Context: an optimization exercise on an open-source flow, tuned for small area, a short achievable clock period and few clock cycles per item. The choices shown serve that exercise and are no tape-out recipe. In this exercise RTL edits were held to simulation tests only and were not proved equivalent to the original. Not every run is shown, and edits may drop behaviour that the tests do not exercise.

--- flow/config.mk ---
export PLATFORM = sky130hd
export DESIGN_NAME = ntt256
export DESIGN_NICKNAME = ntt256
export VERILOG_FILES = /design/flow/design.v
export SDC_FILE = /design/flow/constraint.sdc
export NUM_CORES = 4
export LEC_CHECK = 0
export CAP_MARGIN = 20
export CORE_MARGIN = 2
export CORE_UTILIZATION = 40
export SLEW_MARGIN = 20
--- flow/constraint.sdc ---
create_clock -name core_clock -period 10.0 [get_ports {clk}]
set_input_delay 2.0000 -clock core_clock [delete_from_list [all_inputs] [get_ports {clk}]]
set_output_delay 2.0000 -clock core_clock [all_outputs]
set_load 0.01 [all_outputs]
--- flow/design.v ---
`timescale 1ns / 1ps
module mod_add #(
    parameter WIDTH = 24
)(
    input  wire [WIDTH-1:0] a,
    input  wire [WIDTH-1:0] b,
    input  wire [WIDTH-1:0] q,  
    output wire [WIDTH-1:0] res
);
    wire [WIDTH:0] sum;
    assign sum = a + b;
    assign res = (sum >= q) ? (sum - q) : sum[WIDTH-1:0];
endmodule
`timescale 1ns / 1ps
module mod_sub #(
    parameter WIDTH = 24
)(
    input  wire [WIDTH-1:0] a,
    input  wire [WIDTH-1:0] b,
    input  wire [WIDTH-1:0] q,  
    output wire [WIDTH-1:0] res
);
    wire [WIDTH:0] sub_res;
    assign sub_res = (a >= b) ? (a - b) : (a + q - b);
    assign res = sub_res[WIDTH-1:0];
endmodule
`timescale 1ns / 1ps
module Barrett_reduce #(
    parameter WIDTH = 24
)(
    input  wire               clk,
    input  wire [2*WIDTH-1:0] prod,  
    input  wire [WIDTH-1:0]   q,     
    input  wire [WIDTH+1:0]   mu,    
    output reg  [WIDTH-1:0]   res
);
    (* use_dsp = "yes" *) reg [3*WIDTH+1:0] r1_big_prod;
    reg [2*WIDTH-1:0] r1_prod; 
    reg [WIDTH-1:0]   r1_q;
    always @(posedge clk) begin
        r1_big_prod <= prod * mu;
        r1_prod     <= prod;
        r1_q        <= q;
    end
    (* use_dsp = "yes" *) reg [WIDTH+2:0] r2_q_times_qhat;
    reg [WIDTH+2:0]   r2_prod_low; 
    reg [WIDTH-1:0]   r2_q;
    wire [WIDTH+2:0] q_hat;
    assign q_hat = r1_big_prod >> 48; 
    always @(posedge clk) begin
        r2_q_times_qhat <= q_hat * r1_q;
        r2_prod_low     <= r1_prod[WIDTH+2:0]; 
        r2_q            <= r1_q;
    end
    wire [WIDTH+2:0] r_raw;
    wire [WIDTH+2:0] r_corr;
    wire [WIDTH-1:0] r_final;
    assign r_raw = r2_prod_low - r2_q_times_qhat;
    assign r_corr  = (r_raw >= r2_q) ? (r_raw - r2_q) : r_raw;
    assign r_final = (r_corr >= r2_q) ? (r_corr - r2_q) : r_corr[WIDTH-1:0];
    always @(posedge clk) begin
        res <= r_final;
    end
endmodule
`timescale 1ns / 1ps
(* use_dsp48="no" *)  
module g1_rom(
    g1,
    mid,
    clk
);
    output reg [23:0] g1;
    input      [8:0]  mid;
    input             clk;
    reg [23:0] lut_val;
    always @(*) begin
        case(mid)
            9'd1:   lut_val = 24'd8380416; 
            9'd2:   lut_val = 24'd4808194;   
            9'd4:   lut_val = 24'd3765607; 
            9'd8:   lut_val = 24'd5178923;  
            9'd16:  lut_val = 24'd7778734; 
            9'd32:  lut_val = 24'd5010068; 
            9'd64:  lut_val = 24'd3602218; 
            9'd128: lut_val = 24'd3073009; 
            default: lut_val = 24'd1;
        endcase
    end
    always @(posedge clk) begin
        g1 <= lut_val;
    end
endmodule
`timescale 1ns / 1ps
module ntt_core #(
    parameter WIDTH = 24
)(
    input  wire          clk,
    input  wire          rst_n,
    input  wire          start,
    output reg           done,
    output reg  [7:0]    ram_addr_a,
    output reg           ram_we_a,        
    output reg  [WIDTH-1:0] ram_wdata_a,
    input  wire [WIDTH-1:0] ram_rdata_a,
    output reg  [7:0]    ram_addr_b,
    output reg           ram_we_b,        
    output reg  [WIDTH-1:0] ram_wdata_b,
    input  wire [WIDTH-1:0] ram_rdata_b,
    output wire [WIDTH-1:0] dbg_gk,
    output wire [WIDTH-1:0] dbg_g1,
    output wire [WIDTH-1:0] dbg_val_u,
    output wire [WIDTH-1:0] dbg_val_v,
    output wire [WIDTH-1:0] dbg_prod_y,
    output wire             dbg_butterfly_done
);
    localparam [WIDTH-1:0] Q = 24'd8380417;
    localparam [WIDTH-1:0] G = 24'd1753;
    localparam [25:0]      MU = 26'd33587228;
    localparam [2:0]       MUL_LATENCY = 3'd5;
    localparam S_IDLE           = 6'd0;
    localparam S_PRE_READ       = 6'd1;
    localparam S_PRE_READ_WAIT  = 6'd2;  
    localparam S_PRE_MUL_DAT    = 6'd3;
    localparam S_PRE_WAIT_DAT   = 6'd4;
    localparam S_PRE_MUL_G      = 6'd5;
    localparam S_PRE_WAIT_G     = 6'd6;
    localparam S_BR_CHECK       = 6'd7;
    localparam S_BR_READ_AB     = 6'd8;  
    localparam S_BR_WAIT_AB     = 6'd9; 
    localparam S_BR_WRITE_AB    = 6'd10; 
    localparam S_STAGE_INIT     = 6'd11;
    localparam S_STAGE_INIT_WAIT= 6'd12;
    localparam S_LOOP_I         = 6'd13;
    localparam S_LOOP_J         = 6'd14;
    localparam S_READ_UV        = 6'd15;  
    localparam S_READ_UV_WAIT   = 6'd16; 
    localparam S_CALC_MUL_REQ   = 6'd17; 
    localparam S_CALC_MUL_WAIT  = 6'd18; 
    localparam S_CALC_ADD       = 6'd19; 
    localparam S_WRITE_UV       = 6'd20;  
    localparam S_UPD_GK_REQ     = 6'd21;
    localparam S_UPD_GK_WAIT    = 6'd22;
    localparam S_DONE           = 6'd23;
    reg [5:0] state;
    reg [2:0] wait_cnt;
    reg [8:0] cnt;
    reg [WIDTH-1:0] g_pow;
    reg [7:0] idx_u, idx_rev;
    reg [8:0] mid;
    reg [8:0] i, j;
    reg [WIDTH-1:0] g1, gk;
    reg [WIDTH-1:0] val_u, val_v, prod_y, res_u, res_v;
    reg [WIDTH-1:0] pre_cal_data;
    wire [WIDTH-1:0] mod_add_out, mod_sub_out;
    mod_add #( .WIDTH(WIDTH) ) u_mod_add ( .a(val_u), .b(prod_y), .q(Q), .res(mod_add_out) );
    mod_sub #( .WIDTH(WIDTH) ) u_mod_sub ( .a(val_u), .b(prod_y), .q(Q), .res(mod_sub_out) );
    wire [WIDTH-1:0] g1_rom_out;
    g1_rom u_g1_rom ( .clk(clk), .mid(mid), .g1(g1_rom_out) );
    reg  [WIDTH-1:0] mul_op1, mul_op2;
    wire [WIDTH-1:0] mul_res;
    (* use_dsp = "yes" *) reg [47:0] prod_reg;
    always @(posedge clk) prod_reg <= mul_op1 * mul_op2;
    Barrett_reduce #( .WIDTH(WIDTH) ) u_barrett (
        .clk(clk), .prod(prod_reg), .q(Q), .mu(MU), .res(mul_res)
    );
    function [7:0] bit_reverse(input [7:0] in);
        integer k;
        begin
            for (k = 0; k < 8; k = k + 1) bit_reverse[k] = in[7-k];
        end
    endfunction
    assign dbg_gk = gk;
    assign dbg_g1 = g1;
    assign dbg_val_u = val_u;
    assign dbg_val_v = val_v;
    assign dbg_prod_y = prod_y;
    assign dbg_butterfly_done = (state == S_WRITE_UV);
    always @(posedge clk or negedge rst_n) begin
        if (!rst_n) begin
            state <= S_IDLE;
            done <= 0;
            ram_we_a <= 0; ram_addr_a <= 0; ram_wdata_a <= 0;
            ram_we_b <= 0; ram_addr_b <= 0; ram_wdata_b <= 0;
            cnt <= 0; g_pow <= 1;
            mid <= 1; mul_op1 <= 0; mul_op2 <= 0;
            val_u <= 0; val_v <= 0;
        end else begin
            case (state)
                S_IDLE: begin
                    done <= 0;
                    ram_we_a <= 0; ram_we_b <= 0;
                    if (start) begin
                        cnt <= 0;
                        g_pow <= 24'd1; 
                        state <= S_PRE_READ;
                    end
                end
                S_PRE_READ: begin
                    ram_we_a <= 0;
                    ram_addr_a <= cnt[7:0];
                    state <= S_PRE_READ_WAIT;
                end
                S_PRE_READ_WAIT: begin
                    state <= S_PRE_MUL_DAT;
                end
                S_PRE_MUL_DAT: begin
                    mul_op1 <= ram_rdata_a;
                    mul_op2 <= g_pow; 
                    wait_cnt <= MUL_LATENCY;
                    state <= S_PRE_WAIT_DAT;
                end
                S_PRE_WAIT_DAT: begin
                    if (wait_cnt == 0) begin
                        pre_cal_data <= mul_res; 
                        mul_op1 <= g_pow; mul_op2 <= G;
                        wait_cnt <= MUL_LATENCY;
                        state <= S_PRE_MUL_G;
                    end else wait_cnt <= wait_cnt - 1;
                end
                S_PRE_MUL_G: begin
                    ram_we_a <= 1;
                    ram_addr_a <= cnt[7:0];
                    ram_wdata_a <= pre_cal_data;
                    state <= S_PRE_WAIT_G;
                end
                S_PRE_WAIT_G: begin
                    ram_we_a <= 0; 
                    if (wait_cnt == 0) begin
                        g_pow <= mul_res;  
                        cnt <= cnt + 1;
                        if (cnt == 255) begin
                            cnt <= 0;
                            state <= S_BR_CHECK; 
                        end else state <= S_PRE_READ;
                    end else wait_cnt <= wait_cnt - 1;
                end
                S_BR_CHECK: begin
                    ram_we_a <= 0; ram_we_b <= 0;
                    if (cnt > 255) begin
                        mid <= 1;
                        state <= S_STAGE_INIT;
                    end else begin
                        idx_u = cnt[7:0];
                        idx_rev = bit_reverse(idx_u);
                        if (idx_u < idx_rev) begin
                            state <= S_BR_READ_AB;
                        end else begin
                            cnt <= cnt + 1;
                            state <= S_BR_CHECK;
                        end
                    end
                end
                S_BR_READ_AB: begin
                    ram_addr_a <= idx_u;
                    ram_addr_b <= idx_rev;
                    state <= S_BR_WAIT_AB;
                end
                S_BR_WAIT_AB: begin
                    state <= S_BR_WRITE_AB;
                end
                S_BR_WRITE_AB: begin
                    ram_we_a <= 1;
                    ram_addr_a <= idx_u;
                    ram_wdata_a <= ram_rdata_b;  
                    ram_we_b <= 1;
                    ram_addr_b <= idx_rev;
                    ram_wdata_b <= ram_rdata_a;  
                    cnt <= cnt + 1;
                    state <= S_BR_CHECK;
                end
                S_STAGE_INIT: begin
                    ram_we_a <= 0; ram_we_b <= 0;
                    if (mid < 256) state <= S_STAGE_INIT_WAIT;
                    else state <= S_DONE;
                end
                S_STAGE_INIT_WAIT: begin
                    g1 <= g1_rom_out;  
                    i <= 0;
                    state <= S_LOOP_I;
                end
                S_LOOP_I: begin
                    if (i < 256) begin
                        gk <= 24'd1;
                        j <= 0; state <= S_LOOP_J;
                    end else begin
                        mid <= mid << 1;  
                        state <= S_STAGE_INIT;
                    end
                end
                S_LOOP_J: begin
                    if (j < mid) state <= S_READ_UV;
                    else begin 
                        i <= i + (mid << 1); 
                        state <= S_LOOP_I;
                    end
                end
                S_READ_UV: begin
                    ram_addr_a <= i + j;
                    ram_addr_b <= i + j + mid;
                    state <= S_READ_UV_WAIT;
                end
                S_READ_UV_WAIT: begin
                    state <= S_CALC_MUL_REQ;
                end
                S_CALC_MUL_REQ: begin
                    val_u <= ram_rdata_a;  
                    val_v <= ram_rdata_b;  
                    mul_op1 <= ram_rdata_b; 
                    mul_op2 <= gk; 
                    wait_cnt <= MUL_LATENCY;
                    state <= S_CALC_MUL_WAIT;
                end
                S_CALC_MUL_WAIT: begin
                    if (wait_cnt == 0) begin
                        prod_y <= mul_res; 
                        state <= S_CALC_ADD;
                    end else wait_cnt <= wait_cnt - 1;
                end
                S_CALC_ADD: begin
                    res_u <= mod_add_out;
                    res_v <= mod_sub_out;
                    state <= S_WRITE_UV;
                end
                S_WRITE_UV: begin
                    ram_we_a <= 1;
                    ram_addr_a <= i + j;
                    ram_wdata_a <= res_u;
                    ram_we_b <= 1;
                    ram_addr_b <= i + j + mid;
                    ram_wdata_b <= res_v;
                    state <= S_UPD_GK_REQ;
                end
                S_UPD_GK_REQ: begin
                    ram_we_a <= 0; ram_we_b <= 0;
                    mul_op1 <= gk; mul_op2 <= g1; 
                    wait_cnt <= MUL_LATENCY;
                    state <= S_UPD_GK_WAIT;
                end
                S_UPD_GK_WAIT: begin
                    if (wait_cnt == 0) begin
                        gk <= mul_res;
                        j <= j + 1;
                        state <= S_LOOP_J;
                    end else wait_cnt <= wait_cnt - 1;
                end
                S_DONE: begin
                    done <= 1;
                    if (start == 0) state <= S_IDLE;
                end
                default: state <= S_IDLE;
            endcase
        end
    end
endmodule
`timescale 1ns / 1ps
module ntt256 (
    input  wire        clk,
    input  wire        rst_n,
    input  wire        start,
    output wire        done,
    output wire [7:0]  ram_addr_a,
    output wire        ram_we_a,
    output wire [23:0] ram_wdata_a,
    input  wire [23:0] ram_rdata_a,
    output wire [7:0]  ram_addr_b,
    output wire        ram_we_b,
    output wire [23:0] ram_wdata_b,
    input  wire [23:0] ram_rdata_b
);
    ntt_core #( .WIDTH(24) ) u_ntt (
        .clk(clk), .rst_n(rst_n), .start(start), .done(done),
        .ram_addr_a(ram_addr_a), .ram_we_a(ram_we_a), .ram_wdata_a(ram_wdata_a), .ram_rdata_a(ram_rdata_a),
        .ram_addr_b(ram_addr_b), .ram_we_b(ram_we_b), .ram_wdata_b(ram_wdata_b), .ram_rdata_b(ram_rdata_b),
        .dbg_gk(), .dbg_g1(), .dbg_val_u(), .dbg_val_v(), .dbg_prod_y(), .dbg_butterfly_done()
    );
endmodule
--- flow/run.sh ---
#!/bin/bash
# synth_recipe.tcl (not shown) runs the flow's synth.tcl, then flattens the netlist and writes it again
# the make line also repeats each setting of config.mk as NAME=value (left out here)
make -C /OpenROAD-flow-scripts/flow DESIGN_CONFIG=/design/flow/config.mk WORK_HOME=/design/flow/orfs CLKGATE_MAP_FILE= SYNTH_SCRIPT=/design/flow/synth_recipe.tcl finish
Figure 1. Power grid (run 1).
Scale bar: 100 µm. Pins as bars on the die edge.
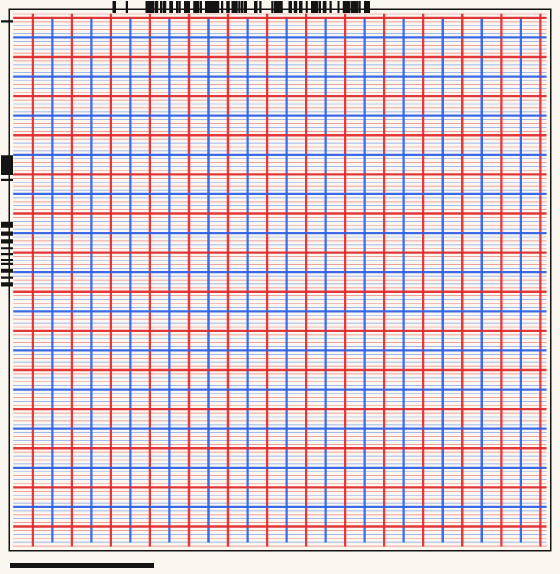
net	color
VSS	red
VDD	blue
met4 straps	27
met5 straps	27
signal pins	118
rows	136
met1 rails	137
height of the chip: 375.4 µm

Figure 2. Placement by cell class (run 1).
Scale bar: 100 µm.
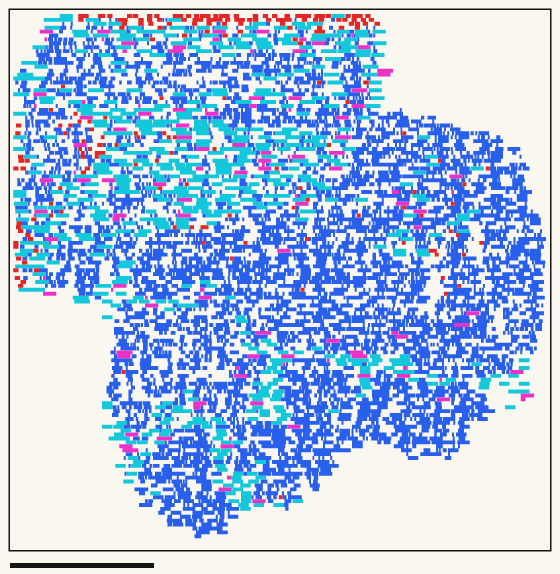
class	color	cells	share of their area
clock drivers and dummy loads	magenta	126	4.1%
other buffers and delay cells	red	191	3.0%
flip-flops	cyan	559	24%
all other logic	blue	4904	69%
post-route cell area: 60760 µm²
Seq area share: 22.77%
Rows: 136
core area: 137200 µm²

Figure 3. Routed clock nets over the placement (run 1).
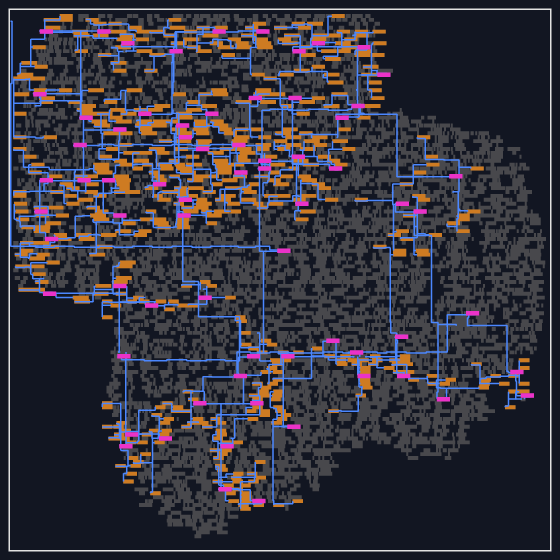
[cells driving clock nets] magenta | count: 69
[clock wires] blue | length: 8850 µm
[flip-flops] orange | count: 559
routed clock nets	70
Max Clock Skew: 44.36 ps
Clk Latency, worst-skew pair: 680 ps

Figure 4. Routed metal, one color a layer (run 1).
Only two layers are drawn.
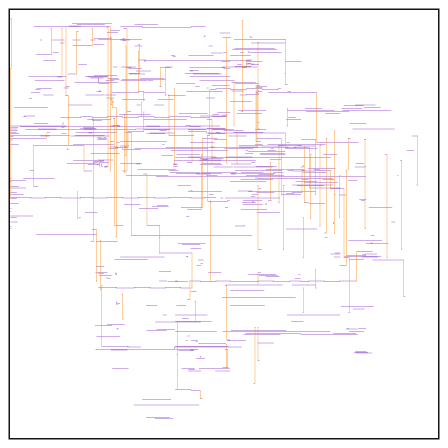
layer	color	wire length
met3	purple	9580 µm
met4	orange	4530 µm
routed len/inst: 20.15 µm
DR vias: 40052
GRT Overall Usage: 21.96%
drt total wl: 152.7 mm

## run 1: worst paths after layout
path	depth (start not counted)	slack, ps	endpoint
min in group asynchronous	1	1270	u_ntt.state[0]$_DFFE_PN0P_
min reg2reg	0	300	u_ntt.u_barrett.r2_prod_low[12]$_DFF_P_
max reg2reg	30	1480	u_ntt.prod_reg[46]$_DFF_P_
max in group asynchronous	3	6850	u_ntt.mul_op2[3]$_DFFE_PN0P_
min	0	300	u_ntt.u_barrett.r2_prod_low[12]$_DFF_P_
max	30	1480	u_ntt.prod_reg[46]$_DFF_P_
## run 1: metrics by stage
stage	hold slack (ps)	setup WS, ps
floorplan	309.6	2464
global placement	311.6	1529
detailed placement	312.1	1519
CTS	297.4	1459
global route	310.4	835.8
finish	299.9	1483
## run 1: synth_stat cells, types with 56 or more instances
library cell  instances
clkbuf_1            197
and2_1              347
dfrtp_1             184
o21ai_0             152
nor3_1               61
nand3_1              56
xnor2_1             207
nand2_1             544
a21o_1               66
edfxtp_1            171
dfxtp_1             202
a21oi_1             242
a22oi_1              62
xor2_1               60
ha_1                589
nor2_1              254
fa_1                661
inv_1               973
==> flow_summary.yaml, run 1 <==
global_route:
  antenna_found_initial: 13
  grtUsageMet3_pct: 3.280
  grt_pass1_wl_mm: 239.9
  grtUsageMet2_pct: 34.99
cts:
  postCtsHoldBufs: 0
  cts_resized: 0
  post_cts.repair.setup_buffers: 0
sta:
  fin_crit_ps: 8517
  hold_violations: 0
  setup_viol: 0
final_layout:
  buf_share_pct: 2.869
  seq_cell_count: 559
  fin_cells: 7577
  multi_input_area_share_pct: 60.71
  seqCellArea_um2: 13840
  inv_count: 977
  largest_class: "multi-input combinational cells"
  area_growth_pct: 10.11
  fin_util_pct: 44.30
  nNetsFinal: 7026
  mostFrequentLayoutCells: "inv_1, fa_1, ha_1, nand2_1, and2_1"
  largest_register_ffs: 48
placement:
  placed_area_um2: 58340
floorplan:
  design.die.area_um2: 140900
  nWellTaps: 1794
  initial_core_util_pct: 40.23
  die_x_um: 375.4
logic_synthesis:
  ys_seq_area_share_pct: 25.07
  ys_ff_latch: 559
  synth.area.mux_share_pct: 0.4331
  yosysUniqueCellTypes: 116
  synthTopCellsByArea: "fa_1, ha_1, edfxtp_1"
  synthSimpleGateAreaFrac_pct: 13.18
  synth_fa_ha_area_share_pct: 37.34
  synth_area_um2: 55180
  syn_avg_cell_area_um2: 9.696
  synth_flop_cell: "dfxtp_1"
worst_setup_path:
  crit_required_ps: 10560
  timing.rr.start: "u_ntt.mul_op2[4]$_DFFE_PN0P_"
  crit_path_start: "u_ntt.mul_op2[4]$_DFFE_PN0P_"
  slowest_stage: "dfrtp_1"
  worstSetupStartpointType: "register"
  critPathKind: "register to register"
route:
  drt-initial-drc-count: 3404
  met3_length_mm: 9.584
run_status:
  outcome: "finished clean"
worst_hold_path:
  min_from: "u_ntt.u_barrett.r1_prod[12]$_DFF_P_"
  holdCritPathClass: "register to register"
Testbench counts for the RTL of run 1, summed over its fixed seeds: cycles 444,708, ntts 18.
## Run 2: files that changed since run 1, shown whole
==> flow/design.v <==
`timescale 1ns / 1ps
module mod_add #(
    parameter WIDTH = 23
)(
    input  wire [WIDTH-1:0] a,
    input  wire [WIDTH-1:0] b,
    input  wire [WIDTH-1:0] q,
    output wire [WIDTH-1:0] res
);
    wire [WIDTH:0]   sum  = a + b;
    wire [WIDTH+1:0] diff = {1'b0, sum} - {2'b00, q};
    assign res = diff[WIDTH+1] ? sum[WIDTH-1:0] : diff[WIDTH-1:0];
endmodule
`timescale 1ns / 1ps
module mod_sub #(
    parameter WIDTH = 23
)(
    input  wire [WIDTH-1:0] a,
    input  wire [WIDTH-1:0] b,
    input  wire [WIDTH-1:0] q,
    output wire [WIDTH-1:0] res
);
    wire [WIDTH:0] diff = {1'b0, a} - {1'b0, b};
    wire [WIDTH:0] corr = diff + {1'b0, q};
    assign res = diff[WIDTH] ? corr[WIDTH-1:0] : diff[WIDTH-1:0];
endmodule
`timescale 1ns / 1ps
module modq_fold1 (
    input  wire [45:0] p,
    output wire [26:0] r
);
    wire [22:0] p0  = p[22:0];
    wire [22:0] p1  = p[45:23];
    wire [9:0]  p1a = p1[9:0];
    wire [12:0] p1b = p1[22:10];
    assign r = {4'd0, p0} + {4'd0, p1a, 13'd0} + {1'b0, p1b, 13'd0}
             + {14'd0, ~p1b} + {4'd0, ~p1} + 27'd8364036;
endmodule
module modq_fold2 (
    input  wire [26:0] r,
    output wire [22:0] t
);
    wire [22:0] r0 = r[22:0];
    wire [3:0]  r1 = r[26:23];
    wire [25:0] s  = {3'd0, r0} + {9'd0, r1, 13'd0} - {22'd0, r1};
    wire [25:0] sm = s - 26'd8380417;
    wire [25:0] sp = s + 26'd8380417;
    assign t = s[25] ? sp[22:0] : (sm[25] ? s[22:0] : sm[22:0]);
endmodule
`timescale 1ns / 1ps
module g1_rom(
    input  wire [7:0]  e,
    output reg  [22:0] w
);
    always @(*) begin
        case (e)
            8'd0: w = 23'd1;
            8'd1: w = 23'd1753;
            8'd2: w = 23'd3073009;
            8'd3: w = 23'd6757063;
            8'd4: w = 23'd3602218;
            8'd5: w = 23'd4234153;
            8'd6: w = 23'd5801164;
            8'd7: w = 23'd3994671;
            8'd8: w = 23'd5010068;
            8'd9: w = 23'd8352605;
            8'd10: w = 23'd1528066;
            8'd11: w = 23'd5346675;
            8'd12: w = 23'd3415069;
            8'd13: w = 23'd2998219;
            8'd14: w = 23'd1356448;
            8'd15: w = 23'd6195333;
            8'd16: w = 23'd7778734;
            8'd17: w = 23'd1182243;
            8'd18: w = 23'd2508980;
            8'd19: w = 23'd6903432;
            8'd20: w = 23'd394148;
            8'd21: w = 23'd3747250;
            8'd22: w = 23'd7062739;
            8'd23: w = 23'd3105558;
            8'd24: w = 23'd5152541;
            8'd25: w = 23'd6695264;
            8'd26: w = 23'd4213992;
            8'd27: w = 23'd3980599;
            8'd28: w = 23'd5483103;
            8'd29: w = 23'd7921677;
            8'd30: w = 23'd348812;
            8'd31: w = 23'd8077412;
            8'd32: w = 23'd5178923;
            8'd33: w = 23'd2660408;
            8'd34: w = 23'd4183372;
            8'd35: w = 23'd586241;
            8'd36: w = 23'd5269599;
            8'd37: w = 23'd2387513;
            8'd38: w = 23'd3482206;
            8'd39: w = 23'd3363542;
            8'd40: w = 23'd4855975;
            8'd41: w = 23'd6400920;
            8'd42: w = 23'd7814814;
            8'd43: w = 23'd5767564;
            8'd44: w = 23'd3756790;
            8'd45: w = 23'd7025525;
            8'd46: w = 23'd4912752;
            8'd47: w = 23'd5365997;
            8'd48: w = 23'd3764867;
            8'd49: w = 23'd4423672;
            8'd50: w = 23'd2811291;
            8'd51: w = 23'd507927;
            8'd52: w = 23'd2071829;
            8'd53: w = 23'd3195676;
            8'd54: w = 23'd3901472;
            8'd55: w = 23'd860144;
            8'd56: w = 23'd7737789;
            8'd57: w = 23'd4829411;
            8'd58: w = 23'd1736313;
            8'd59: w = 23'd1665318;
            8'd60: w = 23'd2917338;
            8'd61: w = 23'd2039144;
            8'd62: w = 23'd4561790;
            8'd63: w = 23'd1900052;
            8'd64: w = 23'd3765607;
            8'd65: w = 23'd5720892;
            8'd66: w = 23'd5744944;
            8'd67: w = 23'd6006015;
            8'd68: w = 23'd2740543;
            8'd69: w = 23'd2192938;
            8'd70: w = 23'd5989328;
            8'd71: w = 23'd7009900;
            8'd72: w = 23'd2663378;
            8'd73: w = 23'd1009365;
            8'd74: w = 23'd1148858;
            8'd75: w = 23'd2647994;
            8'd76: w = 23'd7562881;
            8'd77: w = 23'd8291116;
            8'd78: w = 23'd2683270;
            8'd79: w = 23'd2358373;
            8'd80: w = 23'd2682288;
            8'd81: w = 23'd636927;
            8'd82: w = 23'd1937570;
            8'd83: w = 23'd2491325;
            8'd84: w = 23'd1095468;
            8'd85: w = 23'd1239911;
            8'd86: w = 23'd3035980;
            8'd87: w = 23'd508145;
            8'd88: w = 23'd2453983;
            8'd89: w = 23'd2678278;
            8'd90: w = 23'd1987814;
            8'd91: w = 23'd6764887;
            8'd92: w = 23'd556856;
            8'd93: w = 23'd4040196;
            8'd94: w = 23'd1011223;
            8'd95: w = 23'd4405932;
            8'd96: w = 23'd5234739;
            8'd97: w = 23'd8321269;
            8'd98: w = 23'd5258977;
            8'd99: w = 23'd527981;
            8'd100: w = 23'd3704823;
            8'd101: w = 23'd8111961;
            8'd102: w = 23'd7080401;
            8'd103: w = 23'd545376;
            8'd104: w = 23'd676590;
            8'd105: w = 23'd4423473;
            8'd106: w = 23'd2462444;
            8'd107: w = 23'd749577;
            8'd108: w = 23'd6663429;
            8'd109: w = 23'd7070156;
            8'd110: w = 23'd7727142;
            8'd111: w = 23'd2926054;
            8'd112: w = 23'd557458;
            8'd113: w = 23'd5095502;
            8'd114: w = 23'd7270901;
            8'd115: w = 23'd7655613;
            8'd116: w = 23'd3241972;
            8'd117: w = 23'd1254190;
            8'd118: w = 23'd2925816;
            8'd119: w = 23'd140244;
            8'd120: w = 23'd2815639;
            8'd121: w = 23'd8129971;
            8'd122: w = 23'd5130263;
            8'd123: w = 23'd1163598;
            8'd124: w = 23'd3345963;
            8'd125: w = 23'd7561656;
            8'd126: w = 23'd6143691;
            8'd127: w = 23'd1054478;
            8'd128: w = 23'd4808194;
            8'd129: w = 23'd6444997;
            8'd130: w = 23'd1277625;
            8'd131: w = 23'd2105286;
            8'd132: w = 23'd3182878;
            8'd133: w = 23'd6607829;
            8'd134: w = 23'd1787943;
            8'd135: w = 23'd8368538;
            8'd136: w = 23'd4317364;
            8'd137: w = 23'd822541;
            8'd138: w = 23'd482649;
            8'd139: w = 23'd8041997;
            8'd140: w = 23'd1759347;
            8'd141: w = 23'd141835;
            8'd142: w = 23'd5604662;
            8'd143: w = 23'd3123762;
            8'd144: w = 23'd3542485;
            8'd145: w = 23'd87208;
            8'd146: w = 23'd2028118;
            8'd147: w = 23'd1994046;
            8'd148: w = 23'd928749;
            8'd149: w = 23'd2296099;
            8'd150: w = 23'd2461387;
            8'd151: w = 23'd7277073;
            8'd152: w = 23'd1714295;
            8'd153: w = 23'd4969849;
            8'd154: w = 23'd4892034;
            8'd155: w = 23'd2569011;
            8'd156: w = 23'd3192354;
            8'd157: w = 23'd6458423;
            8'd158: w = 23'd8052569;
            8'd159: w = 23'd3531229;
            8'd160: w = 23'd5496691;
            8'd161: w = 23'd6600190;
            8'd162: w = 23'd5157610;
            8'd163: w = 23'd7200804;
            8'd164: w = 23'd2101410;
            8'd165: w = 23'd4768667;
            8'd166: w = 23'd4197502;
            8'd167: w = 23'd214880;
            8'd168: w = 23'd7946292;
            8'd169: w = 23'd1596822;
            8'd170: w = 23'd169688;
            8'd171: w = 23'd4148469;
            8'd172: w = 23'd6444618;
            8'd173: w = 23'd613238;
            8'd174: w = 23'd2312838;
            8'd175: w = 23'd6663603;
            8'd176: w = 23'd7375178;
            8'd177: w = 23'd6084020;
            8'd178: w = 23'd5396636;
            8'd179: w = 23'd7192532;
            8'd180: w = 23'd4361428;
            8'd181: w = 23'd2642980;
            8'd182: w = 23'd7153756;
            8'd183: w = 23'd3430436;
            8'd184: w = 23'd4795319;
            8'd185: w = 23'd635956;
            8'd186: w = 23'd235407;
            8'd187: w = 23'd2028038;
            8'd188: w = 23'd1853806;
            8'd189: w = 23'd6500539;
            8'd190: w = 23'd6458164;
            8'd191: w = 23'd7598542;
            8'd192: w = 23'd3761513;
            8'd193: w = 23'd6924527;
            8'd194: w = 23'd3852015;
            8'd195: w = 23'd6346610;
            8'd196: w = 23'd4793971;
            8'd197: w = 23'd6653329;
            8'd198: w = 23'd6125690;
            8'd199: w = 23'd3020393;
            8'd200: w = 23'd6705802;
            8'd201: w = 23'd5926272;
            8'd202: w = 23'd5418153;
            8'd203: w = 23'd3009748;
            8'd204: w = 23'd4805951;
            8'd205: w = 23'd2513018;
            8'd206: w = 23'd5601629;
            8'd207: w = 23'd6187330;
            8'd208: w = 23'd2129892;
            8'd209: w = 23'd4415111;
            8'd210: w = 23'd4564692;
            8'd211: w = 23'd6987258;
            8'd212: w = 23'd4874037;
            8'd213: w = 23'd4541938;
            8'd214: w = 23'd621164;
            8'd215: w = 23'd7826699;
            8'd216: w = 23'd1460718;
            8'd217: w = 23'd4611469;
            8'd218: w = 23'd5183169;
            8'd219: w = 23'd1723229;
            8'd220: w = 23'd3870317;
            8'd221: w = 23'd4908348;
            8'd222: w = 23'd6026202;
            8'd223: w = 23'd4606686;
            8'd224: w = 23'd5178987;
            8'd225: w = 23'd2772600;
            8'd226: w = 23'd8106357;
            8'd227: w = 23'd5637006;
            8'd228: w = 23'd1159875;
            8'd229: w = 23'd5199961;
            8'd230: w = 23'd6018354;
            8'd231: w = 23'd7609976;
            8'd232: w = 23'd7044481;
            8'd233: w = 23'd4620952;
            8'd234: w = 23'd5046034;
            8'd235: w = 23'd4357667;
            8'd236: w = 23'd4430364;
            8'd237: w = 23'd6161950;
            8'd238: w = 23'd7921254;
            8'd239: w = 23'd7987710;
            8'd240: w = 23'd7159240;
            8'd241: w = 23'd4663471;
            8'd242: w = 23'd4158088;
            8'd243: w = 23'd6545891;
            8'd244: w = 23'd2156050;
            8'd245: w = 23'd8368000;
            8'd246: w = 23'd3374250;
            8'd247: w = 23'd6866265;
            8'd248: w = 23'd2283733;
            8'd249: w = 23'd5925040;
            8'd250: w = 23'd3258457;
            8'd251: w = 23'd5011144;
            8'd252: w = 23'd1858416;
            8'd253: w = 23'd6201452;
            8'd254: w = 23'd1744507;
            8'd255: w = 23'd7648983;
        endcase
    end
endmodule
`timescale 1ns / 1ps
module ntt_core #(
    parameter WIDTH = 24
)(
    input  wire          clk,
    input  wire          rst_n,
    input  wire          start,
    output reg           done,
    output reg  [7:0]    ram_addr_a,
    output reg           ram_we_a,
    output wire [WIDTH-1:0] ram_wdata_a,
    input  wire [WIDTH-1:0] ram_rdata_a,
    output reg  [7:0]    ram_addr_b,
    output reg           ram_we_b,
    output wire [WIDTH-1:0] ram_wdata_b,
    input  wire [WIDTH-1:0] ram_rdata_b
);
    localparam [22:0] Q = 23'd8380417;
    localparam [10:0] T_END = 11'd1040;    
    function [7:0] rd_addr(input [1:0] P, input [5:0] g, input [1:0] k);
        begin
            case (P)
                2'd0: rd_addr = {k[0], k[1], g[2], g[3], g[4], g[5], g[1], g[0]};
                2'd1: rd_addr = {g[5], g[4], k[0], k[1], g[1], g[0], g[3], g[2]};
                2'd2: rd_addr = {g[5], g[4], k[1], k[0], g[1], g[0], g[3], g[2]};
                2'd3: rd_addr = {k[1], k[0], g[1], g[0], g[5], g[4], g[3], g[2]};
            endcase
        end
    endfunction
    function [7:0] wr_addr(input [1:0] P, input [5:0] g, input [1:0] k);
        begin
            case (P)
                2'd0: wr_addr = {g[0], g[1], g[2], g[3], g[4], g[5], k[1], k[0]};
                2'd1: wr_addr = {g[5], g[4], g[0], g[1], k[1], k[0], g[3], g[2]};
                2'd2: wr_addr = {g[5], g[4], k[1], k[0], g[1], g[0], g[3], g[2]};
                2'd3: wr_addr = {k[1], k[0], g[1], g[0], g[5], g[4], g[3], g[2]};
            endcase
        end
    endfunction
    function [7:0] tw_exp(input [1:0] P, input [5:0] g, input [1:0] sel);
        reg [7:0] m;
        begin
            m = 8'd0;
            case (P)
                2'd0: m = {1'b0, 1'b0, 1'b0, 1'b0, 1'b0, 1'b0, 1'b0, 1'b0};
                2'd1: m = {1'b0, 1'b0, 1'b0, 1'b0, 1'b0, 1'b0, g[3], g[2]};
                2'd2: m = {1'b0, 1'b0, 1'b0, 1'b0, g[1], g[0], g[3], g[2]};
                2'd3: m = {1'b0, 1'b0, g[1], g[0], g[5], g[4], g[3], g[2]};
            endcase
            case (P)
                2'd0: tw_exp = (sel == 2'd0) ? (((m << 1) | 8'd1) << 7) :
                             (sel == 2'd1) ? (((m << 1) | 8'd1) << 6) :
                                             (((m << 1) | 8'd3) << 6);
                2'd1: tw_exp = (sel == 2'd0) ? (((m << 1) | 8'd1) << 5) :
                             (sel == 2'd1) ? (((m << 1) | 8'd1) << 4) :
                                             (((m << 1) | 8'd9) << 4);
                2'd2: tw_exp = (sel == 2'd0) ? (((m << 1) | 8'd1) << 3) :
                             (sel == 2'd1) ? (((m << 1) | 8'd1) << 2) :
                                             (((m << 1) | 8'd33) << 2);
                2'd3: tw_exp = (sel == 2'd0) ? (((m << 1) | 8'd1) << 1) :
                             (sel == 2'd1) ? (((m << 1) | 8'd1) << 0) :
                                             (((m << 1) | 8'd129) << 0);
            endcase
        end
    endfunction
    reg         running;
    reg  [10:0] t;
    wire [10:0] n   = t + 11'd1;          
    wire [1:0]  ph  = n[1:0];
    wire [8:0]  qn  = n[10:2];
    wire [8:0]  gw  = qn - 9'd4;          
    wire        rd_ok = (qn < 9'd256);
    wire        wr_ok = (qn >= 9'd4) && (qn < 9'd260);
    reg  [7:0] nxt_a, nxt_b;
    reg        nxt_we;
    always @(*) begin
        nxt_a  = 8'd0;
        nxt_b  = 8'd128;
        nxt_we = 1'b0;
        case (ph)
            2'd0: if (rd_ok) begin
                nxt_a = rd_addr(qn[7:6], qn[5:0], 2'd0);
                nxt_b = rd_addr(qn[7:6], qn[5:0], 2'd1);
            end
            2'd2: if (rd_ok) begin
                nxt_a = rd_addr(qn[7:6], qn[5:0], 2'd2);
                nxt_b = rd_addr(qn[7:6], qn[5:0], 2'd3);
            end
            2'd1: if (wr_ok) begin
                nxt_a  = wr_addr(gw[7:6], gw[5:0], 2'd0);
                nxt_b  = wr_addr(gw[7:6], gw[5:0], 2'd2);
                nxt_we = 1'b1;
            end
            default: if (wr_ok) begin
                nxt_a  = wr_addr(gw[7:6], gw[5:0], 2'd1);
                nxt_b  = wr_addr(gw[7:6], gw[5:0], 2'd3);
                nxt_we = 1'b1;
            end
        endcase
    end
    always @(posedge clk or negedge rst_n) begin
        if (!rst_n) begin
            running    <= 1'b0;
            done       <= 1'b0;
            t          <= 11'd0;
            ram_addr_a <= 8'd0;
            ram_addr_b <= 8'd128;
            ram_we_a   <= 1'b0;
            ram_we_b   <= 1'b0;
        end else begin
            ram_addr_a <= nxt_a;
            ram_addr_b <= nxt_b;
            ram_we_a   <= nxt_we & running;
            ram_we_b   <= nxt_we & running;
            if (running) begin
                if (n == T_END) begin
                    running <= 1'b0;
                    done    <= 1'b1;
                    t       <= 11'd0;
                end else begin
                    t <= n;
                end
            end else if (start) begin
                running <= 1'b1;
                done    <= 1'b0;
                t       <= 11'd1;
            end
        end
    end
    wire [10:0] te  = t + 11'd2;
    wire [1:0]  phe = te[1:0];
    reg  [8:0]  ge;
    reg  [1:0]  sel;
    always @(*) begin
        case (phe)
            2'd3:    begin ge = te[10:2];          sel = 2'd0; end
            2'd1:    begin ge = te[10:2] - 9'd1;   sel = 2'd0; end
            2'd0:    begin ge = te[10:2] - 9'd3;   sel = 2'd1; end
            default: begin ge = te[10:2] - 9'd3;   sel = 2'd2; end
        endcase
    end
    reg  [7:0]  e;
    reg  [22:0] w;
    wire [22:0] rom_w;
    g1_rom u_rom ( .e(e), .w(rom_w) );
    reg  [22:0] rd_a, rd_b;           
    reg  [22:0] u, v;                 
    reg  [22:0] h0, h1, h2, h3;       
    reg  [22:0] u1, u2, u3, u4;
    reg  [34:0] pl;
    reg  [33:0] ph_;
    reg  [45:0] prod;
    reg  [26:0] r1;
    reg  [22:0] tm;
    reg  [22:0] x, y;
    wire [26:0] fold1_out;
    wire [22:0] fold2_out;
    wire [22:0] add_out, sub_out;
    modq_fold1 u_fold1 ( .p(prod), .r(fold1_out) );
    modq_fold2 u_fold2 ( .r(r1), .t(fold2_out) );
    mod_add #( .WIDTH(23) ) u_add ( .a(u4), .b(tm), .q(Q), .res(add_out) );
    mod_sub #( .WIDTH(23) ) u_sub ( .a(u4), .b(tm), .q(Q), .res(sub_out) );
    always @(posedge clk) begin
        e    <= tw_exp(ge[7:6], ge[5:0], sel);
        w    <= rom_w;
        rd_a <= ram_rdata_a[22:0];
        rd_b <= ram_rdata_b[22:0];
        case (ph)
            2'd0:    begin u <= h0;   v <= h2;   end
            2'd2:    begin u <= h2;   v <= h3;   end
            default: begin u <= rd_a; v <= rd_b; end
        endcase
        case (t[1:0])
            2'd0: begin h0 <= x; h1 <= y; end
            2'd2: begin h2 <= x; h3 <= y; end
            2'd3: begin h2 <= h1; end
            default: ;
        endcase
        pl   <= v * w[11:0];
        ph_  <= v * w[22:12];
        u1   <= u;
        prod <= {11'd0, pl} + {ph_, 12'd0};
        u2   <= u1;
        r1   <= fold1_out;
        u3   <= u2;
        tm   <= fold2_out;
        u4   <= u3;
        x    <= add_out;
        y    <= sub_out;
    end
    assign ram_wdata_a = {1'b0, x};
    assign ram_wdata_b = {1'b0, y};
endmodule
`timescale 1ns / 1ps
module ntt256 (
    input  wire        clk,
    input  wire        rst_n,
    input  wire        start,
    output wire        done,
    output wire [7:0]  ram_addr_a,
    output wire        ram_we_a,
    output wire [23:0] ram_wdata_a,
    input  wire [23:0] ram_rdata_a,
    output wire [7:0]  ram_addr_b,
    output wire        ram_we_b,
    output wire [23:0] ram_wdata_b,
    input  wire [23:0] ram_rdata_b
);
    ntt_core #( .WIDTH(24) ) u_ntt (
        .clk(clk), .rst_n(rst_n), .start(start), .done(done),
        .ram_addr_a(ram_addr_a), .ram_we_a(ram_we_a), .ram_wdata_a(ram_wdata_a), .ram_rdata_a(ram_rdata_a),
        .ram_addr_b(ram_addr_b), .ram_we_b(ram_we_b), .ram_wdata_b(ram_wdata_b), .ram_rdata_b(ram_rdata_b)
    );
endmodule
==> flow_summary.yaml, run 2 <==
run_status:
  outcome: "did not finish"
  stop_stage: "synthesis (1_2_yosys)"
  stop_error: "ERROR: TCL interpreter returned an error: Source files actually used in the design:"
logic_synthesis:
  yosys_warnings: 2
Testbench counts for the RTL of run 2, summed over its fixed seeds: cycles 18,720, ntts 18.
==> inputs of run 3 (changes only) <==
--- a/flow/config.mk
+++ b/flow/config.mk
@@ -9,3 +9,4 @@
 export CORE_MARGIN = 2
 export CORE_UTILIZATION = 40
 export SLEW_MARGIN = 20
+export SYNTH_MEMORY_MAX_BITS = 8192
Figure 5. Worst path highlighted (run 3).
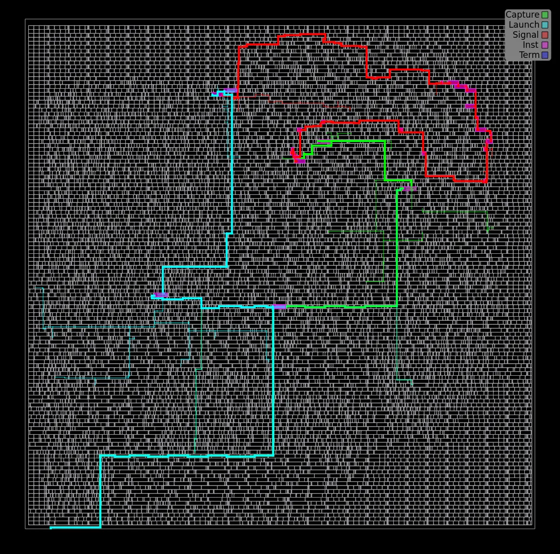
final non-filler cell total: 7289
Min Clock Period, post-route: 6931 ps

==> flow_summary.yaml, run 3 <==
run_status:
  outcome: "finished clean"
logic_synthesis:
  synth_flop_cell: "dfxtp_1"
  yosys_warnings: 2
  syn_avg_cell_area_um2: 8.551
  yosysUniqueCellTypes: 105
  synth_area_um2: 48620
  ys_seq_area_share_pct: 24.77
  synth_common_cells: "nand2_1, inv_1, fa_1, dfxtp_1, ha_1"
  yosysMostFrequentCell: "nand2_1"
  synthTopCellsByArea: "fa_1, dfxtp_1, ha_1"
global_route:
  antenna_found_initial: 8
  grt_pass1_wl_mm: 254.9
cts:
  worstSkewPairLatency_ps: 720
final_layout:
  buf_share_pct: 3.625
  multi_input_area_share_pct: 61.65
  largest_class: "multi-input combinational cells"
  seqCellArea_um2: 12060
  seq_cell_count: 548
  inv_count: 624
placement:
  placed_area_um2: 51300
floorplan:
  die_x_um: 352.6
  chipHeight_um: 352.6
  initial_core_util_pct: 40.42
worst_setup_path:
  worstSetupStartpointType: "register"
  slowest_stage: "dfxtp_1"
  cp-endpoint: "u_ntt.pl[31]$_DFF_P_"
  r2r-end: "u_ntt.pl[31]$_DFF_P_"
  critical_path_cell_count: 19
worst_hold_path:
  hold_end: "u_ntt.u2[12]$_DFF_P_"
sta:
  hold_violations: 0
  setup_viol: 0
route:
  vias: 41920
  wirelength_mm: 169.0
Figure 6. Routing congestion map (run 3).
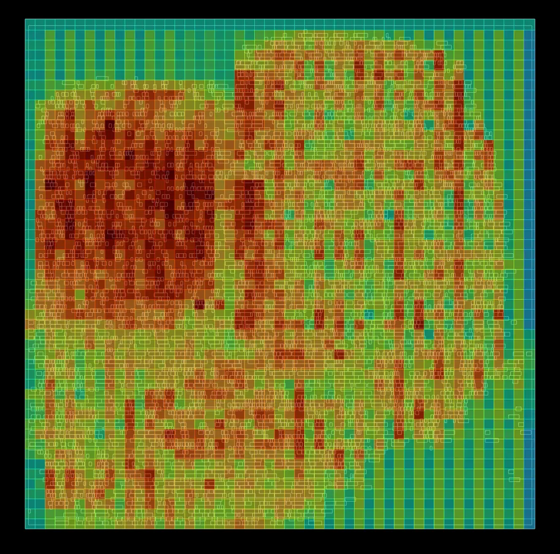
GRT Overall Usage: 26.59%
post-layout util: 44.42%
routed len/inst: 23.19 µm

## run 3: logic make-up after synthesis
kind of cell	Yosys count	synth area share, %
AND/OR/NAND/NOR	1787	17.12
multiplexers	67	1.935
AO/OA/AOI/OAI	1307	17.75
buffers and inverters	965	7.587
XOR/XNOR	238	4.326
adder cells (fa/ha/maj)	773	26.50
other	1	0.007713
flip-flops	548	24.77
## run 3: routing by layer
metal  up-vias  share of wire, %  track usage (%)
li1      19164                 -                -
met5         -             0.024                0
met4         6               5.2            12.06
met3       428               7.8            4.455
met1     20524                43            35.91
met2      1798                44            41.67
## run 3: through the flow
step	std cells	hold WS [ps]	util, %	setup slack, ps
3_5_place_dp	7175	312.1	42.65	3183
5_1_grt	7289	326.2	44.42	2712
4_1_cts	7289	324.3	44.42	3086
3_3_place_gp	7175	309.7	42.65	3254
6_report	7289	322.8	44.42	3069
2_1_floorplan	5687	309.6	-	4357
Figure 7. Routed metal, one color a layer (run 3).
Only two layers are drawn.
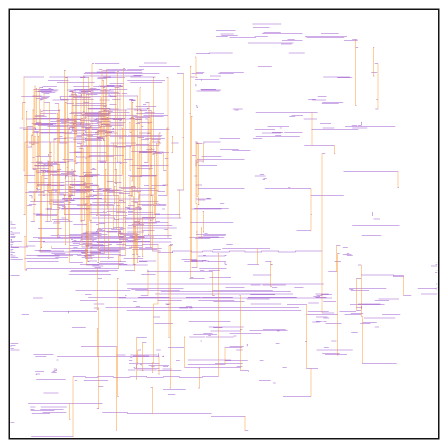

==> inputs of run 4 (changes only) <==
--- a/flow/config.mk
+++ b/flow/config.mk
@@ -5,8 +5,10 @@
 export SDC_FILE = /design/flow/constraint.sdc
 export NUM_CORES = 4
 export LEC_CHECK = 0
+export ABC_CLOCK_PERIOD_IN_PS = 3000
 export CAP_MARGIN = 20
 export CORE_MARGIN = 2
 export CORE_UTILIZATION = 40
+export SETUP_SLACK_MARGIN = 5
 export SLEW_MARGIN = 20
 export SYNTH_MEMORY_MAX_BITS = 8192
Figure 8. Routed metal, one color a layer (run 4).
Only two layers are drawn.
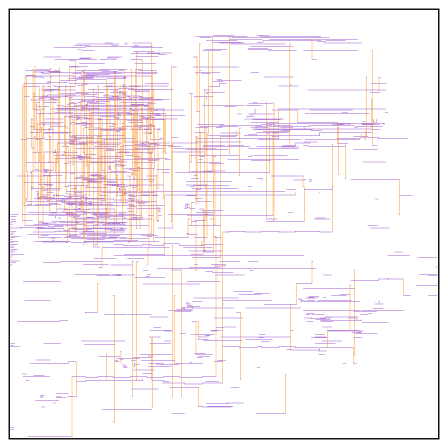
layer	color	wire length
met3	purple	15600 µm
met4	orange	10100 µm
drt total wl: 180.8 mm
GRT Overall Usage: 28.06%
DR vias: 42906

Figure 9. Routing congestion map (run 4).
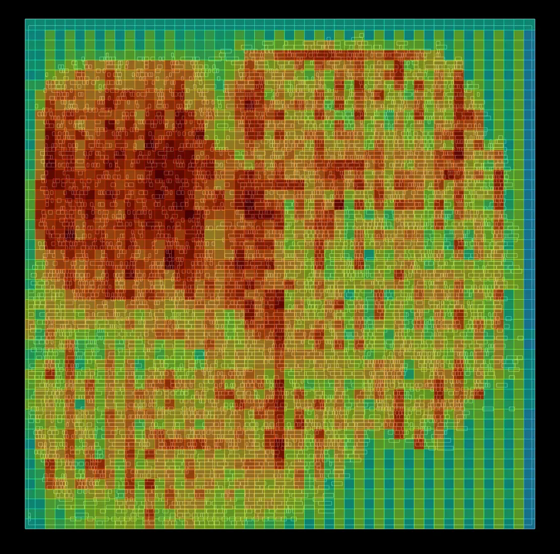
grt met3 use: 5.682%
global-route met1 utilization: 37.79%
routed len/inst: 24.49 µm
met2 Resource Use GR: 42.89%

==> flow_summary.yaml, run 4 <==
run_status:
  outcome: "finished clean"
worst_setup_path:
  slowest_stage: "fa_1"
  cp-endpoint: "u_ntt.pl[30]$_DFF_P_"
  timing.rr.start: "u_ntt.v[5]$_DFF_P_"
  worstSetupStartpointType: "register"
  critPathKind: "register to register"
  rr_worst_depth: 21
  crit_path_start: "u_ntt.v[5]$_DFF_P_"
logic_synthesis:
  synth_common_cells: "nand2_1, inv_1, fa_1, dfxtp_1, ha_1"
  synth_area_um2: 48620
  yosys_warnings: 2
  yosysUniqueCellTypes: 105
  synth_flop_cell: "dfxtp_1"
  synth_xor_area_share_pct: 4.326
  ys_ff_latch: 548
  synth.area.mux_share_pct: 1.935
  synth_fa_ha_area_share_pct: 26.50
  yosysMostFrequentCell: "nand2_1"
  synthTopCellsByArea: "fa_1, dfxtp_1, ha_1"
  ys_seq_area_share_pct: 24.77
  syn_avg_cell_area_um2: 8.551
sta:
  setup_viol: 0
  clock-skew-final_ps: 38.35
  hold_violations: 0
worst_hold_path:
  holdCritPathClass: "register to register"
  whs_path_depth: 0
  hold_end: "u_ntt.u2[20]$_DFF_P_"
  min_from: "u_ntt.u1[20]$_DFF_P_"
global_route:
  grt_pass1_wl_mm: 265.5
  antenna_found_initial: 12
  grt-busiest-layer: "met2"
floorplan:
  rows: 127
  nWellTaps: 1612
  initial_core_util_pct: 40.42
placement:
  numPlacedInstances: 7155
cts:
  worstSkewPairLatency_ps: 690
final_layout:
  mostFrequentLayoutCells: "nand2_1, inv_1, fa_1, dfxtp_1, ha_1"
  area_growth_pct: 15.21
  multi_input_area_share_pct: 60.69
  fin_cells: 7384
  buf_share_pct: 6.016
  nNetsFinal: 6543
  inv_count: 624
route:
  wl_met2_mm: 79.60
## run 4: critical path, delay by kind of cell, from the launching register on
kind | cells | cell delay [ps]
multiplexers | 1 | 170
adder cells (fa/ha/maj) | 6 | 2660
AND/OR/NAND/NOR | 5 | 520
flip-flops | 1 | 370
AO/OA/AOI/OAI | 4 | 1250
buffers and inverters | 5 | 470
## run 4: per-stage QoR
step	cell area [µm²]	hold WS (ps)	utilization, %	setup WS [ps]
6_report	56010	322.0	46.56	4387
5_1_grt	56010	329.1	46.56	4232
4_1_cts	55210	322.7	45.90	4403
3_5_place_dp	51610	312.1	42.90	3605
3_3_place_gp	51610	309.6	42.90	3626
2_1_floorplan	49540	309.6	-	4819
## run 4: kinds of logic after synthesis
| family | count (synthesis) |
|---|---|
| AND/OR/NAND/NOR | 1787 |
| AO/OA/AOI/OAI | 1307 |
| buffers and inverters | 965 |
| adder cells (fa/ha/maj) | 773 |
| flip-flops | 548 |
| XOR/XNOR | 238 |
| multiplexers | 67 |
| other | 1 |
## run 4: timing repair
item,in CTS,in global routing
endpoints found under the setup margin,44,60
gates cloned,2,5
buffers inserted,82,26
pin swaps,75,62
resized for setup,132,116
Figure 10. Power grid (run 4).
Scale bar: 100 µm. Pins as bars on the die edge.
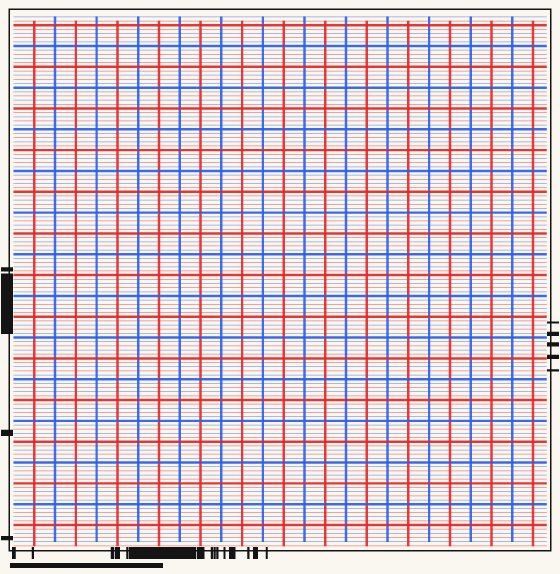

## Run 5: large edit since run 4, in outline
flow/design.v: 529 -> 1743 lines; modules unchanged: 4
  mul_cs: new, 872 lines
  modq_fold1: edited, 11 -> 116 lines
  modq_fold2: edited, 11 -> 99 lines
  modq_addsub: new, 149 lines
  ntt_core: edited, 192 -> 192 lines
==> module modq_addsub as of run 5 <==
module modq_addsub (
    input  wire [22:0] u,
    input  wire [22:0] t,
    output wire [22:0] x,
    output wire [22:0] y
);
    wire [24:0] s = {1'b0, 1'b0, u[22], u[21], u[20], u[19], u[18], u[17], u[16], u[15], u[14], u[13], u[12], u[11], u[10], u[9], u[8], u[7], u[6], u[5], u[4], u[3], u[2], u[1], u[0]} + {1'b0, 1'b0, t[22], t[21], t[20], t[19], t[18], t[17], t[16], t[15], t[14], t[13], t[12], t[11], t[10], t[9], t[8], t[7], t[6], t[5], t[4], t[3], t[2], t[1], t[0]};
    wire n1 = u[0] ^ t[0];
    wire n2 = u[0] & t[0];
    wire n3 = u[1] ^ t[1] ^ 1'b1;
    wire n4 = (u[1] & t[1]) | (u[1] & 1'b1) | (t[1] & 1'b1);
    wire n5 = u[2] ^ t[2] ^ 1'b1;
    wire n6 = (u[2] & t[2]) | (u[2] & 1'b1) | (t[2] & 1'b1);
    wire n7 = u[3] ^ t[3] ^ 1'b1;
    wire n8 = (u[3] & t[3]) | (u[3] & 1'b1) | (t[3] & 1'b1);
    wire n9 = u[4] ^ t[4] ^ 1'b1;
    wire n10 = (u[4] & t[4]) | (u[4] & 1'b1) | (t[4] & 1'b1);
    wire n11 = u[5] ^ t[5] ^ 1'b1;
    wire n12 = (u[5] & t[5]) | (u[5] & 1'b1) | (t[5] & 1'b1);
    wire n13 = u[6] ^ t[6] ^ 1'b1;
    wire n14 = (u[6] & t[6]) | (u[6] & 1'b1) | (t[6] & 1'b1);
    wire n15 = u[7] ^ t[7] ^ 1'b1;
    wire n16 = (u[7] & t[7]) | (u[7] & 1'b1) | (t[7] & 1'b1);
    wire n17 = u[8] ^ t[8] ^ 1'b1;
    wire n18 = (u[8] & t[8]) | (u[8] & 1'b1) | (t[8] & 1'b1);
    wire n19 = u[9] ^ t[9] ^ 1'b1;
    wire n20 = (u[9] & t[9]) | (u[9] & 1'b1) | (t[9] & 1'b1);
    wire n21 = u[10] ^ t[10] ^ 1'b1;
    wire n22 = (u[10] & t[10]) | (u[10] & 1'b1) | (t[10] & 1'b1);
    wire n23 = u[11] ^ t[11] ^ 1'b1;
    wire n24 = (u[11] & t[11]) | (u[11] & 1'b1) | (t[11] & 1'b1);
    wire n25 = u[12] ^ t[12] ^ 1'b1;
    wire n26 = (u[12] & t[12]) | (u[12] & 1'b1) | (t[12] & 1'b1);
    wire n27 = u[13] ^ t[13];
    wire n28 = u[13] & t[13];
    wire n29 = u[14] ^ t[14];
    wire n30 = u[14] & t[14];
    wire n31 = u[15] ^ t[15];
    wire n32 = u[15] & t[15];
    wire n33 = u[16] ^ t[16];
    wire n34 = u[16] & t[16];
    wire n35 = u[17] ^ t[17];
    wire n36 = u[17] & t[17];
    wire n37 = u[18] ^ t[18];
    wire n38 = u[18] & t[18];
    wire n39 = u[19] ^ t[19];
    wire n40 = u[19] & t[19];
    wire n41 = u[20] ^ t[20];
    wire n42 = u[20] & t[20];
    wire n43 = u[21] ^ t[21];
    wire n44 = u[21] & t[21];
    wire n45 = u[22] ^ t[22];
    wire n46 = u[22] & t[22];
    wire [24:0] sm = {1'b1, n46, n44, n42, n40, n38, n36, n34, n32, n30, n28, n26, n24, n22, n20, n18, n16, n14, n12, n10, n8, n6, n4, n2, n1} + {1'b0, 1'b1, n45, n43, n41, n39, n37, n35, n33, n31, n29, n27, n25, n23, n21, n19, n17, n15, n13, n11, n9, n7, n5, n3, 1'b1};
    wire n47 = u[0] ^ ~t[0];
    wire n48 = u[0] & ~t[0];
    wire n49 = u[1] ^ ~t[1];
    wire n50 = u[1] & ~t[1];
    wire n51 = u[2] ^ ~t[2];
    wire n52 = u[2] & ~t[2];
    wire n53 = u[3] ^ ~t[3];
    wire n54 = u[3] & ~t[3];
    wire n55 = u[4] ^ ~t[4];
    wire n56 = u[4] & ~t[4];
    wire n57 = u[5] ^ ~t[5];
    wire n58 = u[5] & ~t[5];
    wire n59 = u[6] ^ ~t[6];
    wire n60 = u[6] & ~t[6];
    wire n61 = u[7] ^ ~t[7];
    wire n62 = u[7] & ~t[7];
    wire n63 = u[8] ^ ~t[8];
    wire n64 = u[8] & ~t[8];
    wire n65 = u[9] ^ ~t[9];
    wire n66 = u[9] & ~t[9];
    wire n67 = u[10] ^ ~t[10];
    wire n68 = u[10] & ~t[10];
    wire n69 = u[11] ^ ~t[11];
    wire n70 = u[11] & ~t[11];
    wire n71 = u[12] ^ ~t[12];
    wire n72 = u[12] & ~t[12];
    wire n73 = u[13] ^ ~t[13];
    wire n74 = u[13] & ~t[13];
    wire n75 = u[14] ^ ~t[14];
    wire n76 = u[14] & ~t[14];
    wire n77 = u[15] ^ ~t[15];
    wire n78 = u[15] & ~t[15];
    wire n79 = u[16] ^ ~t[16];
    wire n80 = u[16] & ~t[16];
    wire n81 = u[17] ^ ~t[17];
    wire n82 = u[17] & ~t[17];
    wire n83 = u[18] ^ ~t[18];
    wire n84 = u[18] & ~t[18];
    wire n85 = u[19] ^ ~t[19];
    wire n86 = u[19] & ~t[19];
    wire n87 = u[20] ^ ~t[20];
    wire n88 = u[20] & ~t[20];
    wire n89 = u[21] ^ ~t[21];
    wire n90 = u[21] & ~t[21];
    wire n91 = u[22] ^ ~t[22];
    wire n92 = u[22] & ~t[22];
    wire [24:0] d = {1'b1, n92, n90, n88, n86, n84, n82, n80, n78, n76, n74, n72, n70, n68, n66, n64, n62, n60, n58, n56, n54, n52, n50, n48, n47} + {1'b0, 1'b1, n91, n89, n87, n85, n83, n81, n79, n77, n75, n73, n71, n69, n67, n65, n63, n61, n59, n57, n55, n53, n51, n49, 1'b1};
    wire n93 = u[1] ^ ~t[1];
    wire n94 = u[1] & ~t[1];
    wire n95 = u[2] ^ ~t[2];
    wire n96 = u[2] & ~t[2];
    wire n97 = u[3] ^ ~t[3];
    wire n98 = u[3] & ~t[3];
    wire n99 = u[4] ^ ~t[4];
    wire n100 = u[4] & ~t[4];
    wire n101 = u[5] ^ ~t[5];
    wire n102 = u[5] & ~t[5];
    wire n103 = u[6] ^ ~t[6];
    wire n104 = u[6] & ~t[6];
    wire n105 = u[7] ^ ~t[7];
    wire n106 = u[7] & ~t[7];
    wire n107 = u[8] ^ ~t[8];
    wire n108 = u[8] & ~t[8];
    wire n109 = u[9] ^ ~t[9];
    wire n110 = u[9] & ~t[9];
    wire n111 = u[10] ^ ~t[10];
    wire n112 = u[10] & ~t[10];
    wire n113 = u[11] ^ ~t[11];
    wire n114 = u[11] & ~t[11];
    wire n115 = u[12] ^ ~t[12];
    wire n116 = u[12] & ~t[12];
    wire n117 = u[13] ^ ~t[13] ^ 1'b1;
    wire n118 = (u[13] & ~t[13]) | (u[13] & 1'b1) | (~t[13] & 1'b1);
    wire n119 = u[14] ^ ~t[14] ^ 1'b1;
    wire n120 = (u[14] & ~t[14]) | (u[14] & 1'b1) | (~t[14] & 1'b1);
    wire n121 = u[15] ^ ~t[15] ^ 1'b1;
    wire n122 = (u[15] & ~t[15]) | (u[15] & 1'b1) | (~t[15] & 1'b1);
    wire n123 = u[16] ^ ~t[16] ^ 1'b1;
    wire n124 = (u[16] & ~t[16]) | (u[16] & 1'b1) | (~t[16] & 1'b1);
    wire n125 = u[17] ^ ~t[17] ^ 1'b1;
    wire n126 = (u[17] & ~t[17]) | (u[17] & 1'b1) | (~t[17] & 1'b1);
    wire n127 = u[18] ^ ~t[18] ^ 1'b1;
    wire n128 = (u[18] & ~t[18]) | (u[18] & 1'b1) | (~t[18] & 1'b1);
    wire n129 = u[19] ^ ~t[19] ^ 1'b1;
    wire n130 = (u[19] & ~t[19]) | (u[19] & 1'b1) | (~t[19] & 1'b1);
    wire n131 = u[20] ^ ~t[20] ^ 1'b1;
    wire n132 = (u[20] & ~t[20]) | (u[20] & 1'b1) | (~t[20] & 1'b1);
    wire n133 = u[21] ^ ~t[21] ^ 1'b1;
    wire n134 = (u[21] & ~t[21]) | (u[21] & 1'b1) | (~t[21] & 1'b1);
    wire n135 = u[22] ^ ~t[22] ^ 1'b1;
    wire n136 = (u[22] & ~t[22]) | (u[22] & 1'b1) | (~t[22] & 1'b1);
    wire [24:0] dp = {1'b1, n136, n134, n132, n130, n128, n126, n124, n122, n120, n118, n116, n114, n112, n110, n108, n106, n104, n102, n100, n98, n96, n94, n93, u[0]} + {1'b0, 1'b1, n135, n133, n131, n129, n127, n125, n123, n121, n119, n117, n115, n113, n111, n109, n107, n105, n103, n101, n99, n97, n95, 1'b1, ~t[0]};
    assign x = sm[24] ? s[22:0] : sm[22:0];
    assign y = d[24] ? dp[22:0] : d[22:0];
endmodule
==> module modq_fold2 as of run 5 <==
module modq_fold2 (
    input  wire [26:0] r,
    output wire [22:0] t
);
    wire n1 = r[0] ^ ~r[23];
    wire n2 = r[0] & ~r[23];
    wire n3 = r[1] ^ ~r[24];
    wire n4 = r[1] & ~r[24];
    wire n5 = r[2] ^ ~r[25];
    wire n6 = r[2] & ~r[25];
    wire n7 = r[3] ^ ~r[26];
    wire n8 = r[3] & ~r[26];
    wire n9 = r[4] ^ 1'b1;
    wire n10 = r[4] & 1'b1;
    wire n11 = r[5] ^ 1'b1;
    wire n12 = r[5] & 1'b1;
    wire n13 = r[6] ^ 1'b1;
    wire n14 = r[6] & 1'b1;
    wire n15 = r[7] ^ 1'b1;
    wire n16 = r[7] & 1'b1;
    wire n17 = r[8] ^ 1'b1;
    wire n18 = r[8] & 1'b1;
    wire n19 = r[9] ^ 1'b1;
    wire n20 = r[9] & 1'b1;
    wire n21 = r[10] ^ 1'b1;
    wire n22 = r[10] & 1'b1;
    wire n23 = r[11] ^ 1'b1;
    wire n24 = r[11] & 1'b1;
    wire n25 = r[12] ^ 1'b1;
    wire n26 = r[12] & 1'b1;
    wire n27 = r[13] ^ r[23] ^ 1'b1;
    wire n28 = (r[13] & r[23]) | (r[13] & 1'b1) | (r[23] & 1'b1);
    wire n29 = r[14] ^ r[24] ^ 1'b1;
    wire n30 = (r[14] & r[24]) | (r[14] & 1'b1) | (r[24] & 1'b1);
    wire n31 = r[15] ^ r[25] ^ 1'b1;
    wire n32 = (r[15] & r[25]) | (r[15] & 1'b1) | (r[25] & 1'b1);
    wire n33 = r[16] ^ r[26] ^ 1'b1;
    wire n34 = (r[16] & r[26]) | (r[16] & 1'b1) | (r[26] & 1'b1);
    wire n35 = r[17] ^ 1'b1;
    wire n36 = r[17] & 1'b1;
    wire n37 = r[18] ^ 1'b1;
    wire n38 = r[18] & 1'b1;
    wire n39 = r[19] ^ 1'b1;
    wire n40 = r[19] & 1'b1;
    wire n41 = r[20] ^ 1'b1;
    wire n42 = r[20] & 1'b1;
    wire n43 = r[21] ^ 1'b1;
    wire n44 = r[21] & 1'b1;
    wire n45 = r[22] ^ 1'b1;
    wire n46 = r[22] & 1'b1;
    wire [25:0] s = {1'b1, 1'b1, n46, n44, n42, n40, n38, n36, n34, n32, n30, n28, n26, n24, n22, n20, n18, n16, n14, n12, n10, n8, n6, n4, n2, n1} + {1'b0, 1'b0, 1'b1, n45, n43, n41, n39, n37, n35, n33, n31, n29, n27, n25, n23, n21, n19, n17, n15, n13, n11, n9, n7, n5, n3, 1'b1};
    wire [25:0] sm = {1'b1, 1'b1, 1'b1, r[22], r[21], r[20], r[19], r[18], r[17], r[16], r[15], r[14], r[13], r[12], r[11], r[10], r[9], r[8], r[7], r[6], r[5], r[4], r[3], r[2], r[1], r[0]} + {1'b0, 1'b0, 1'b0, 1'b0, 1'b0, 1'b0, 1'b0, 1'b0, 1'b0, r[26], r[25], r[24], r[23], 1'b1, 1'b1, 1'b1, 1'b1, 1'b1, 1'b1, 1'b1, 1'b1, 1'b1, ~r[26], ~r[25], ~r[24], ~r[23]};
    wire n47 = r[1] ^ ~r[24];
    wire n48 = r[1] & ~r[24];
    wire n49 = r[2] ^ ~r[25];
    wire n50 = r[2] & ~r[25];
    wire n51 = r[3] ^ ~r[26];
    wire n52 = r[3] & ~r[26];
    wire n53 = r[4] ^ 1'b1;
    wire n54 = r[4] & 1'b1;
    wire n55 = r[5] ^ 1'b1;
    wire n56 = r[5] & 1'b1;
    wire n57 = r[6] ^ 1'b1;
    wire n58 = r[6] & 1'b1;
    wire n59 = r[7] ^ 1'b1;
    wire n60 = r[7] & 1'b1;
    wire n61 = r[8] ^ 1'b1;
    wire n62 = r[8] & 1'b1;
    wire n63 = r[9] ^ 1'b1;
    wire n64 = r[9] & 1'b1;
    wire n65 = r[10] ^ 1'b1;
    wire n66 = r[10] & 1'b1;
    wire n67 = r[11] ^ 1'b1;
    wire n68 = r[11] & 1'b1;
    wire n69 = r[12] ^ 1'b1;
    wire n70 = r[12] & 1'b1;
    wire n71 = r[13] ^ r[23];
    wire n72 = r[13] & r[23];
    wire n73 = r[14] ^ r[24] ^ 1'b1;
    wire n74 = (r[14] & r[24]) | (r[14] & 1'b1) | (r[24] & 1'b1);
    wire n75 = r[15] ^ r[25] ^ 1'b1;
    wire n76 = (r[15] & r[25]) | (r[15] & 1'b1) | (r[25] & 1'b1);
    wire n77 = r[16] ^ r[26] ^ 1'b1;
    wire n78 = (r[16] & r[26]) | (r[16] & 1'b1) | (r[26] & 1'b1);
    wire n79 = r[17] ^ 1'b1;
    wire n80 = r[17] & 1'b1;
    wire n81 = r[18] ^ 1'b1;
    wire n82 = r[18] & 1'b1;
    wire n83 = r[19] ^ 1'b1;
    wire n84 = r[19] & 1'b1;
    wire n85 = r[20] ^ 1'b1;
    wire n86 = r[20] & 1'b1;
    wire n87 = r[21] ^ 1'b1;
    wire n88 = r[21] & 1'b1;
    wire n89 = r[22] ^ 1'b1;
    wire n90 = r[22] & 1'b1;
    wire [25:0] sp = {1'b0, 1'b0, n90, n88, n86, n84, n82, n80, n78, n76, n74, n72, n70, n68, n66, n64, n62, n60, n58, n56, n54, n52, n50, n48, n47, r[0]} + {1'b0, 1'b0, 1'b0, n89, n87, n85, n83, n81, n79, n77, n75, n73, n71, n69, n67, n65, n63, n61, n59, n57, n55, n53, n51, n49, 1'b1, ~r[23]};
    assign t = s[25] ? sp[22:0] : (sm[25] ? s[22:0] : sm[22:0]);
endmodule
--- a/flow/config.mk
+++ b/flow/config.mk
@@ -6,9 +6,8 @@
 export NUM_CORES = 4
 export LEC_CHECK = 0
-export ABC_CLOCK_PERIOD_IN_PS = 3000
 export CAP_MARGIN = 20
 export CORE_MARGIN = 2
 export CORE_UTILIZATION = 40
-export SETUP_SLACK_MARGIN = 5
+export SETUP_SLACK_MARGIN = 3
 export SLEW_MARGIN = 20
 export SYNTH_MEMORY_MAX_BITS = 8192
Figure 11. Power grid (run 5).
Scale bar: 100 µm. Pins as bars on the die edge.
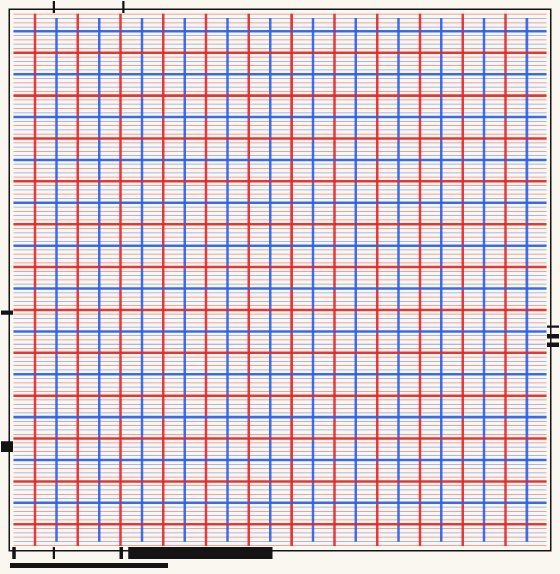
net	color
VSS	red
VDD	blue
rows	124
met5 straps	24
signal pins	118
die width: 342.7 µm
height of the chip: 342.7 µm

==> flow_summary.yaml, run 5 <==
run_status:
  outcome: "finished clean"
worst_setup_path:
  timing.rr.start: "u_ntt.e[1]$_DFF_P_"
  reg2reg_slack_ps: 4320
  critical-path-top-delay-family: "simple AND/OR/NAND/NOR gates"
  worstSetupStartpointType: "register"
  slowest_stage: "nor2_2"
sta:
  setup_viol: 0
  fin_crit_ps: 5680
route:
  vias: 40550
  wl_met2_mm: 74.38
  drt-initial-drc-count: 4589
  wirelength_mm: 168.7
final_layout:
  fin_cells: 6780
  multi_input_area_share_pct: 59.42
  seq_cell_count: 570
  mostFrequentLayoutCells: "inv_1, nand2_1, dfxtp_1, a21oi_1, ha_1"
  area_growth_pct: 10.61
  fin_util_pct: 44.50
worst_hold_path:
  hold_end: "u_ntt.u3[16]$_DFF_P_"
  min_from: "u_ntt.u2[16]$_DFF_P_"
logic_synthesis:
  synth_area_um2: 45880
floorplan:
  core_um2: 114000
  nWellTaps: 1512
global_route:
  use_met1_pct: 37.61
  grtUsageMet3_pct: 5.762
placement:
  placed_area_um2: 48420
  numPlacedInstances: 6655
Testbench counts for the RTL of run 5, summed over its fixed seeds: cycles 18,720, ntts 18.
Figure 12. Routing congestion map (run 5).
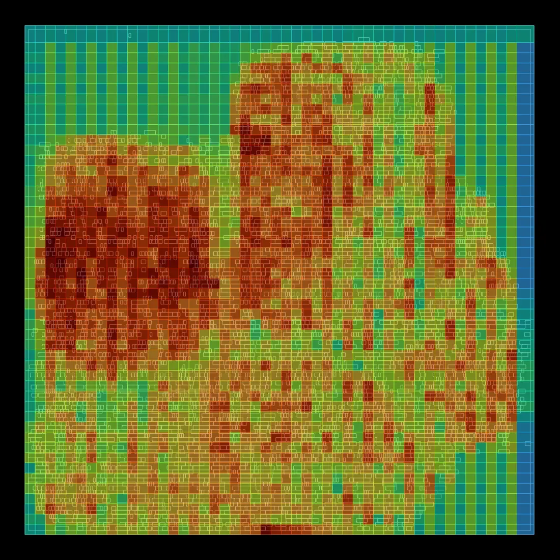
met2 Resource Use GR: 43.54%
GRT busiest layer: met2
routed len/inst: 24.88 µm
GRT Overall Usage: 28.09%

## run 5: kinds of logic after synthesis
group / count (synthesis) / share of synthesized area [%]
buffers and inverters: 870 / 7.189
AOI/OAI and AO/OA: 1556 / 22.47
muxes: 81 / 2.684
other: 1 / 0.008174
DFF: 570 / 27.21
and+or+nand+nor: 1167 / 11.25
xor gates and xnor gates: 419 / 8.048
adders and majority gates: 618 / 21.14
## run 5: worst max-delay path by stage
| stage | from | end |
|---|---|---|
| 6_report | u_ntt.e[1]$_DFF_P_ | u_ntt.w[15]$_DFF_P_ |
| 5_1_grt | u_ntt.e[1]$_DFF_P_ | u_ntt.w[15]$_DFF_P_ |
| 4_1_cts | u_ntt.e[0]$_DFF_P_ | u_ntt.w[15]$_DFF_P_ |
| 3_5_place_dp | u_ntt.e[0]$_DFF_P_ | u_ntt.w[15]$_DFF_P_ |
| 3_3_place_gp | u_ntt.e[0]$_DFF_P_ | u_ntt.w[15]$_DFF_P_ |
| 2_1_floorplan | u_ntt.w[9]$_DFF_P_ | u_ntt.mc[22]$_DFF_P_ |
Figure 13. Worst path highlighted (run 5).
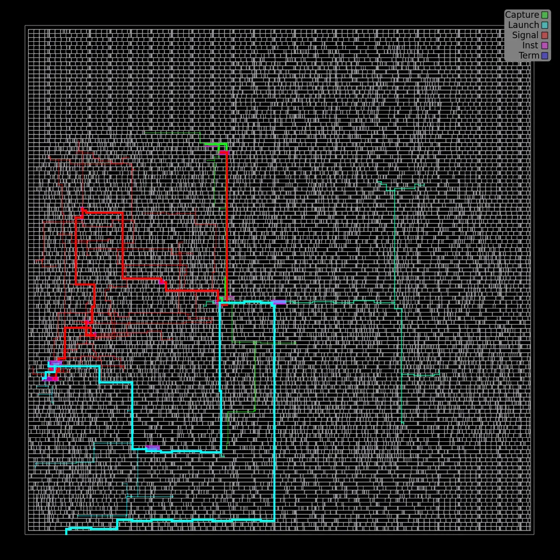

==> inputs of run 6 (changes only) <==
--- a/flow/config.mk
+++ b/flow/config.mk
@@ -8,6 +8,6 @@
 export CAP_MARGIN = 20
 export CORE_MARGIN = 2
 export CORE_UTILIZATION = 40
-export SETUP_SLACK_MARGIN = 3
+export SETUP_SLACK_MARGIN = 5
 export SLEW_MARGIN = 20
 export SYNTH_MEMORY_MAX_BITS = 8192
Figure 14. Worst path highlighted (run 6).
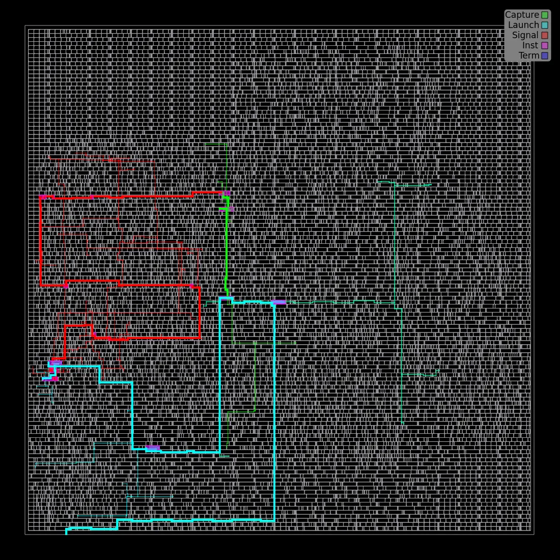
final setup margin: 5030 ps
post-layout util: 44.52%
final non-filler cell total: 6781
Min Clock Period, post-route: 4970 ps
setup tns final: 0 ps

Figure 15. Routed metal, one color a layer (run 6).
Only two layers are drawn.
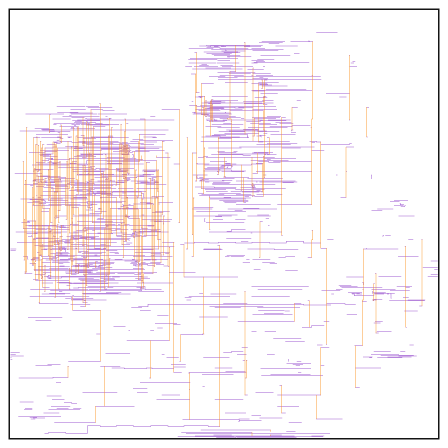
layer	color	wire length
met4	orange	9000 µm
met3	purple	16000 µm
routed len/inst: 24.87 µm
drt total wl: 168.7 mm
DR vias: 40485

==> flow_summary.yaml, run 6 <==
final_layout:
  seqCellArea_um2: 12500
  mostFrequentLayoutCells: "inv_1, nand2_1, dfxtp_1, a21oi_1, ha_1"
  area_growth_pct: 10.66
worst_setup_path:
  timing.rr.start: "u_ntt.e[1]$_DFF_P_"
  path_buf_inv: 4
  crit_required_ps: 10480
  critical-path-top-delay-family: "buffers and inverters"
  cp-endpoint: "u_ntt.w[10]$_DFF_P_"
  worstSetupStartpointType: "register"
  crit_path_start: "u_ntt.e[1]$_DFF_P_"
  slowest_stage: "clkinvlp_4"
  critical_path_cell_count: 12
  r2r-end: "u_ntt.w[10]$_DFF_P_"
logic_synthesis:
  syn_avg_cell_area_um2: 8.685
  yosysUniqueCellTypes: 93
  yosys_warnings: 2
  yosysMostFrequentCell: "inv_1"
  synthSimpleGateAreaFrac_pct: 11.25
  synth.area.mux_share_pct: 2.684
  ys_seq_area_share_pct: 27.21
  synth_top_family_by_area: "compound AO/OA/AOI/OAI gates"
  synthTopCellsByArea: "dfxtp_1, fa_1, ha_1"
  synth_flop_cell: "dfxtp_1"
  synth_fa_ha_area_share_pct: 21.14
  synth_area_um2: 45880
route:
  met3_length_mm: 15.96
  wl_met2_mm: 74.15
global_route:
  antenna_found_initial: 8
  grt_usage_pct: 28.09
run_status:
  outcome: "finished clean"
sta:
  setup_viol: 0
  hold_violations: 0
cts:
  worstSkewPairLatency_ps: 640
floorplan:
  die_x_um: 342.7
  rows: 124
worst_hold_path:
  hold_end: "u_ntt.u3[16]$_DFF_P_"
  whs_path_depth: 0
  holdCritPathClass: "register to register"
  min_from: "u_ntt.u2[16]$_DFF_P_"
==> run 6: routing by layer <==
metal	track usage, %	vias to the layer above
li1	-	18331
met1	37.61	19439
met2	43.54	2198
met3	5.762	509
met5	0	-
met4	12.85	8
==> run 6: through the flow <==
step	utilization [%]	area [µm²]	instances	setup WS, ps
after floorplan	-	45880	5283	5701
after global placement	42.46	48420	6655	4647
after detailed placement	42.46	48420	6655	4730
after CTS	44.49	50740	6778	5080
after global routing	44.52	50760	6780	5011
final	44.52	50770	6781	5030
==> run 6: final cells by class <==
| type | count | area share [%] |
|---|---|---|
| antenna | 3 | 0.01479 |
| clock buffer | 88 | 3.660 |
| clock inverter | 35 | 0.8946 |
| inverter | 510 | 3.791 |
| multi-input combinational | 3843 | 59.41 |
| sequential | 570 | 24.62 |
| tap | 1512 | 3.726 |
| timing repair buffer | 220 | 3.884 |
==> run 6: timing repair <==
| item | in CTS | in global routing |
|---|---|---|
| hold endpoints to repair | 0 | 0 |
| resized for setup | 1 | 6 |
| setup endpoints to repair | 4 | 16 |
Figure 16. Placement by cell class (run 6).
Scale bar: 100 µm.
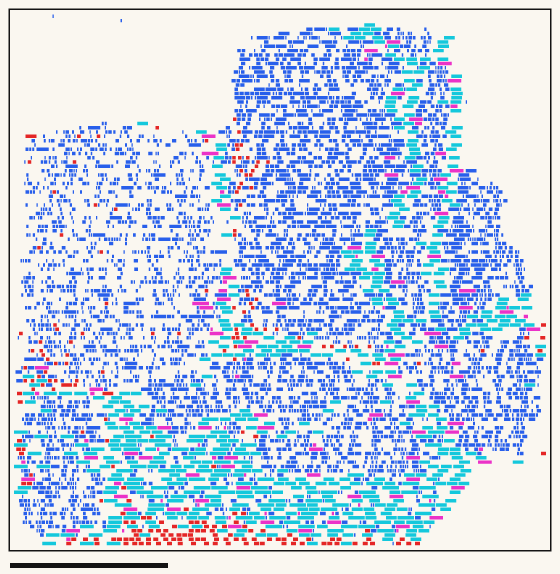

==> inputs of run 7 (changes only) <==
==> flow/flow/run.sh (new file) <==
#!/bin/bash
# Standard layout (standard.sh), with timing repair aiming for 7 ns of setup slack.
set -euo pipefail
bash standard.sh SETUP_SLACK_MARGIN=7 finish > standard_flow.log 2>&1
==> flow/standard.sh (new file) <==
#!/bin/bash
# synth_recipe.tcl (not shown) runs the flow's synth.tcl, then flattens the netlist and writes it again
# the make line also repeats each setting of config.mk as NAME=value (left out here)
make -C /OpenROAD-flow-scripts/flow DESIGN_CONFIG=/design/flow/config.mk WORK_HOME=/design/flow/orfs CLKGATE_MAP_FILE= SYNTH_SCRIPT=/design/flow/synth_recipe.tcl "${@:-finish}"
removed: flow/run.sh
Figure 17. Placement by cell class (run 7).
Scale bar: 100 µm.
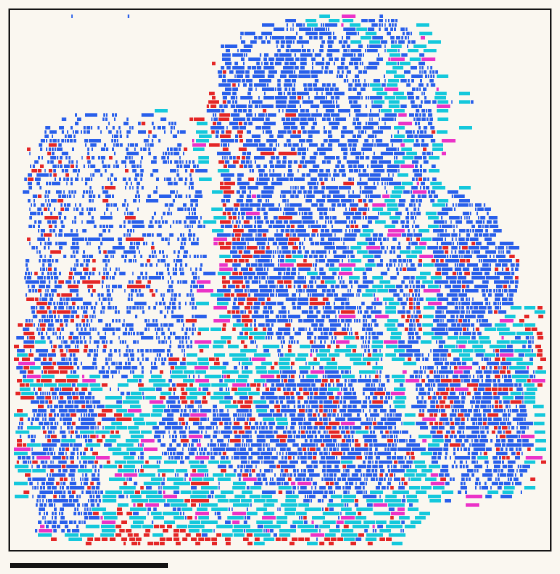
class	color	cells	share of their area
flip-flops	cyan	570	21%
clock drivers and dummy loads	magenta	125	4.0%
all other logic	blue	4371	63%
other buffers and delay cells	red	646	11%
Rows: 124
Seq area share: 20.78%
core area: 114000 µm²
post-layout util: 53.98%

==> flow_summary.yaml, run 7 <==
sta:
  holdWs_ps: 318.3
  setup_tns_ps: 0
global_route:
  use_met1_pct: 40.25
  grt_pass1_wl_mm: 273.8
  antenna_found_initial: 9
  grt_usage_pct: 30.83
route:
  wirelength_mm: 190.3
  vias: 44151
  wl_met1_mm: 73.71
  met3_length_mm: 21.17
  avgRoutedWirePerCell_um: 26.34
run_status:
  outcome: "finished clean"
worst_setup_path:
  crit_path_start: "u_ntt.w[4]$_DFF_P_"
  cp-endpoint: "u_ntt.mc[29]$_DFF_P_"
  crit_required_ps: 10480
  r2r-end: "u_ntt.mc[29]$_DFF_P_"
  timing.rr.start: "u_ntt.w[4]$_DFF_P_"
logic_synthesis:
  synth_xor_area_share_pct: 8.048
  synthTopCellsByArea: "dfxtp_1, fa_1, ha_1"
cts:
  worstSkewPairLatency_ps: 630
floorplan:
  chipHeight_um: 342.7
worst_hold_path:
  min_from: "u_ntt.u3[17]$_DFF_P_"
final_layout:
  area_growth_pct: 34.18
Figure 18. Power grid (run 7).
Scale bar: 100 µm. Pins as bars on the die edge.
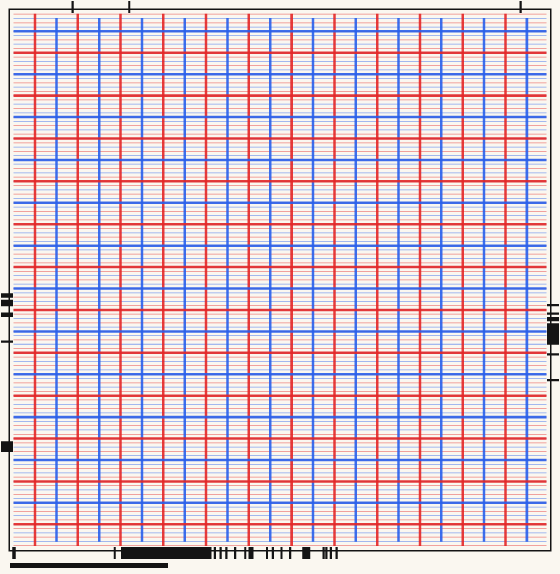
net	color
VDD	blue
VSS	red
met5 straps	24
met1 rails	125
met4 straps	24
signal pins	118

-- run 7: cell counts after synthesis --
Identical to the previous run, type by type.
-- run 7: repair_timing --
| item | CTS | global route |
|---|---|---|
| setup endpoints to repair | 284 | 278 |
| gates cloned | 25 | 8 |
| hold buffers | 0 | 0 |
| resized for setup | 1204 | 499 |
| setup buffers | 275 | 150 |
| pin swaps | 254 | 292 |
-- run 7: critical path, cell delays in order (launching register included) --
cell	delay [ps]
dfxtp_2	340
nand2b_1	180
o21ai_4	190
buf_12	180
buf_4	170
nand2_1	90
xor2_2	180
fa_2	370
fa_2	560
inv_1	60
fa_2	400
fa_1	510
inv_1	60
fa_1	450
-- run 7: cell families (layout without fill, tap and decap cells) --
kind of cell | count (synthesis) | in the layout
simple gates | 1167 | 1174
xor+xnor | 419 | 419
fa+ha+maj | 618 | 618
flops | 570 | 570
other cells | 1 | 4
compound gates | 1556 | 1567
buf+inv | 870 | 1281
mux | 81 | 81
-- run 7: final cells by class --
class                   count  area, µm²
multi-input cells        3861      35630
inverters                 510       2063
clock buffers              93       1876
diodes                      2      5.005
clock inverters            32      531.8
well taps                1512       1892
flip-flops and latches    570      12790
repair buffers            646       6769
fillers                  9925      52480
Figure 19. Routed clock nets over the placement (run 7).
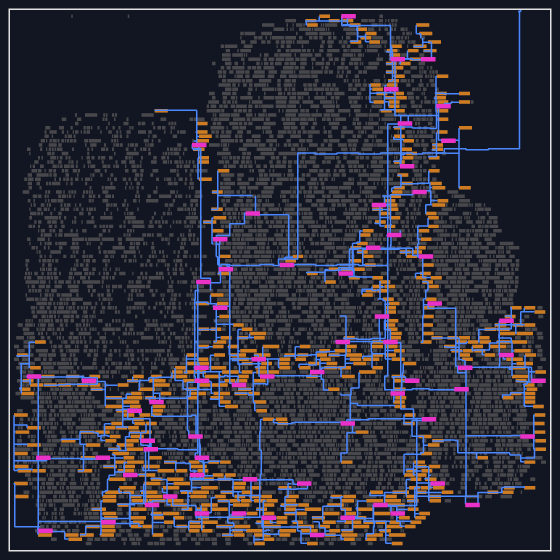

==> inputs of run 8 (changes only) <==
==> flow/flow/run.sh (replaced) <==
#!/bin/bash
# Standard layout (standard.sh), with timing repair aiming for 6 ns of setup slack.
set -euo pipefail
bash standard.sh SETUP_SLACK_MARGIN=6 finish > standard_flow.log 2>&1
Figure 20. Routed clock nets over the placement (run 8).
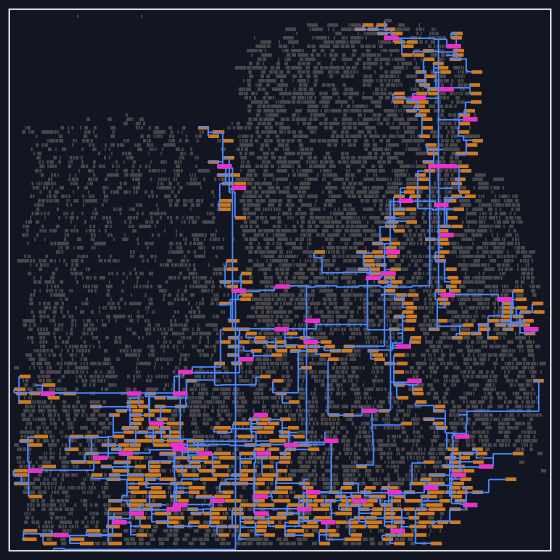
[cells driving clock nets] magenta | count: 61
[clock wires] blue | length: 7350 µm
[flip-flops] orange | count: 570
routed clock nets	62
Max Clock Skew: 62.37 ps

==> flow_summary.yaml, run 8 <==
sta:
  setup_tns_ps: 0
  holdWs_ps: 291.9
  setup_viol: 0
  fin_crit_ps: 4087
  setup_ws_ps: 5913
worst_setup_path:
  r2r-end: "u_ntt.w[17]$_DFF_P_"
  max_stage_delay_ps: 720
  reg2reg_slack_ps: 5910
  rr_worst_depth: 14
  slowest_stage: "o21ai_0"
  cp-endpoint: "u_ntt.w[17]$_DFF_P_"
  timing.rr.start: "u_ntt.e[1]$_DFF_P_"
logic_synthesis:
  synth_flop_cell: "dfxtp_1"
  synth.area.mux_share_pct: 2.684
  ys_ff_latch: 570
  synth_fa_ha_area_share_pct: 21.14
  synth_compound_area_share_pct: 22.47
  synthSimpleGateAreaFrac_pct: 11.25
  yosysUniqueCellTypes: 93
  synth_xor_area_share_pct: 8.048
final_layout:
  mostFrequentLayoutCells: "inv_1, nand2_1, dfxtp_1, a21oi_1, ha_1"
  nNetsFinal: 5941
  fin_cells: 6839
  final_area_um2: 52220
floorplan:
  chipHeight_um: 342.7
  rows: 124
placement:
  numPlacedInstances: 6660
  place_ws_ps: 4706
route:
  highest_layer: "met5"
  wirelength_mm: 175.3
  drt-initial-drc-count: 4895
cts:
  postCtsHoldBufs: 0
worst_hold_path:
  hold_end: "u_ntt.u1[16]$_DFF_P_"
global_route:
  grt_usage_pct: 28.99
  grtUsageMet3_pct: 6.195
  use_met1_pct: 38.74
  antenna_found_initial: 8
run_status:
  outcome: "finished clean"
Figure 21. Routing congestion map (run 8).
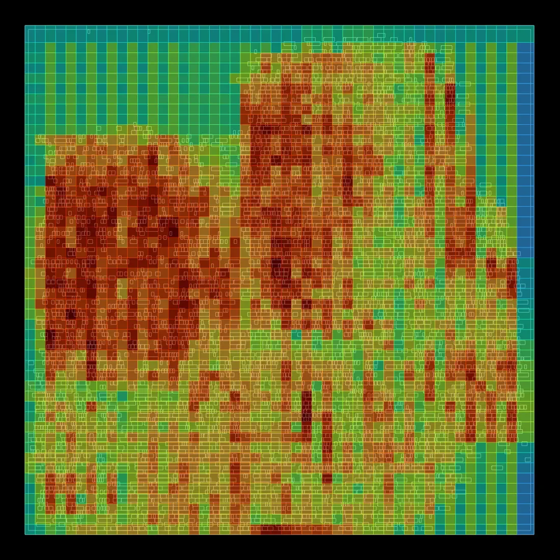
post-layout util: 45.80%
routed len/inst: 25.63 µm

run 8: cell counts after synthesis:
Identical to the previous run, type by type.
run 8: final cells by class:
class                   count  area, µm²
clock buffers              74       1667
well taps                1512       1892
diodes                      2      5.005
inverters                 510       1961
multi-input cells        3845      30830
fillers                 11036      61810
flip-flops and latches    570      12530
repair buffers            286       2745
clock inverters            39      589.3
repair inverters            1      5.005
run 8: what timing repair did:
item / 4_1_cts / 5_1_grt
buffers inserted: 19 / 29
pin swaps: 9 / 37
resized for setup: 106 / 142
endpoints found under the setup margin: 125 / 104
gates cloned: 7 / 8
run 8: worst max-delay path, delay by kind of cell (launching register included):
family                     cells  cell delay, ps
DFF                            1             300
buffers and inverters          4            1070
adders and majority gates      1             210
and+or+nand+nor                4             980
AOI/OAI and AO/OA              5            1380
Figure 22. Power grid (run 8).
Scale bar: 100 µm. Pins as bars on the die edge.
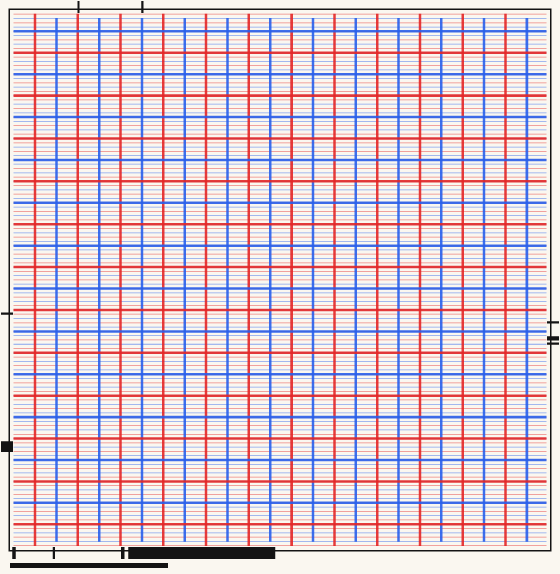

==> run 9: too many edits to list; what changed since run 8 <==
flow/design.v: 1743 -> 1752 lines; modules unchanged: 7
  booth_enc: new, 41 lines
  mul_cs: edited, 872 -> 836 lines
  ntt_core: edited, 192 -> 196 lines
==> module booth_enc as of run 9 <==
module booth_enc (
    input  wire [22:0] b,
    output wire [35:0] bd
);
    assign bd[0] = b[1] & ~(b[0] & 1'b0);
    assign bd[1] = b[0] ^ 1'b0;
    assign bd[2] = (b[1] & ~b[0] & ~1'b0) | (~b[1] & b[0] & 1'b0);
    assign bd[3] = b[3] & ~(b[2] & b[1]);
    assign bd[4] = b[2] ^ b[1];
    assign bd[5] = (b[3] & ~b[2] & ~b[1]) | (~b[3] & b[2] & b[1]);
    assign bd[6] = b[5] & ~(b[4] & b[3]);
    assign bd[7] = b[4] ^ b[3];
    assign bd[8] = (b[5] & ~b[4] & ~b[3]) | (~b[5] & b[4] & b[3]);
    assign bd[9] = b[7] & ~(b[6] & b[5]);
    assign bd[10] = b[6] ^ b[5];
    assign bd[11] = (b[7] & ~b[6] & ~b[5]) | (~b[7] & b[6] & b[5]);
    assign bd[12] = b[9] & ~(b[8] & b[7]);
    assign bd[13] = b[8] ^ b[7];
    assign bd[14] = (b[9] & ~b[8] & ~b[7]) | (~b[9] & b[8] & b[7]);
    assign bd[15] = b[11] & ~(b[10] & b[9]);
    assign bd[16] = b[10] ^ b[9];
    assign bd[17] = (b[11] & ~b[10] & ~b[9]) | (~b[11] & b[10] & b[9]);
    assign bd[18] = b[13] & ~(b[12] & b[11]);
    assign bd[19] = b[12] ^ b[11];
    assign bd[20] = (b[13] & ~b[12] & ~b[11]) | (~b[13] & b[12] & b[11]);
    assign bd[21] = b[15] & ~(b[14] & b[13]);
    assign bd[22] = b[14] ^ b[13];
    assign bd[23] = (b[15] & ~b[14] & ~b[13]) | (~b[15] & b[14] & b[13]);
    assign bd[24] = b[17] & ~(b[16] & b[15]);
    assign bd[25] = b[16] ^ b[15];
    assign bd[26] = (b[17] & ~b[16] & ~b[15]) | (~b[17] & b[16] & b[15]);
    assign bd[27] = b[19] & ~(b[18] & b[17]);
    assign bd[28] = b[18] ^ b[17];
    assign bd[29] = (b[19] & ~b[18] & ~b[17]) | (~b[19] & b[18] & b[17]);
    assign bd[30] = b[21] & ~(b[20] & b[19]);
    assign bd[31] = b[20] ^ b[19];
    assign bd[32] = (b[21] & ~b[20] & ~b[19]) | (~b[21] & b[20] & b[19]);
    assign bd[33] = 1'b0 & ~(b[22] & b[21]);
    assign bd[34] = b[22] ^ b[21];
    assign bd[35] = (1'b0 & ~b[22] & ~b[21]) | (~1'b0 & b[22] & b[21]);
endmodule
==> module ntt_core as of run 9 <==
module ntt_core #(
    parameter WIDTH = 24
)(
    input  wire          clk,
    input  wire          rst_n,
    input  wire          start,
    output reg           done,
    output reg  [7:0]    ram_addr_a,
    output reg           ram_we_a,
    output wire [WIDTH-1:0] ram_wdata_a,
    input  wire [WIDTH-1:0] ram_rdata_a,
    output reg  [7:0]    ram_addr_b,
    output reg           ram_we_b,
    output wire [WIDTH-1:0] ram_wdata_b,
    input  wire [WIDTH-1:0] ram_rdata_b
);
    localparam [22:0] Q = 23'd8380417;
    localparam [10:0] T_END = 11'd1040;    
    function [7:0] rd_addr(input [1:0] P, input [5:0] g, input [1:0] k);
        begin
            case (P)
                2'd0: rd_addr = {k[0], k[1], g[2], g[3], g[4], g[5], g[1], g[0]};
                2'd1: rd_addr = {g[5], g[4], k[0], k[1], g[1], g[0], g[3], g[2]};
                2'd2: rd_addr = {g[5], g[4], k[1], k[0], g[1], g[0], g[3], g[2]};
                2'd3: rd_addr = {k[1], k[0], g[1], g[0], g[5], g[4], g[3], g[2]};
            endcase
        end
    endfunction
    function [7:0] wr_addr(input [1:0] P, input [5:0] g, input [1:0] k);
        begin
            case (P)
                2'd0: wr_addr = {g[0], g[1], g[2], g[3], g[4], g[5], k[1], k[0]};
                2'd1: wr_addr = {g[5], g[4], g[0], g[1], k[1], k[0], g[3], g[2]};
                2'd2: wr_addr = {g[5], g[4], k[1], k[0], g[1], g[0], g[3], g[2]};
                2'd3: wr_addr = {k[1], k[0], g[1], g[0], g[5], g[4], g[3], g[2]};
            endcase
        end
    endfunction
    function [7:0] tw_exp(input [1:0] P, input [5:0] g, input [1:0] sel);
        reg [7:0] m;
        begin
            m = 8'd0;
            case (P)
                2'd0: m = {1'b0, 1'b0, 1'b0, 1'b0, 1'b0, 1'b0, 1'b0, 1'b0};
                2'd1: m = {1'b0, 1'b0, 1'b0, 1'b0, 1'b0, 1'b0, g[3], g[2]};
                2'd2: m = {1'b0, 1'b0, 1'b0, 1'b0, g[1], g[0], g[3], g[2]};
                2'd3: m = {1'b0, 1'b0, g[1], g[0], g[5], g[4], g[3], g[2]};
            endcase
            case (P)
                2'd0: tw_exp = (sel == 2'd0) ? (((m << 1) | 8'd1) << 7) :
                             (sel == 2'd1) ? (((m << 1) | 8'd1) << 6) :
                                             (((m << 1) | 8'd3) << 6);
                2'd1: tw_exp = (sel == 2'd0) ? (((m << 1) | 8'd1) << 5) :
                             (sel == 2'd1) ? (((m << 1) | 8'd1) << 4) :
                                             (((m << 1) | 8'd9) << 4);
                2'd2: tw_exp = (sel == 2'd0) ? (((m << 1) | 8'd1) << 3) :
                             (sel == 2'd1) ? (((m << 1) | 8'd1) << 2) :
                                             (((m << 1) | 8'd33) << 2);
                2'd3: tw_exp = (sel == 2'd0) ? (((m << 1) | 8'd1) << 1) :
                             (sel == 2'd1) ? (((m << 1) | 8'd1) << 0) :
                                             (((m << 1) | 8'd129) << 0);
            endcase
        end
    endfunction
    reg         running;
    reg  [10:0] t;
    wire [10:0] n   = t + 11'd1;          
    wire [1:0]  ph  = n[1:0];
    wire [8:0]  qn  = n[10:2];
    wire [8:0]  gw  = qn - 9'd4;          
    wire        rd_ok = (qn < 9'd256);
    wire        wr_ok = (qn >= 9'd4) && (qn < 9'd260);
    reg  [7:0] nxt_a, nxt_b;
    reg        nxt_we;
    always @(*) begin
        nxt_a  = 8'd0;
        nxt_b  = 8'd128;
        nxt_we = 1'b0;
        case (ph)
            2'd0: if (rd_ok) begin
                nxt_a = rd_addr(qn[7:6], qn[5:0], 2'd0);
                nxt_b = rd_addr(qn[7:6], qn[5:0], 2'd1);
            end
            2'd2: if (rd_ok) begin
                nxt_a = rd_addr(qn[7:6], qn[5:0], 2'd2);
                nxt_b = rd_addr(qn[7:6], qn[5:0], 2'd3);
            end
            2'd1: if (wr_ok) begin
                nxt_a  = wr_addr(gw[7:6], gw[5:0], 2'd0);
                nxt_b  = wr_addr(gw[7:6], gw[5:0], 2'd2);
                nxt_we = 1'b1;
            end
            default: if (wr_ok) begin
                nxt_a  = wr_addr(gw[7:6], gw[5:0], 2'd1);
                nxt_b  = wr_addr(gw[7:6], gw[5:0], 2'd3);
                nxt_we = 1'b1;
            end
        endcase
    end
    always @(posedge clk or negedge rst_n) begin
        if (!rst_n) begin
            running    <= 1'b0;
            done       <= 1'b0;
            t          <= 11'd0;
            ram_addr_a <= 8'd0;
            ram_addr_b <= 8'd128;
            ram_we_a   <= 1'b0;
            ram_we_b   <= 1'b0;
        end else begin
            ram_addr_a <= nxt_a;
            ram_addr_b <= nxt_b;
            ram_we_a   <= nxt_we & running;
            ram_we_b   <= nxt_we & running;
            if (running) begin
                if (n == T_END) begin
                    running <= 1'b0;
                    done    <= 1'b1;
                    t       <= 11'd0;
                end else begin
                    t <= n;
                end
            end else if (start) begin
                running <= 1'b1;
                done    <= 1'b0;
                t       <= 11'd1;
            end
        end
    end
    wire [10:0] te  = t + 11'd3;
    wire [1:0]  phe = te[1:0];
    reg  [8:0]  ge;
    reg  [1:0]  sel;
    always @(*) begin
        case (phe)
            2'd3:    begin ge = te[10:2];          sel = 2'd0; end
            2'd1:    begin ge = te[10:2] - 9'd1;   sel = 2'd0; end
            2'd0:    begin ge = te[10:2] - 9'd3;   sel = 2'd1; end
            default: begin ge = te[10:2] - 9'd3;   sel = 2'd2; end
        endcase
    end
    reg  [7:0]  e;
    reg  [22:0] wr;
    reg  [35:0] w;                    
    wire [22:0] rom_w;
    wire [35:0] w_enc;
    g1_rom   u_rom  ( .e(e), .w(rom_w) );
    booth_enc u_enc ( .b(wr), .bd(w_enc) );
    reg  [22:0] rd_a, rd_b;           
    reg  [22:0] u, v;                 
    reg  [22:0] h0, h1, h2, h3;       
    reg  [22:0] u1, u2, u3, u4;
    reg  [45:0] ms, mc;               
    reg  [45:0] prod;
    reg  [26:0] r1;
    reg  [22:0] tm;
    reg  [22:0] x, y;
    wire [26:0] fold1_out;
    wire [22:0] fold2_out;
    wire [22:0] add_out, sub_out;
    wire [45:0] mul_s, mul_c;
    mul_cs     u_mul   ( .a(v), .bd(w), .s(mul_s), .c(mul_c) );
    modq_fold1 u_fold1 ( .p(prod), .r(fold1_out) );
    modq_fold2 u_fold2 ( .r(r1), .t(fold2_out) );
    modq_addsub u_as   ( .u(u4), .t(tm), .x(add_out), .y(sub_out) );
    always @(posedge clk) begin
        e    <= tw_exp(ge[7:6], ge[5:0], sel);
        wr   <= rom_w;
        w    <= w_enc;
        rd_a <= ram_rdata_a[22:0];
        rd_b <= ram_rdata_b[22:0];
        case (ph)
            2'd0:    begin u <= h0;   v <= h2;   end
            2'd2:    begin u <= h2;   v <= h3;   end
            default: begin u <= rd_a; v <= rd_b; end
        endcase
        case (t[1:0])
            2'd0: begin h0 <= x; h1 <= y; end
            2'd2: begin h2 <= x; h3 <= y; end
            2'd3: begin h2 <= h1; end
            default: ;
        endcase
        ms   <= mul_s;
        mc   <= mul_c;
        u1   <= u;
        prod <= ms + mc;
        u2   <= u1;
        r1   <= fold1_out;
        u3   <= u2;
        tm   <= fold2_out;
        u4   <= u3;
        x    <= add_out;
        y    <= sub_out;
    end
    assign ram_wdata_a = {1'b0, x};
    assign ram_wdata_b = {1'b0, y};
endmodule
==> flow/flow/run.sh (replaced) <==
#!/bin/bash
# Standard layout (standard.sh), with timing repair aiming for 6.5 ns of setup slack.
set -euo pipefail
bash standard.sh SETUP_SLACK_MARGIN=6.5 finish > standard_flow.log 2>&1
--- a/flow/config.mk
+++ b/flow/config.mk
@@ -9,5 +9,4 @@
 export CORE_MARGIN = 2
 export CORE_UTILIZATION = 40
-export SETUP_SLACK_MARGIN = 5
 export SLEW_MARGIN = 20
 export SYNTH_MEMORY_MAX_BITS = 8192
Figure 23. Power grid (run 9).
Scale bar: 100 µm. Pins as bars on the die edge.
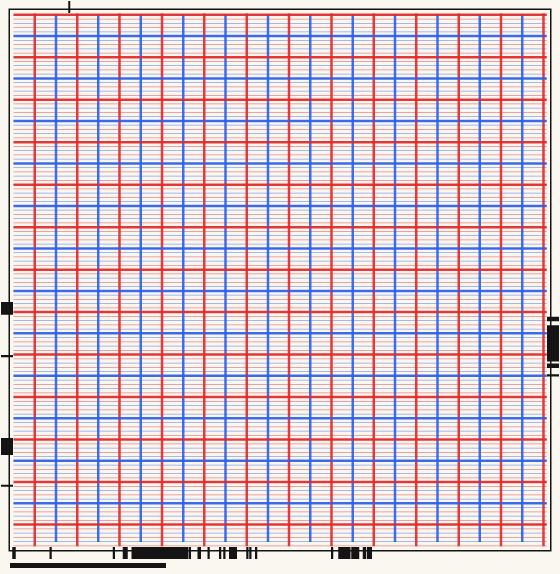
net	color
VDD	blue
VSS	red
met5 straps	25
rows	125
signal pins	118
met1 rails	126
die width: 345.8 µm
height of the chip: 345.8 µm
core area: 116000 µm²

==> flow_summary.yaml, run 9 <==
logic_synthesis:
  yosysMostFrequentCell: "inv_1"
  yosysUniqueCellTypes: 90
  synth_common_cells: "inv_1, dfxtp_1, nand2_1, xnor2_1, ha_1"
  syn_avg_cell_area_um2: 8.753
  synth_area_um2: 46720
  synth_flop_cell: "dfxtp_1"
  synthTopCellsByArea: "dfxtp_1, fa_1, ha_1"
  ys_seq_area_share_pct: 28.22
worst_hold_path:
  whs_path_depth: 0
  min_from: "u_ntt.u[20]$_DFF_P_"
cts:
  cts_resized: 534
  worstSkewPairLatency_ps: 630
  post_cts.repair.setup_buffers: 72
  postCtsHoldBufs: 0
sta:
  fin_crit_ps: 3655
  holdWs_ps: 311.3
  setup_ws_ps: 6345
  setup_tns_ps: 0
  hold_violations: 0
route:
  drt-initial-drc-count: 5321
  met3_length_mm: 18.67
  highest_layer: "met5"
worst_setup_path:
  cp-endpoint: "u_ntt.tm[22]$_DFF_P_"
  critical-path-top-delay-family: "compound AO/OA/AOI/OAI gates"
  rr_worst_depth: 15
  max_stage_delay_ps: 460
  cp_common_cell: "o21ai_2"
  critPathKind: "register to register"
  reg2reg_slack_ps: 6350
  path_buf_inv: 2
  crit_path_start: "u_ntt.r1[23]$_DFF_P_"
  worstSetupStartpointType: "register"
  timing.rr.start: "u_ntt.r1[23]$_DFF_P_"
global_route:
  grt-busiest-layer: "met2"
  grt_pass1_wl_mm: 265.7
  use_met1_pct: 39.43
  grtUsageMet3_pct: 5.873
final_layout:
  fin_util_pct: 49.27
  fin_cells: 7030
run_status:
  outcome: "finished clean"
placement:
  place_ws_ps: 4903
Testbench counts for the RTL of run 9, summed over its fixed seeds: cycles 18,720, ntts 18.
Figure 24. Routed metal, one color a layer (run 9).
Only two layers are drawn.
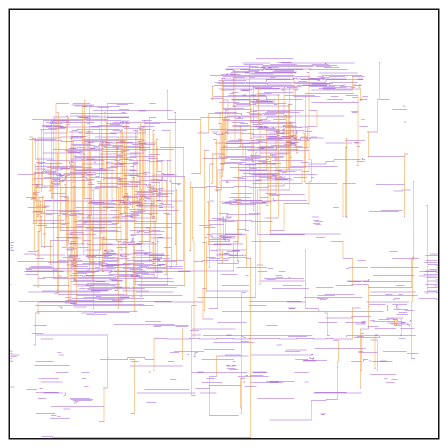
layer	color	wire length
met3	purple	18700 µm
met4	orange	10500 µm
DR vias: 42859
GRT Overall Usage: 29.23%
routed len/inst: 26.62 µm

## run 9: changes by cell type after synthesis, moves of 16 or more
cell	delta
o211ai_1	+20
a22oi_1	+27
dfxtp_1	+35
mux4_2	-16
a21oi_1	-39
nand3_1	-41
clkbuf_1	+26
o21ai_0	+48
nand2_1	-64
xnor2_1	+35
## run 9: final cells by class
type                            count  area [µm²]  area share [%]
Multi-Input combinational cell   3852       32950           57.62
Sequential cell                   605       13390           23.42
Timing Repair Buffer              408        4642           8.118
Inverter                          516        1987           3.475
Clock buffer                       94        1954           3.418
Tap cell                         1524        1907           3.335
Clock inverter                     29       346.6          0.6061
Antenna cell                        2       5.005        0.008753
## run 9: cell families after synthesis
group / synth area share, %
XOR/XNOR: 8.323
adder cells (fa/ha/maj): 20.73
buffers and inverters: 7.193
flip-flops: 28.22
AO/OA/AOI/OAI: 23.09
multiplexers: 1.912
other: 0.008026
AND/OR/NAND/NOR: 10.53
## run 9: worst reg2reg max path: cells and delay by family (launching register included)
kind	cells	cell delay, ps
compound gates	9	1960
fa+ha+maj	2	610
buf+inv	2	100
flops	1	360
simple gates	2	470
Figure 25. Routing congestion map (run 9).
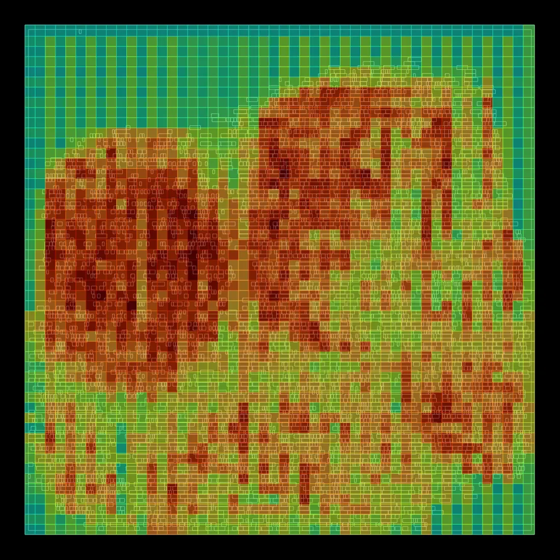

==> inputs of run 10 (changes only) <==
--- a/flow/config.mk
+++ b/flow/config.mk
@@ -7,6 +7,6 @@
 export LEC_CHECK = 0
 export CAP_MARGIN = 20
 export CORE_MARGIN = 2
-export CORE_UTILIZATION = 40
+export CORE_UTILIZATION = 60
 export SLEW_MARGIN = 20
 export SYNTH_MEMORY_MAX_BITS = 8192
Figure 26. Routing congestion map (run 10).
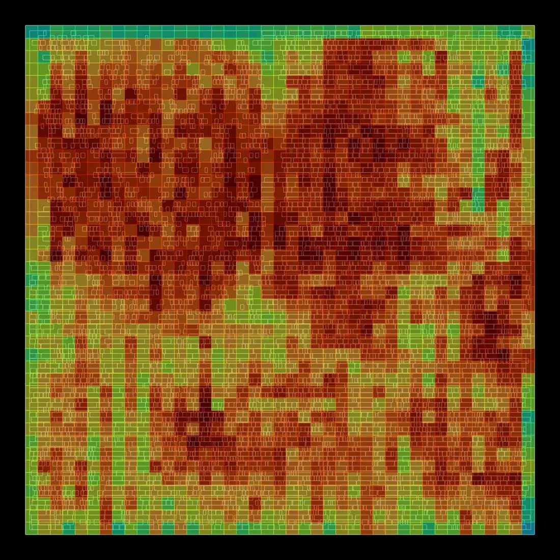
grt met3 use: 12.97%
global-route met1 utilization: 55.71%

==> flow_summary.yaml, run 10 <==
worst_setup_path:
  critPathKind: "register to register"
  cp_common_cell: "ha_4"
  crit_required_ps: 10510
  r2r-end: "u_ntt.r1[25]$_DFF_P_"
  reg2reg_slack_ps: 6160
final_layout:
  final_area_um2: 56560
  largest_class: "multi-input combinational cells"
  nFillCells: 5274
  area_growth_pct: 21.06
  fin_cells: 6560
  inv_count: 516
  n_all_buffers: 418
  nNetsFinal: 6127
  final-clk-cell-share_pct: 4.021
  seq_cell_count: 605
global_route:
  antenna_found_initial: 14
run_status:
  outcome: "finished clean"
sta:
  setup_viol: 0
route:
  vias: 45208
  drt-initial-drc-count: 6445
logic_synthesis:
  syn_avg_cell_area_um2: 8.753
  synth_top_family_by_area: "compound AO/OA/AOI/OAI gates"
  synthSimpleGateAreaFrac_pct: 10.53
  yosysMostFrequentCell: "inv_1"
floorplan:
  nWellTaps: 1040
cts:
  post_cts.repair.setup_buffers: 102
Figure 27. Routed metal, one color a layer (run 10).
Only two layers are drawn.
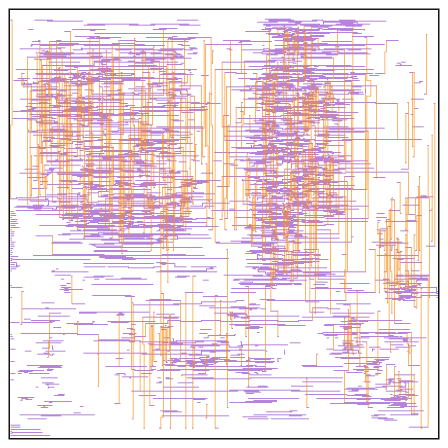
layer	color	wire length
met3	purple	25.9 mm
met4	orange	15900 µm
routed len/inst: 29.02 µm
GRT Overall Usage: 43.77%

-- run 10: cell count changes in the layout (fill, tap and decap cells not counted), moves of 11 or more --
cell / previous run / this run
dfxtp_1: 398 / 384
nor2_1: 283 / 272
fa_1: 214 / 203
fa_2: 49 / 60
ha_4: 50 / 38
clkbuf_16: 87 / 72
-- run 10: worst max path at each step --
stage	startpoint	slack [ps]	cells past startpoint	endpoint
floorplan	u_ntt.v[21]$_DFF_P_	6490	12	u_ntt.mc[29]$_DFF_P_
global placement	u_ntt.r1[23]$_DFF_P_	5280	15	u_ntt.tm[22]$_DFF_P_
detailed placement	u_ntt.r1[23]$_DFF_P_	5300	15	u_ntt.tm[22]$_DFF_P_
CTS	u_ntt.tm[7]$_DFF_P_	6360	17	u_ntt.x[10]$_DFF_P_
global route	u_ntt.r1[25]$_DFF_P_	6120	14	u_ntt.tm[19]$_DFF_P_
finish	u_ntt.prod[43]$_DFF_P_	6160	15	u_ntt.r1[25]$_DFF_P_
-- run 10: metal layers --
metal  vias up  wire [µm]
li1      18994          -
met3      1126      25870
met4        14      15900
met1     21363      67710
met5         -        207
met2      3711      80700
Figure 28. Routed clock nets over the placement (run 10).
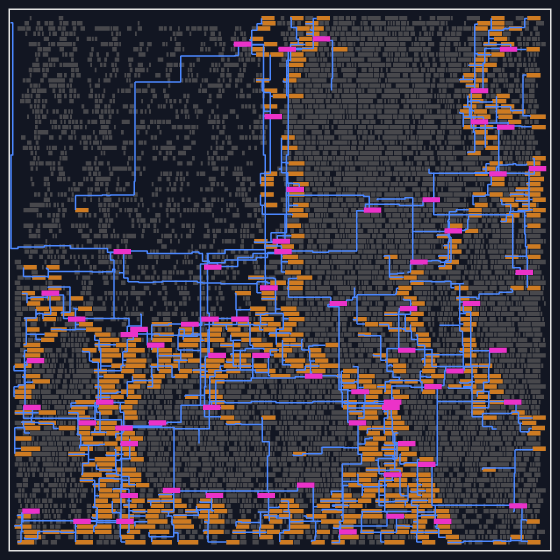

==> inputs of run 11 (changes only) <==
--- a/flow/config.mk
+++ b/flow/config.mk
@@ -8,5 +8,6 @@
 export CAP_MARGIN = 20
 export CORE_MARGIN = 2
 export CORE_UTILIZATION = 60
+export PLACE_DENSITY = 0.75
 export SLEW_MARGIN = 20
 export SYNTH_MEMORY_MAX_BITS = 8192
Figure 29. Routed clock nets over the placement (run 11).
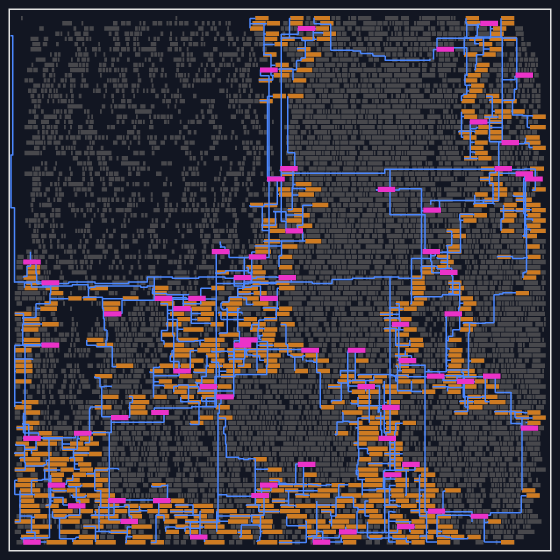
[cells driving clock nets] magenta | count: 67
[clock wires] blue | length: 7650 µm
[flip-flops] orange | count: 605
routed clock nets	68
flops lie	spread over the die
Max Clock Skew: 45.03 ps
Clk Latency, worst-skew pair: 640 ps

==> flow_summary.yaml, run 11 <==
worst_hold_path:
  min_from: "u_ntt.u[0]$_DFF_P_"
  holdCritPathClass: "register to register"
worst_setup_path:
  crit_required_ps: 10490
  path_cells: "buf_12, clkinv_8, ha_1, buf_4, nand2_2, nand2_1, nor2_2, o31ai_1, a31oi_1, o21ai_0, a41oi_1"
  r2r-end: "u_ntt.wr[1]$_DFF_P_"
  critPathKind: "register to register"
  slowest_stage: "a41oi_1"
  critical_path_cell_count: 11
  path_buf_inv: 3
floorplan:
  die_x_um: 283.1
  initial_core_util_pct: 60.42
  core_um2: 77340
  chipHeight_um: 283.1
logic_synthesis:
  yosysMostFrequentCell: "inv_1"
  syn_avg_cell_area_um2: 8.753
  yosys_warnings: 2
route:
  wl_met2_mm: 76.82
  vias: 44722
  wl_met1_mm: 66.39
  wirelength_mm: 183.9
  met3_length_mm: 24.69
  drt-initial-drc-count: 6391
final_layout:
  nNetsFinal: 6121
  final_area_um2: 56340
  mostFrequentLayoutCells: "inv_1, nand2_1, dfxtp_1, xnor2_1, a21oi_1"
run_status:
  outcome: "finished clean"
placement:
  placed_area_um2: 48640
global_route:
  grtUsageMet2_pct: 62.28
  antenna_found_initial: 11
sta:
  setup_viol: 0
Figure 30. Routing congestion map (run 11).
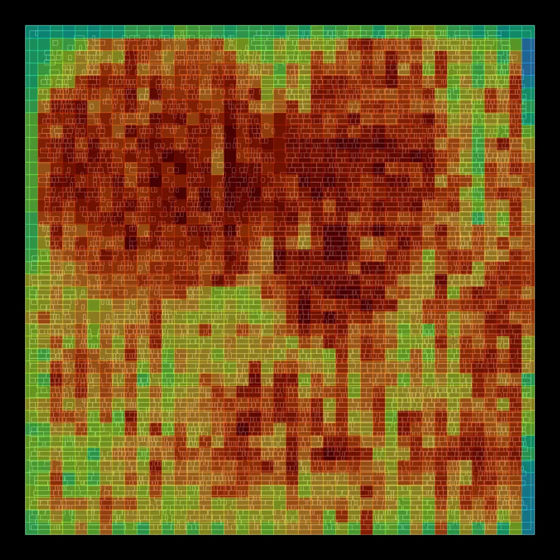
routed len/inst: 28.05 µm
GRT Overall Usage: 41.90%
post-layout util: 72.85%
grt met3 use: 12.54%

-- run 11: cell counts after synthesis --
Identical to the previous run, type by type.
-- run 11: metrics by stage --
step	setup slack [ps]	hold slack (ps)
after floorplan	6493	309.6
after global placement	5012	309.6
after detailed placement	5020	312.1
after CTS	6357	309.5
after global routing	6308	321.5
final	6322	308.1
-- run 11: final cells by class --
class	instances	area, µm²	area share [%]
multi-input cells	3852	32720	58.07
flip-flops and latches	605	13450	23.87
repair buffers	414	4523	8.028
inverters	516	2001	3.551
clock buffers	87	1883	3.342
well taps	1040	1301	2.310
clock inverters	36	449.2	0.7972
diodes	6	15.01	0.02665
-- run 11: cells by family after synthesis --
group | count (synthesis) | synth area share (%)
buffers and inverters | 888 | 7.193
other | 1 | 0.008026
XOR/XNOR | 444 | 8.323
AND/OR/NAND/NOR | 1094 | 10.53
multiplexers | 66 | 1.912
adder cells (fa/ha/maj) | 617 | 20.73
flip-flops | 605 | 28.22
AO/OA/AOI/OAI | 1623 | 23.09
-- run 11: what timing repair did --
action | in CTS | in global routing
gates resized for setup | 526 | 376
buffers inserted | 88 | 88
gates cloned | 17 | 10
pin swaps | 96 | 200
setup endpoints to repair | 236 | 137
endpoints found under the hold margin | 0 | 0
Figure 31. Worst path highlighted (run 11).
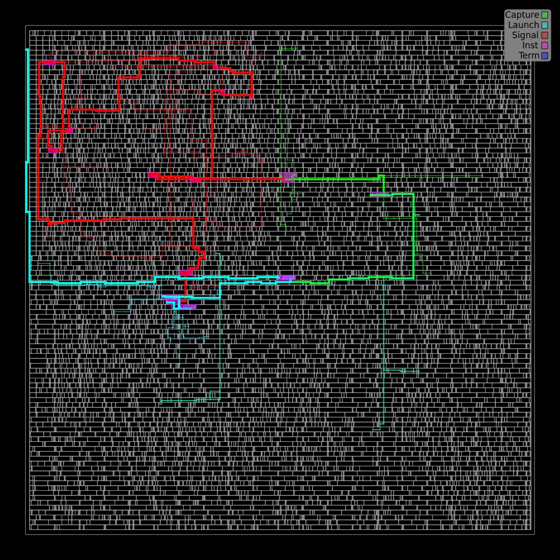

==> inputs of run 12 (changes only) <==
--- a/flow/config.mk
+++ b/flow/config.mk
@@ -5,9 +5,9 @@
 export SDC_FILE = /design/flow/constraint.sdc
 export NUM_CORES = 4
 export LEC_CHECK = 0
+export ABC_AREA = 1
 export CAP_MARGIN = 20
 export CORE_MARGIN = 2
-export CORE_UTILIZATION = 60
-export PLACE_DENSITY = 0.75
+export CORE_UTILIZATION = 40
 export SLEW_MARGIN = 20
 export SYNTH_MEMORY_MAX_BITS = 8192
Figure 32. Worst path highlighted (run 12).
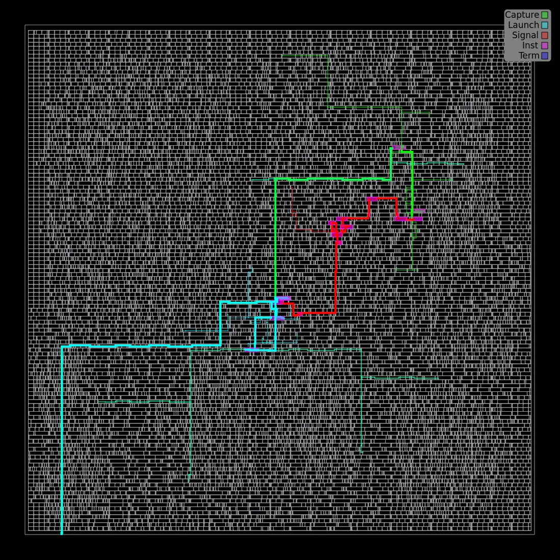
final setup margin: 6313 ps
final non-filler cell total: 7940
post-layout util: 47.39%
Min Clock Period, post-route: 3687 ps

==> flow_summary.yaml, run 12 <==
worst_setup_path:
  r2r-end: "u_ntt.mc[19]$_DFF_P_"
  path_buf_inv: 5
  reg2reg_slack_ps: 6310
  max_stage_delay_ps: 540
  critical_path_cell_count: 12
  cp_common_cell: "fa_1"
  cp-endpoint: "u_ntt.mc[19]$_DFF_P_"
  slowest_stage: "fa_1"
  crit_required_ps: 10600
  path_cells: "clkinvlp_4, buf_6, o22ai_2, xor2_1, fa_1, inv_1, fa_2, fa_1, inv_2, fa_1, inv_2, fa_2"
  crit_path_start: "u_ntt.w[1]$_DFF_P_"
  timing.rr.start: "u_ntt.w[1]$_DFF_P_"
  critPathKind: "register to register"
floorplan:
  design.die.area_um2: 121900
  nWellTaps: 1536
  initial_core_util_pct: 40.35
logic_synthesis:
  yosysMostFrequentCell: "nand2_1"
  synth_common_cells: "nand2_1, inv_1, dfxtp_1, nor2_1, xor2_1"
  ys_ff_latch: 605
  yosys_warnings: 2
  ys_seq_area_share_pct: 27.67
  yosysUniqueCellTypes: 64
final_layout:
  inv_count: 972
  buf_share_pct: 6.363
  seq_cell_count: 605
  final_area_um2: 55960
  area_growth_pct: 17.44
  n_all_buffers: 344
  final-clk-cell-share_pct: 4.078
  seq_share_pct: 23.79
  seqCellArea_um2: 13310
  clockBufferCount: 92
run_status:
  outcome: "finished clean"
cts:
  worstSkewPairLatency_ps: 650
  post_cts.repair.setup_buffers: 78
sta:
  hold_violations: 0
route:
  wirelength_mm: 214.6
  avgRoutedWirePerCell_um: 27.02
  drt-initial-drc-count: 5549
  vias: 46538
global_route:
  antenna_found_initial: 12
  grt_pass1_wl_mm: 305.9
  grt_usage_pct: 34.06
worst_hold_path:
  hold_end: "u_ntt.u4[3]$_DFF_P_"
  holdCritPathClass: "register to register"
  min_from: "u_ntt.u3[3]$_DFF_P_"
Figure 33. Power grid (run 12).
Scale bar: 100 µm. Pins as bars on the die edge.
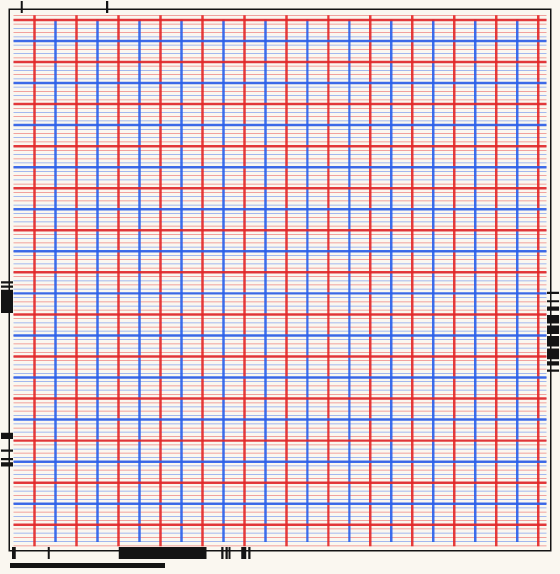
net	color
VDD	blue
VSS	red
met1 rails	127
rows	126
met5 straps	25
signal pins	118
core area: 118100 µm²
height of the chip: 349.1 µm
die width: 349.1 µm

## run 12: cells by family after synthesis
group,count (synthesis),synth area share (%)
and+or+nand+nor,1926,16.79
adders and majority gates,617,20.33
xor gates and xnor gates,443,8.182
other,1,0.007870
AOI/OAI and AO/OA,1364,17.24
muxes,4,0.08927
buffers and inverters,1220,9.692
DFF,605,27.67
## run 12: metrics by stage
step	instances	setup slack [ps]	hold WS [ps]
5_1_grt	7937	6255	327.6
6_report	7940	6313	325.5
3_5_place_dp	7647	5343	312.1
3_3_place_gp	7647	5363	310.0
4_1_cts	7874	6252	323.2
2_1_floorplan	6181	6465	309.6
## run 12: metal layers
metal  track usage, %  vias to the layer above  wire length (µm)
li1                 -                    20792                 -
met1            44.39                    22308             86360
met2            52.08                     2716             92120
met3            7.957                      714             21630
met4            18.36                        8             14380
met5                0                        -                57

[afterwards: timing with drivers on the ports]
No port has a modelled driver above. Below, the same layouts with a new extraction and two added sets of constraints. Step 1: set_driving_cell puts a clkbuf_16 on clk and a buf_2 on each other input, an assumption about the parent block. Step 2 times the ports against the registers' clock, not the clock port: input delays grow and output delays shrink by t, the midpoint of the rising clock arrivals with the driver on. Slacks: ideal ports / drivers / drivers and shift; pairs: ideal ports / drivers.
run	t (ns)	setup WS [ns]	worst register clock-pin slew, ns	worst slew at a driven data input, ns
run 1	0.732	1.483 / 1.483 / 1.483	0.07 / 0.07	0.14
run 3	0.751	3.069 / 3.069 / 3.069	0.07 / 0.07	0.07
run 4	0.748	4.387 / 4.387 / 4.387	0.06 / 0.06	0.08
run 5	0.691	4.320 / 4.320 / 4.320	0.07 / 0.07	0.13
run 6	0.694	5.030 / 5.030 / 5.030	0.07 / 0.07	0.13
run 7	0.691	6.131 / 6.131 / 6.131	0.07 / 0.07	0.09
run 8	0.721	5.913 / 5.913 / 5.913	0.08 / 0.08	0.13
run 9	0.694	6.345 / 6.345 / 6.345	0.07 / 0.07	0.06
run 10	0.690	6.156 / 6.156 / 6.156	0.08 / 0.08	0.13
run 11	0.686	6.322 / 6.322 / 6.322	0.07 / 0.07	0.12
run 12	0.714	6.313 / 6.313 / 6.313	0.07 / 0.07	0.19
After both steps every run listed still meets setup and hold.
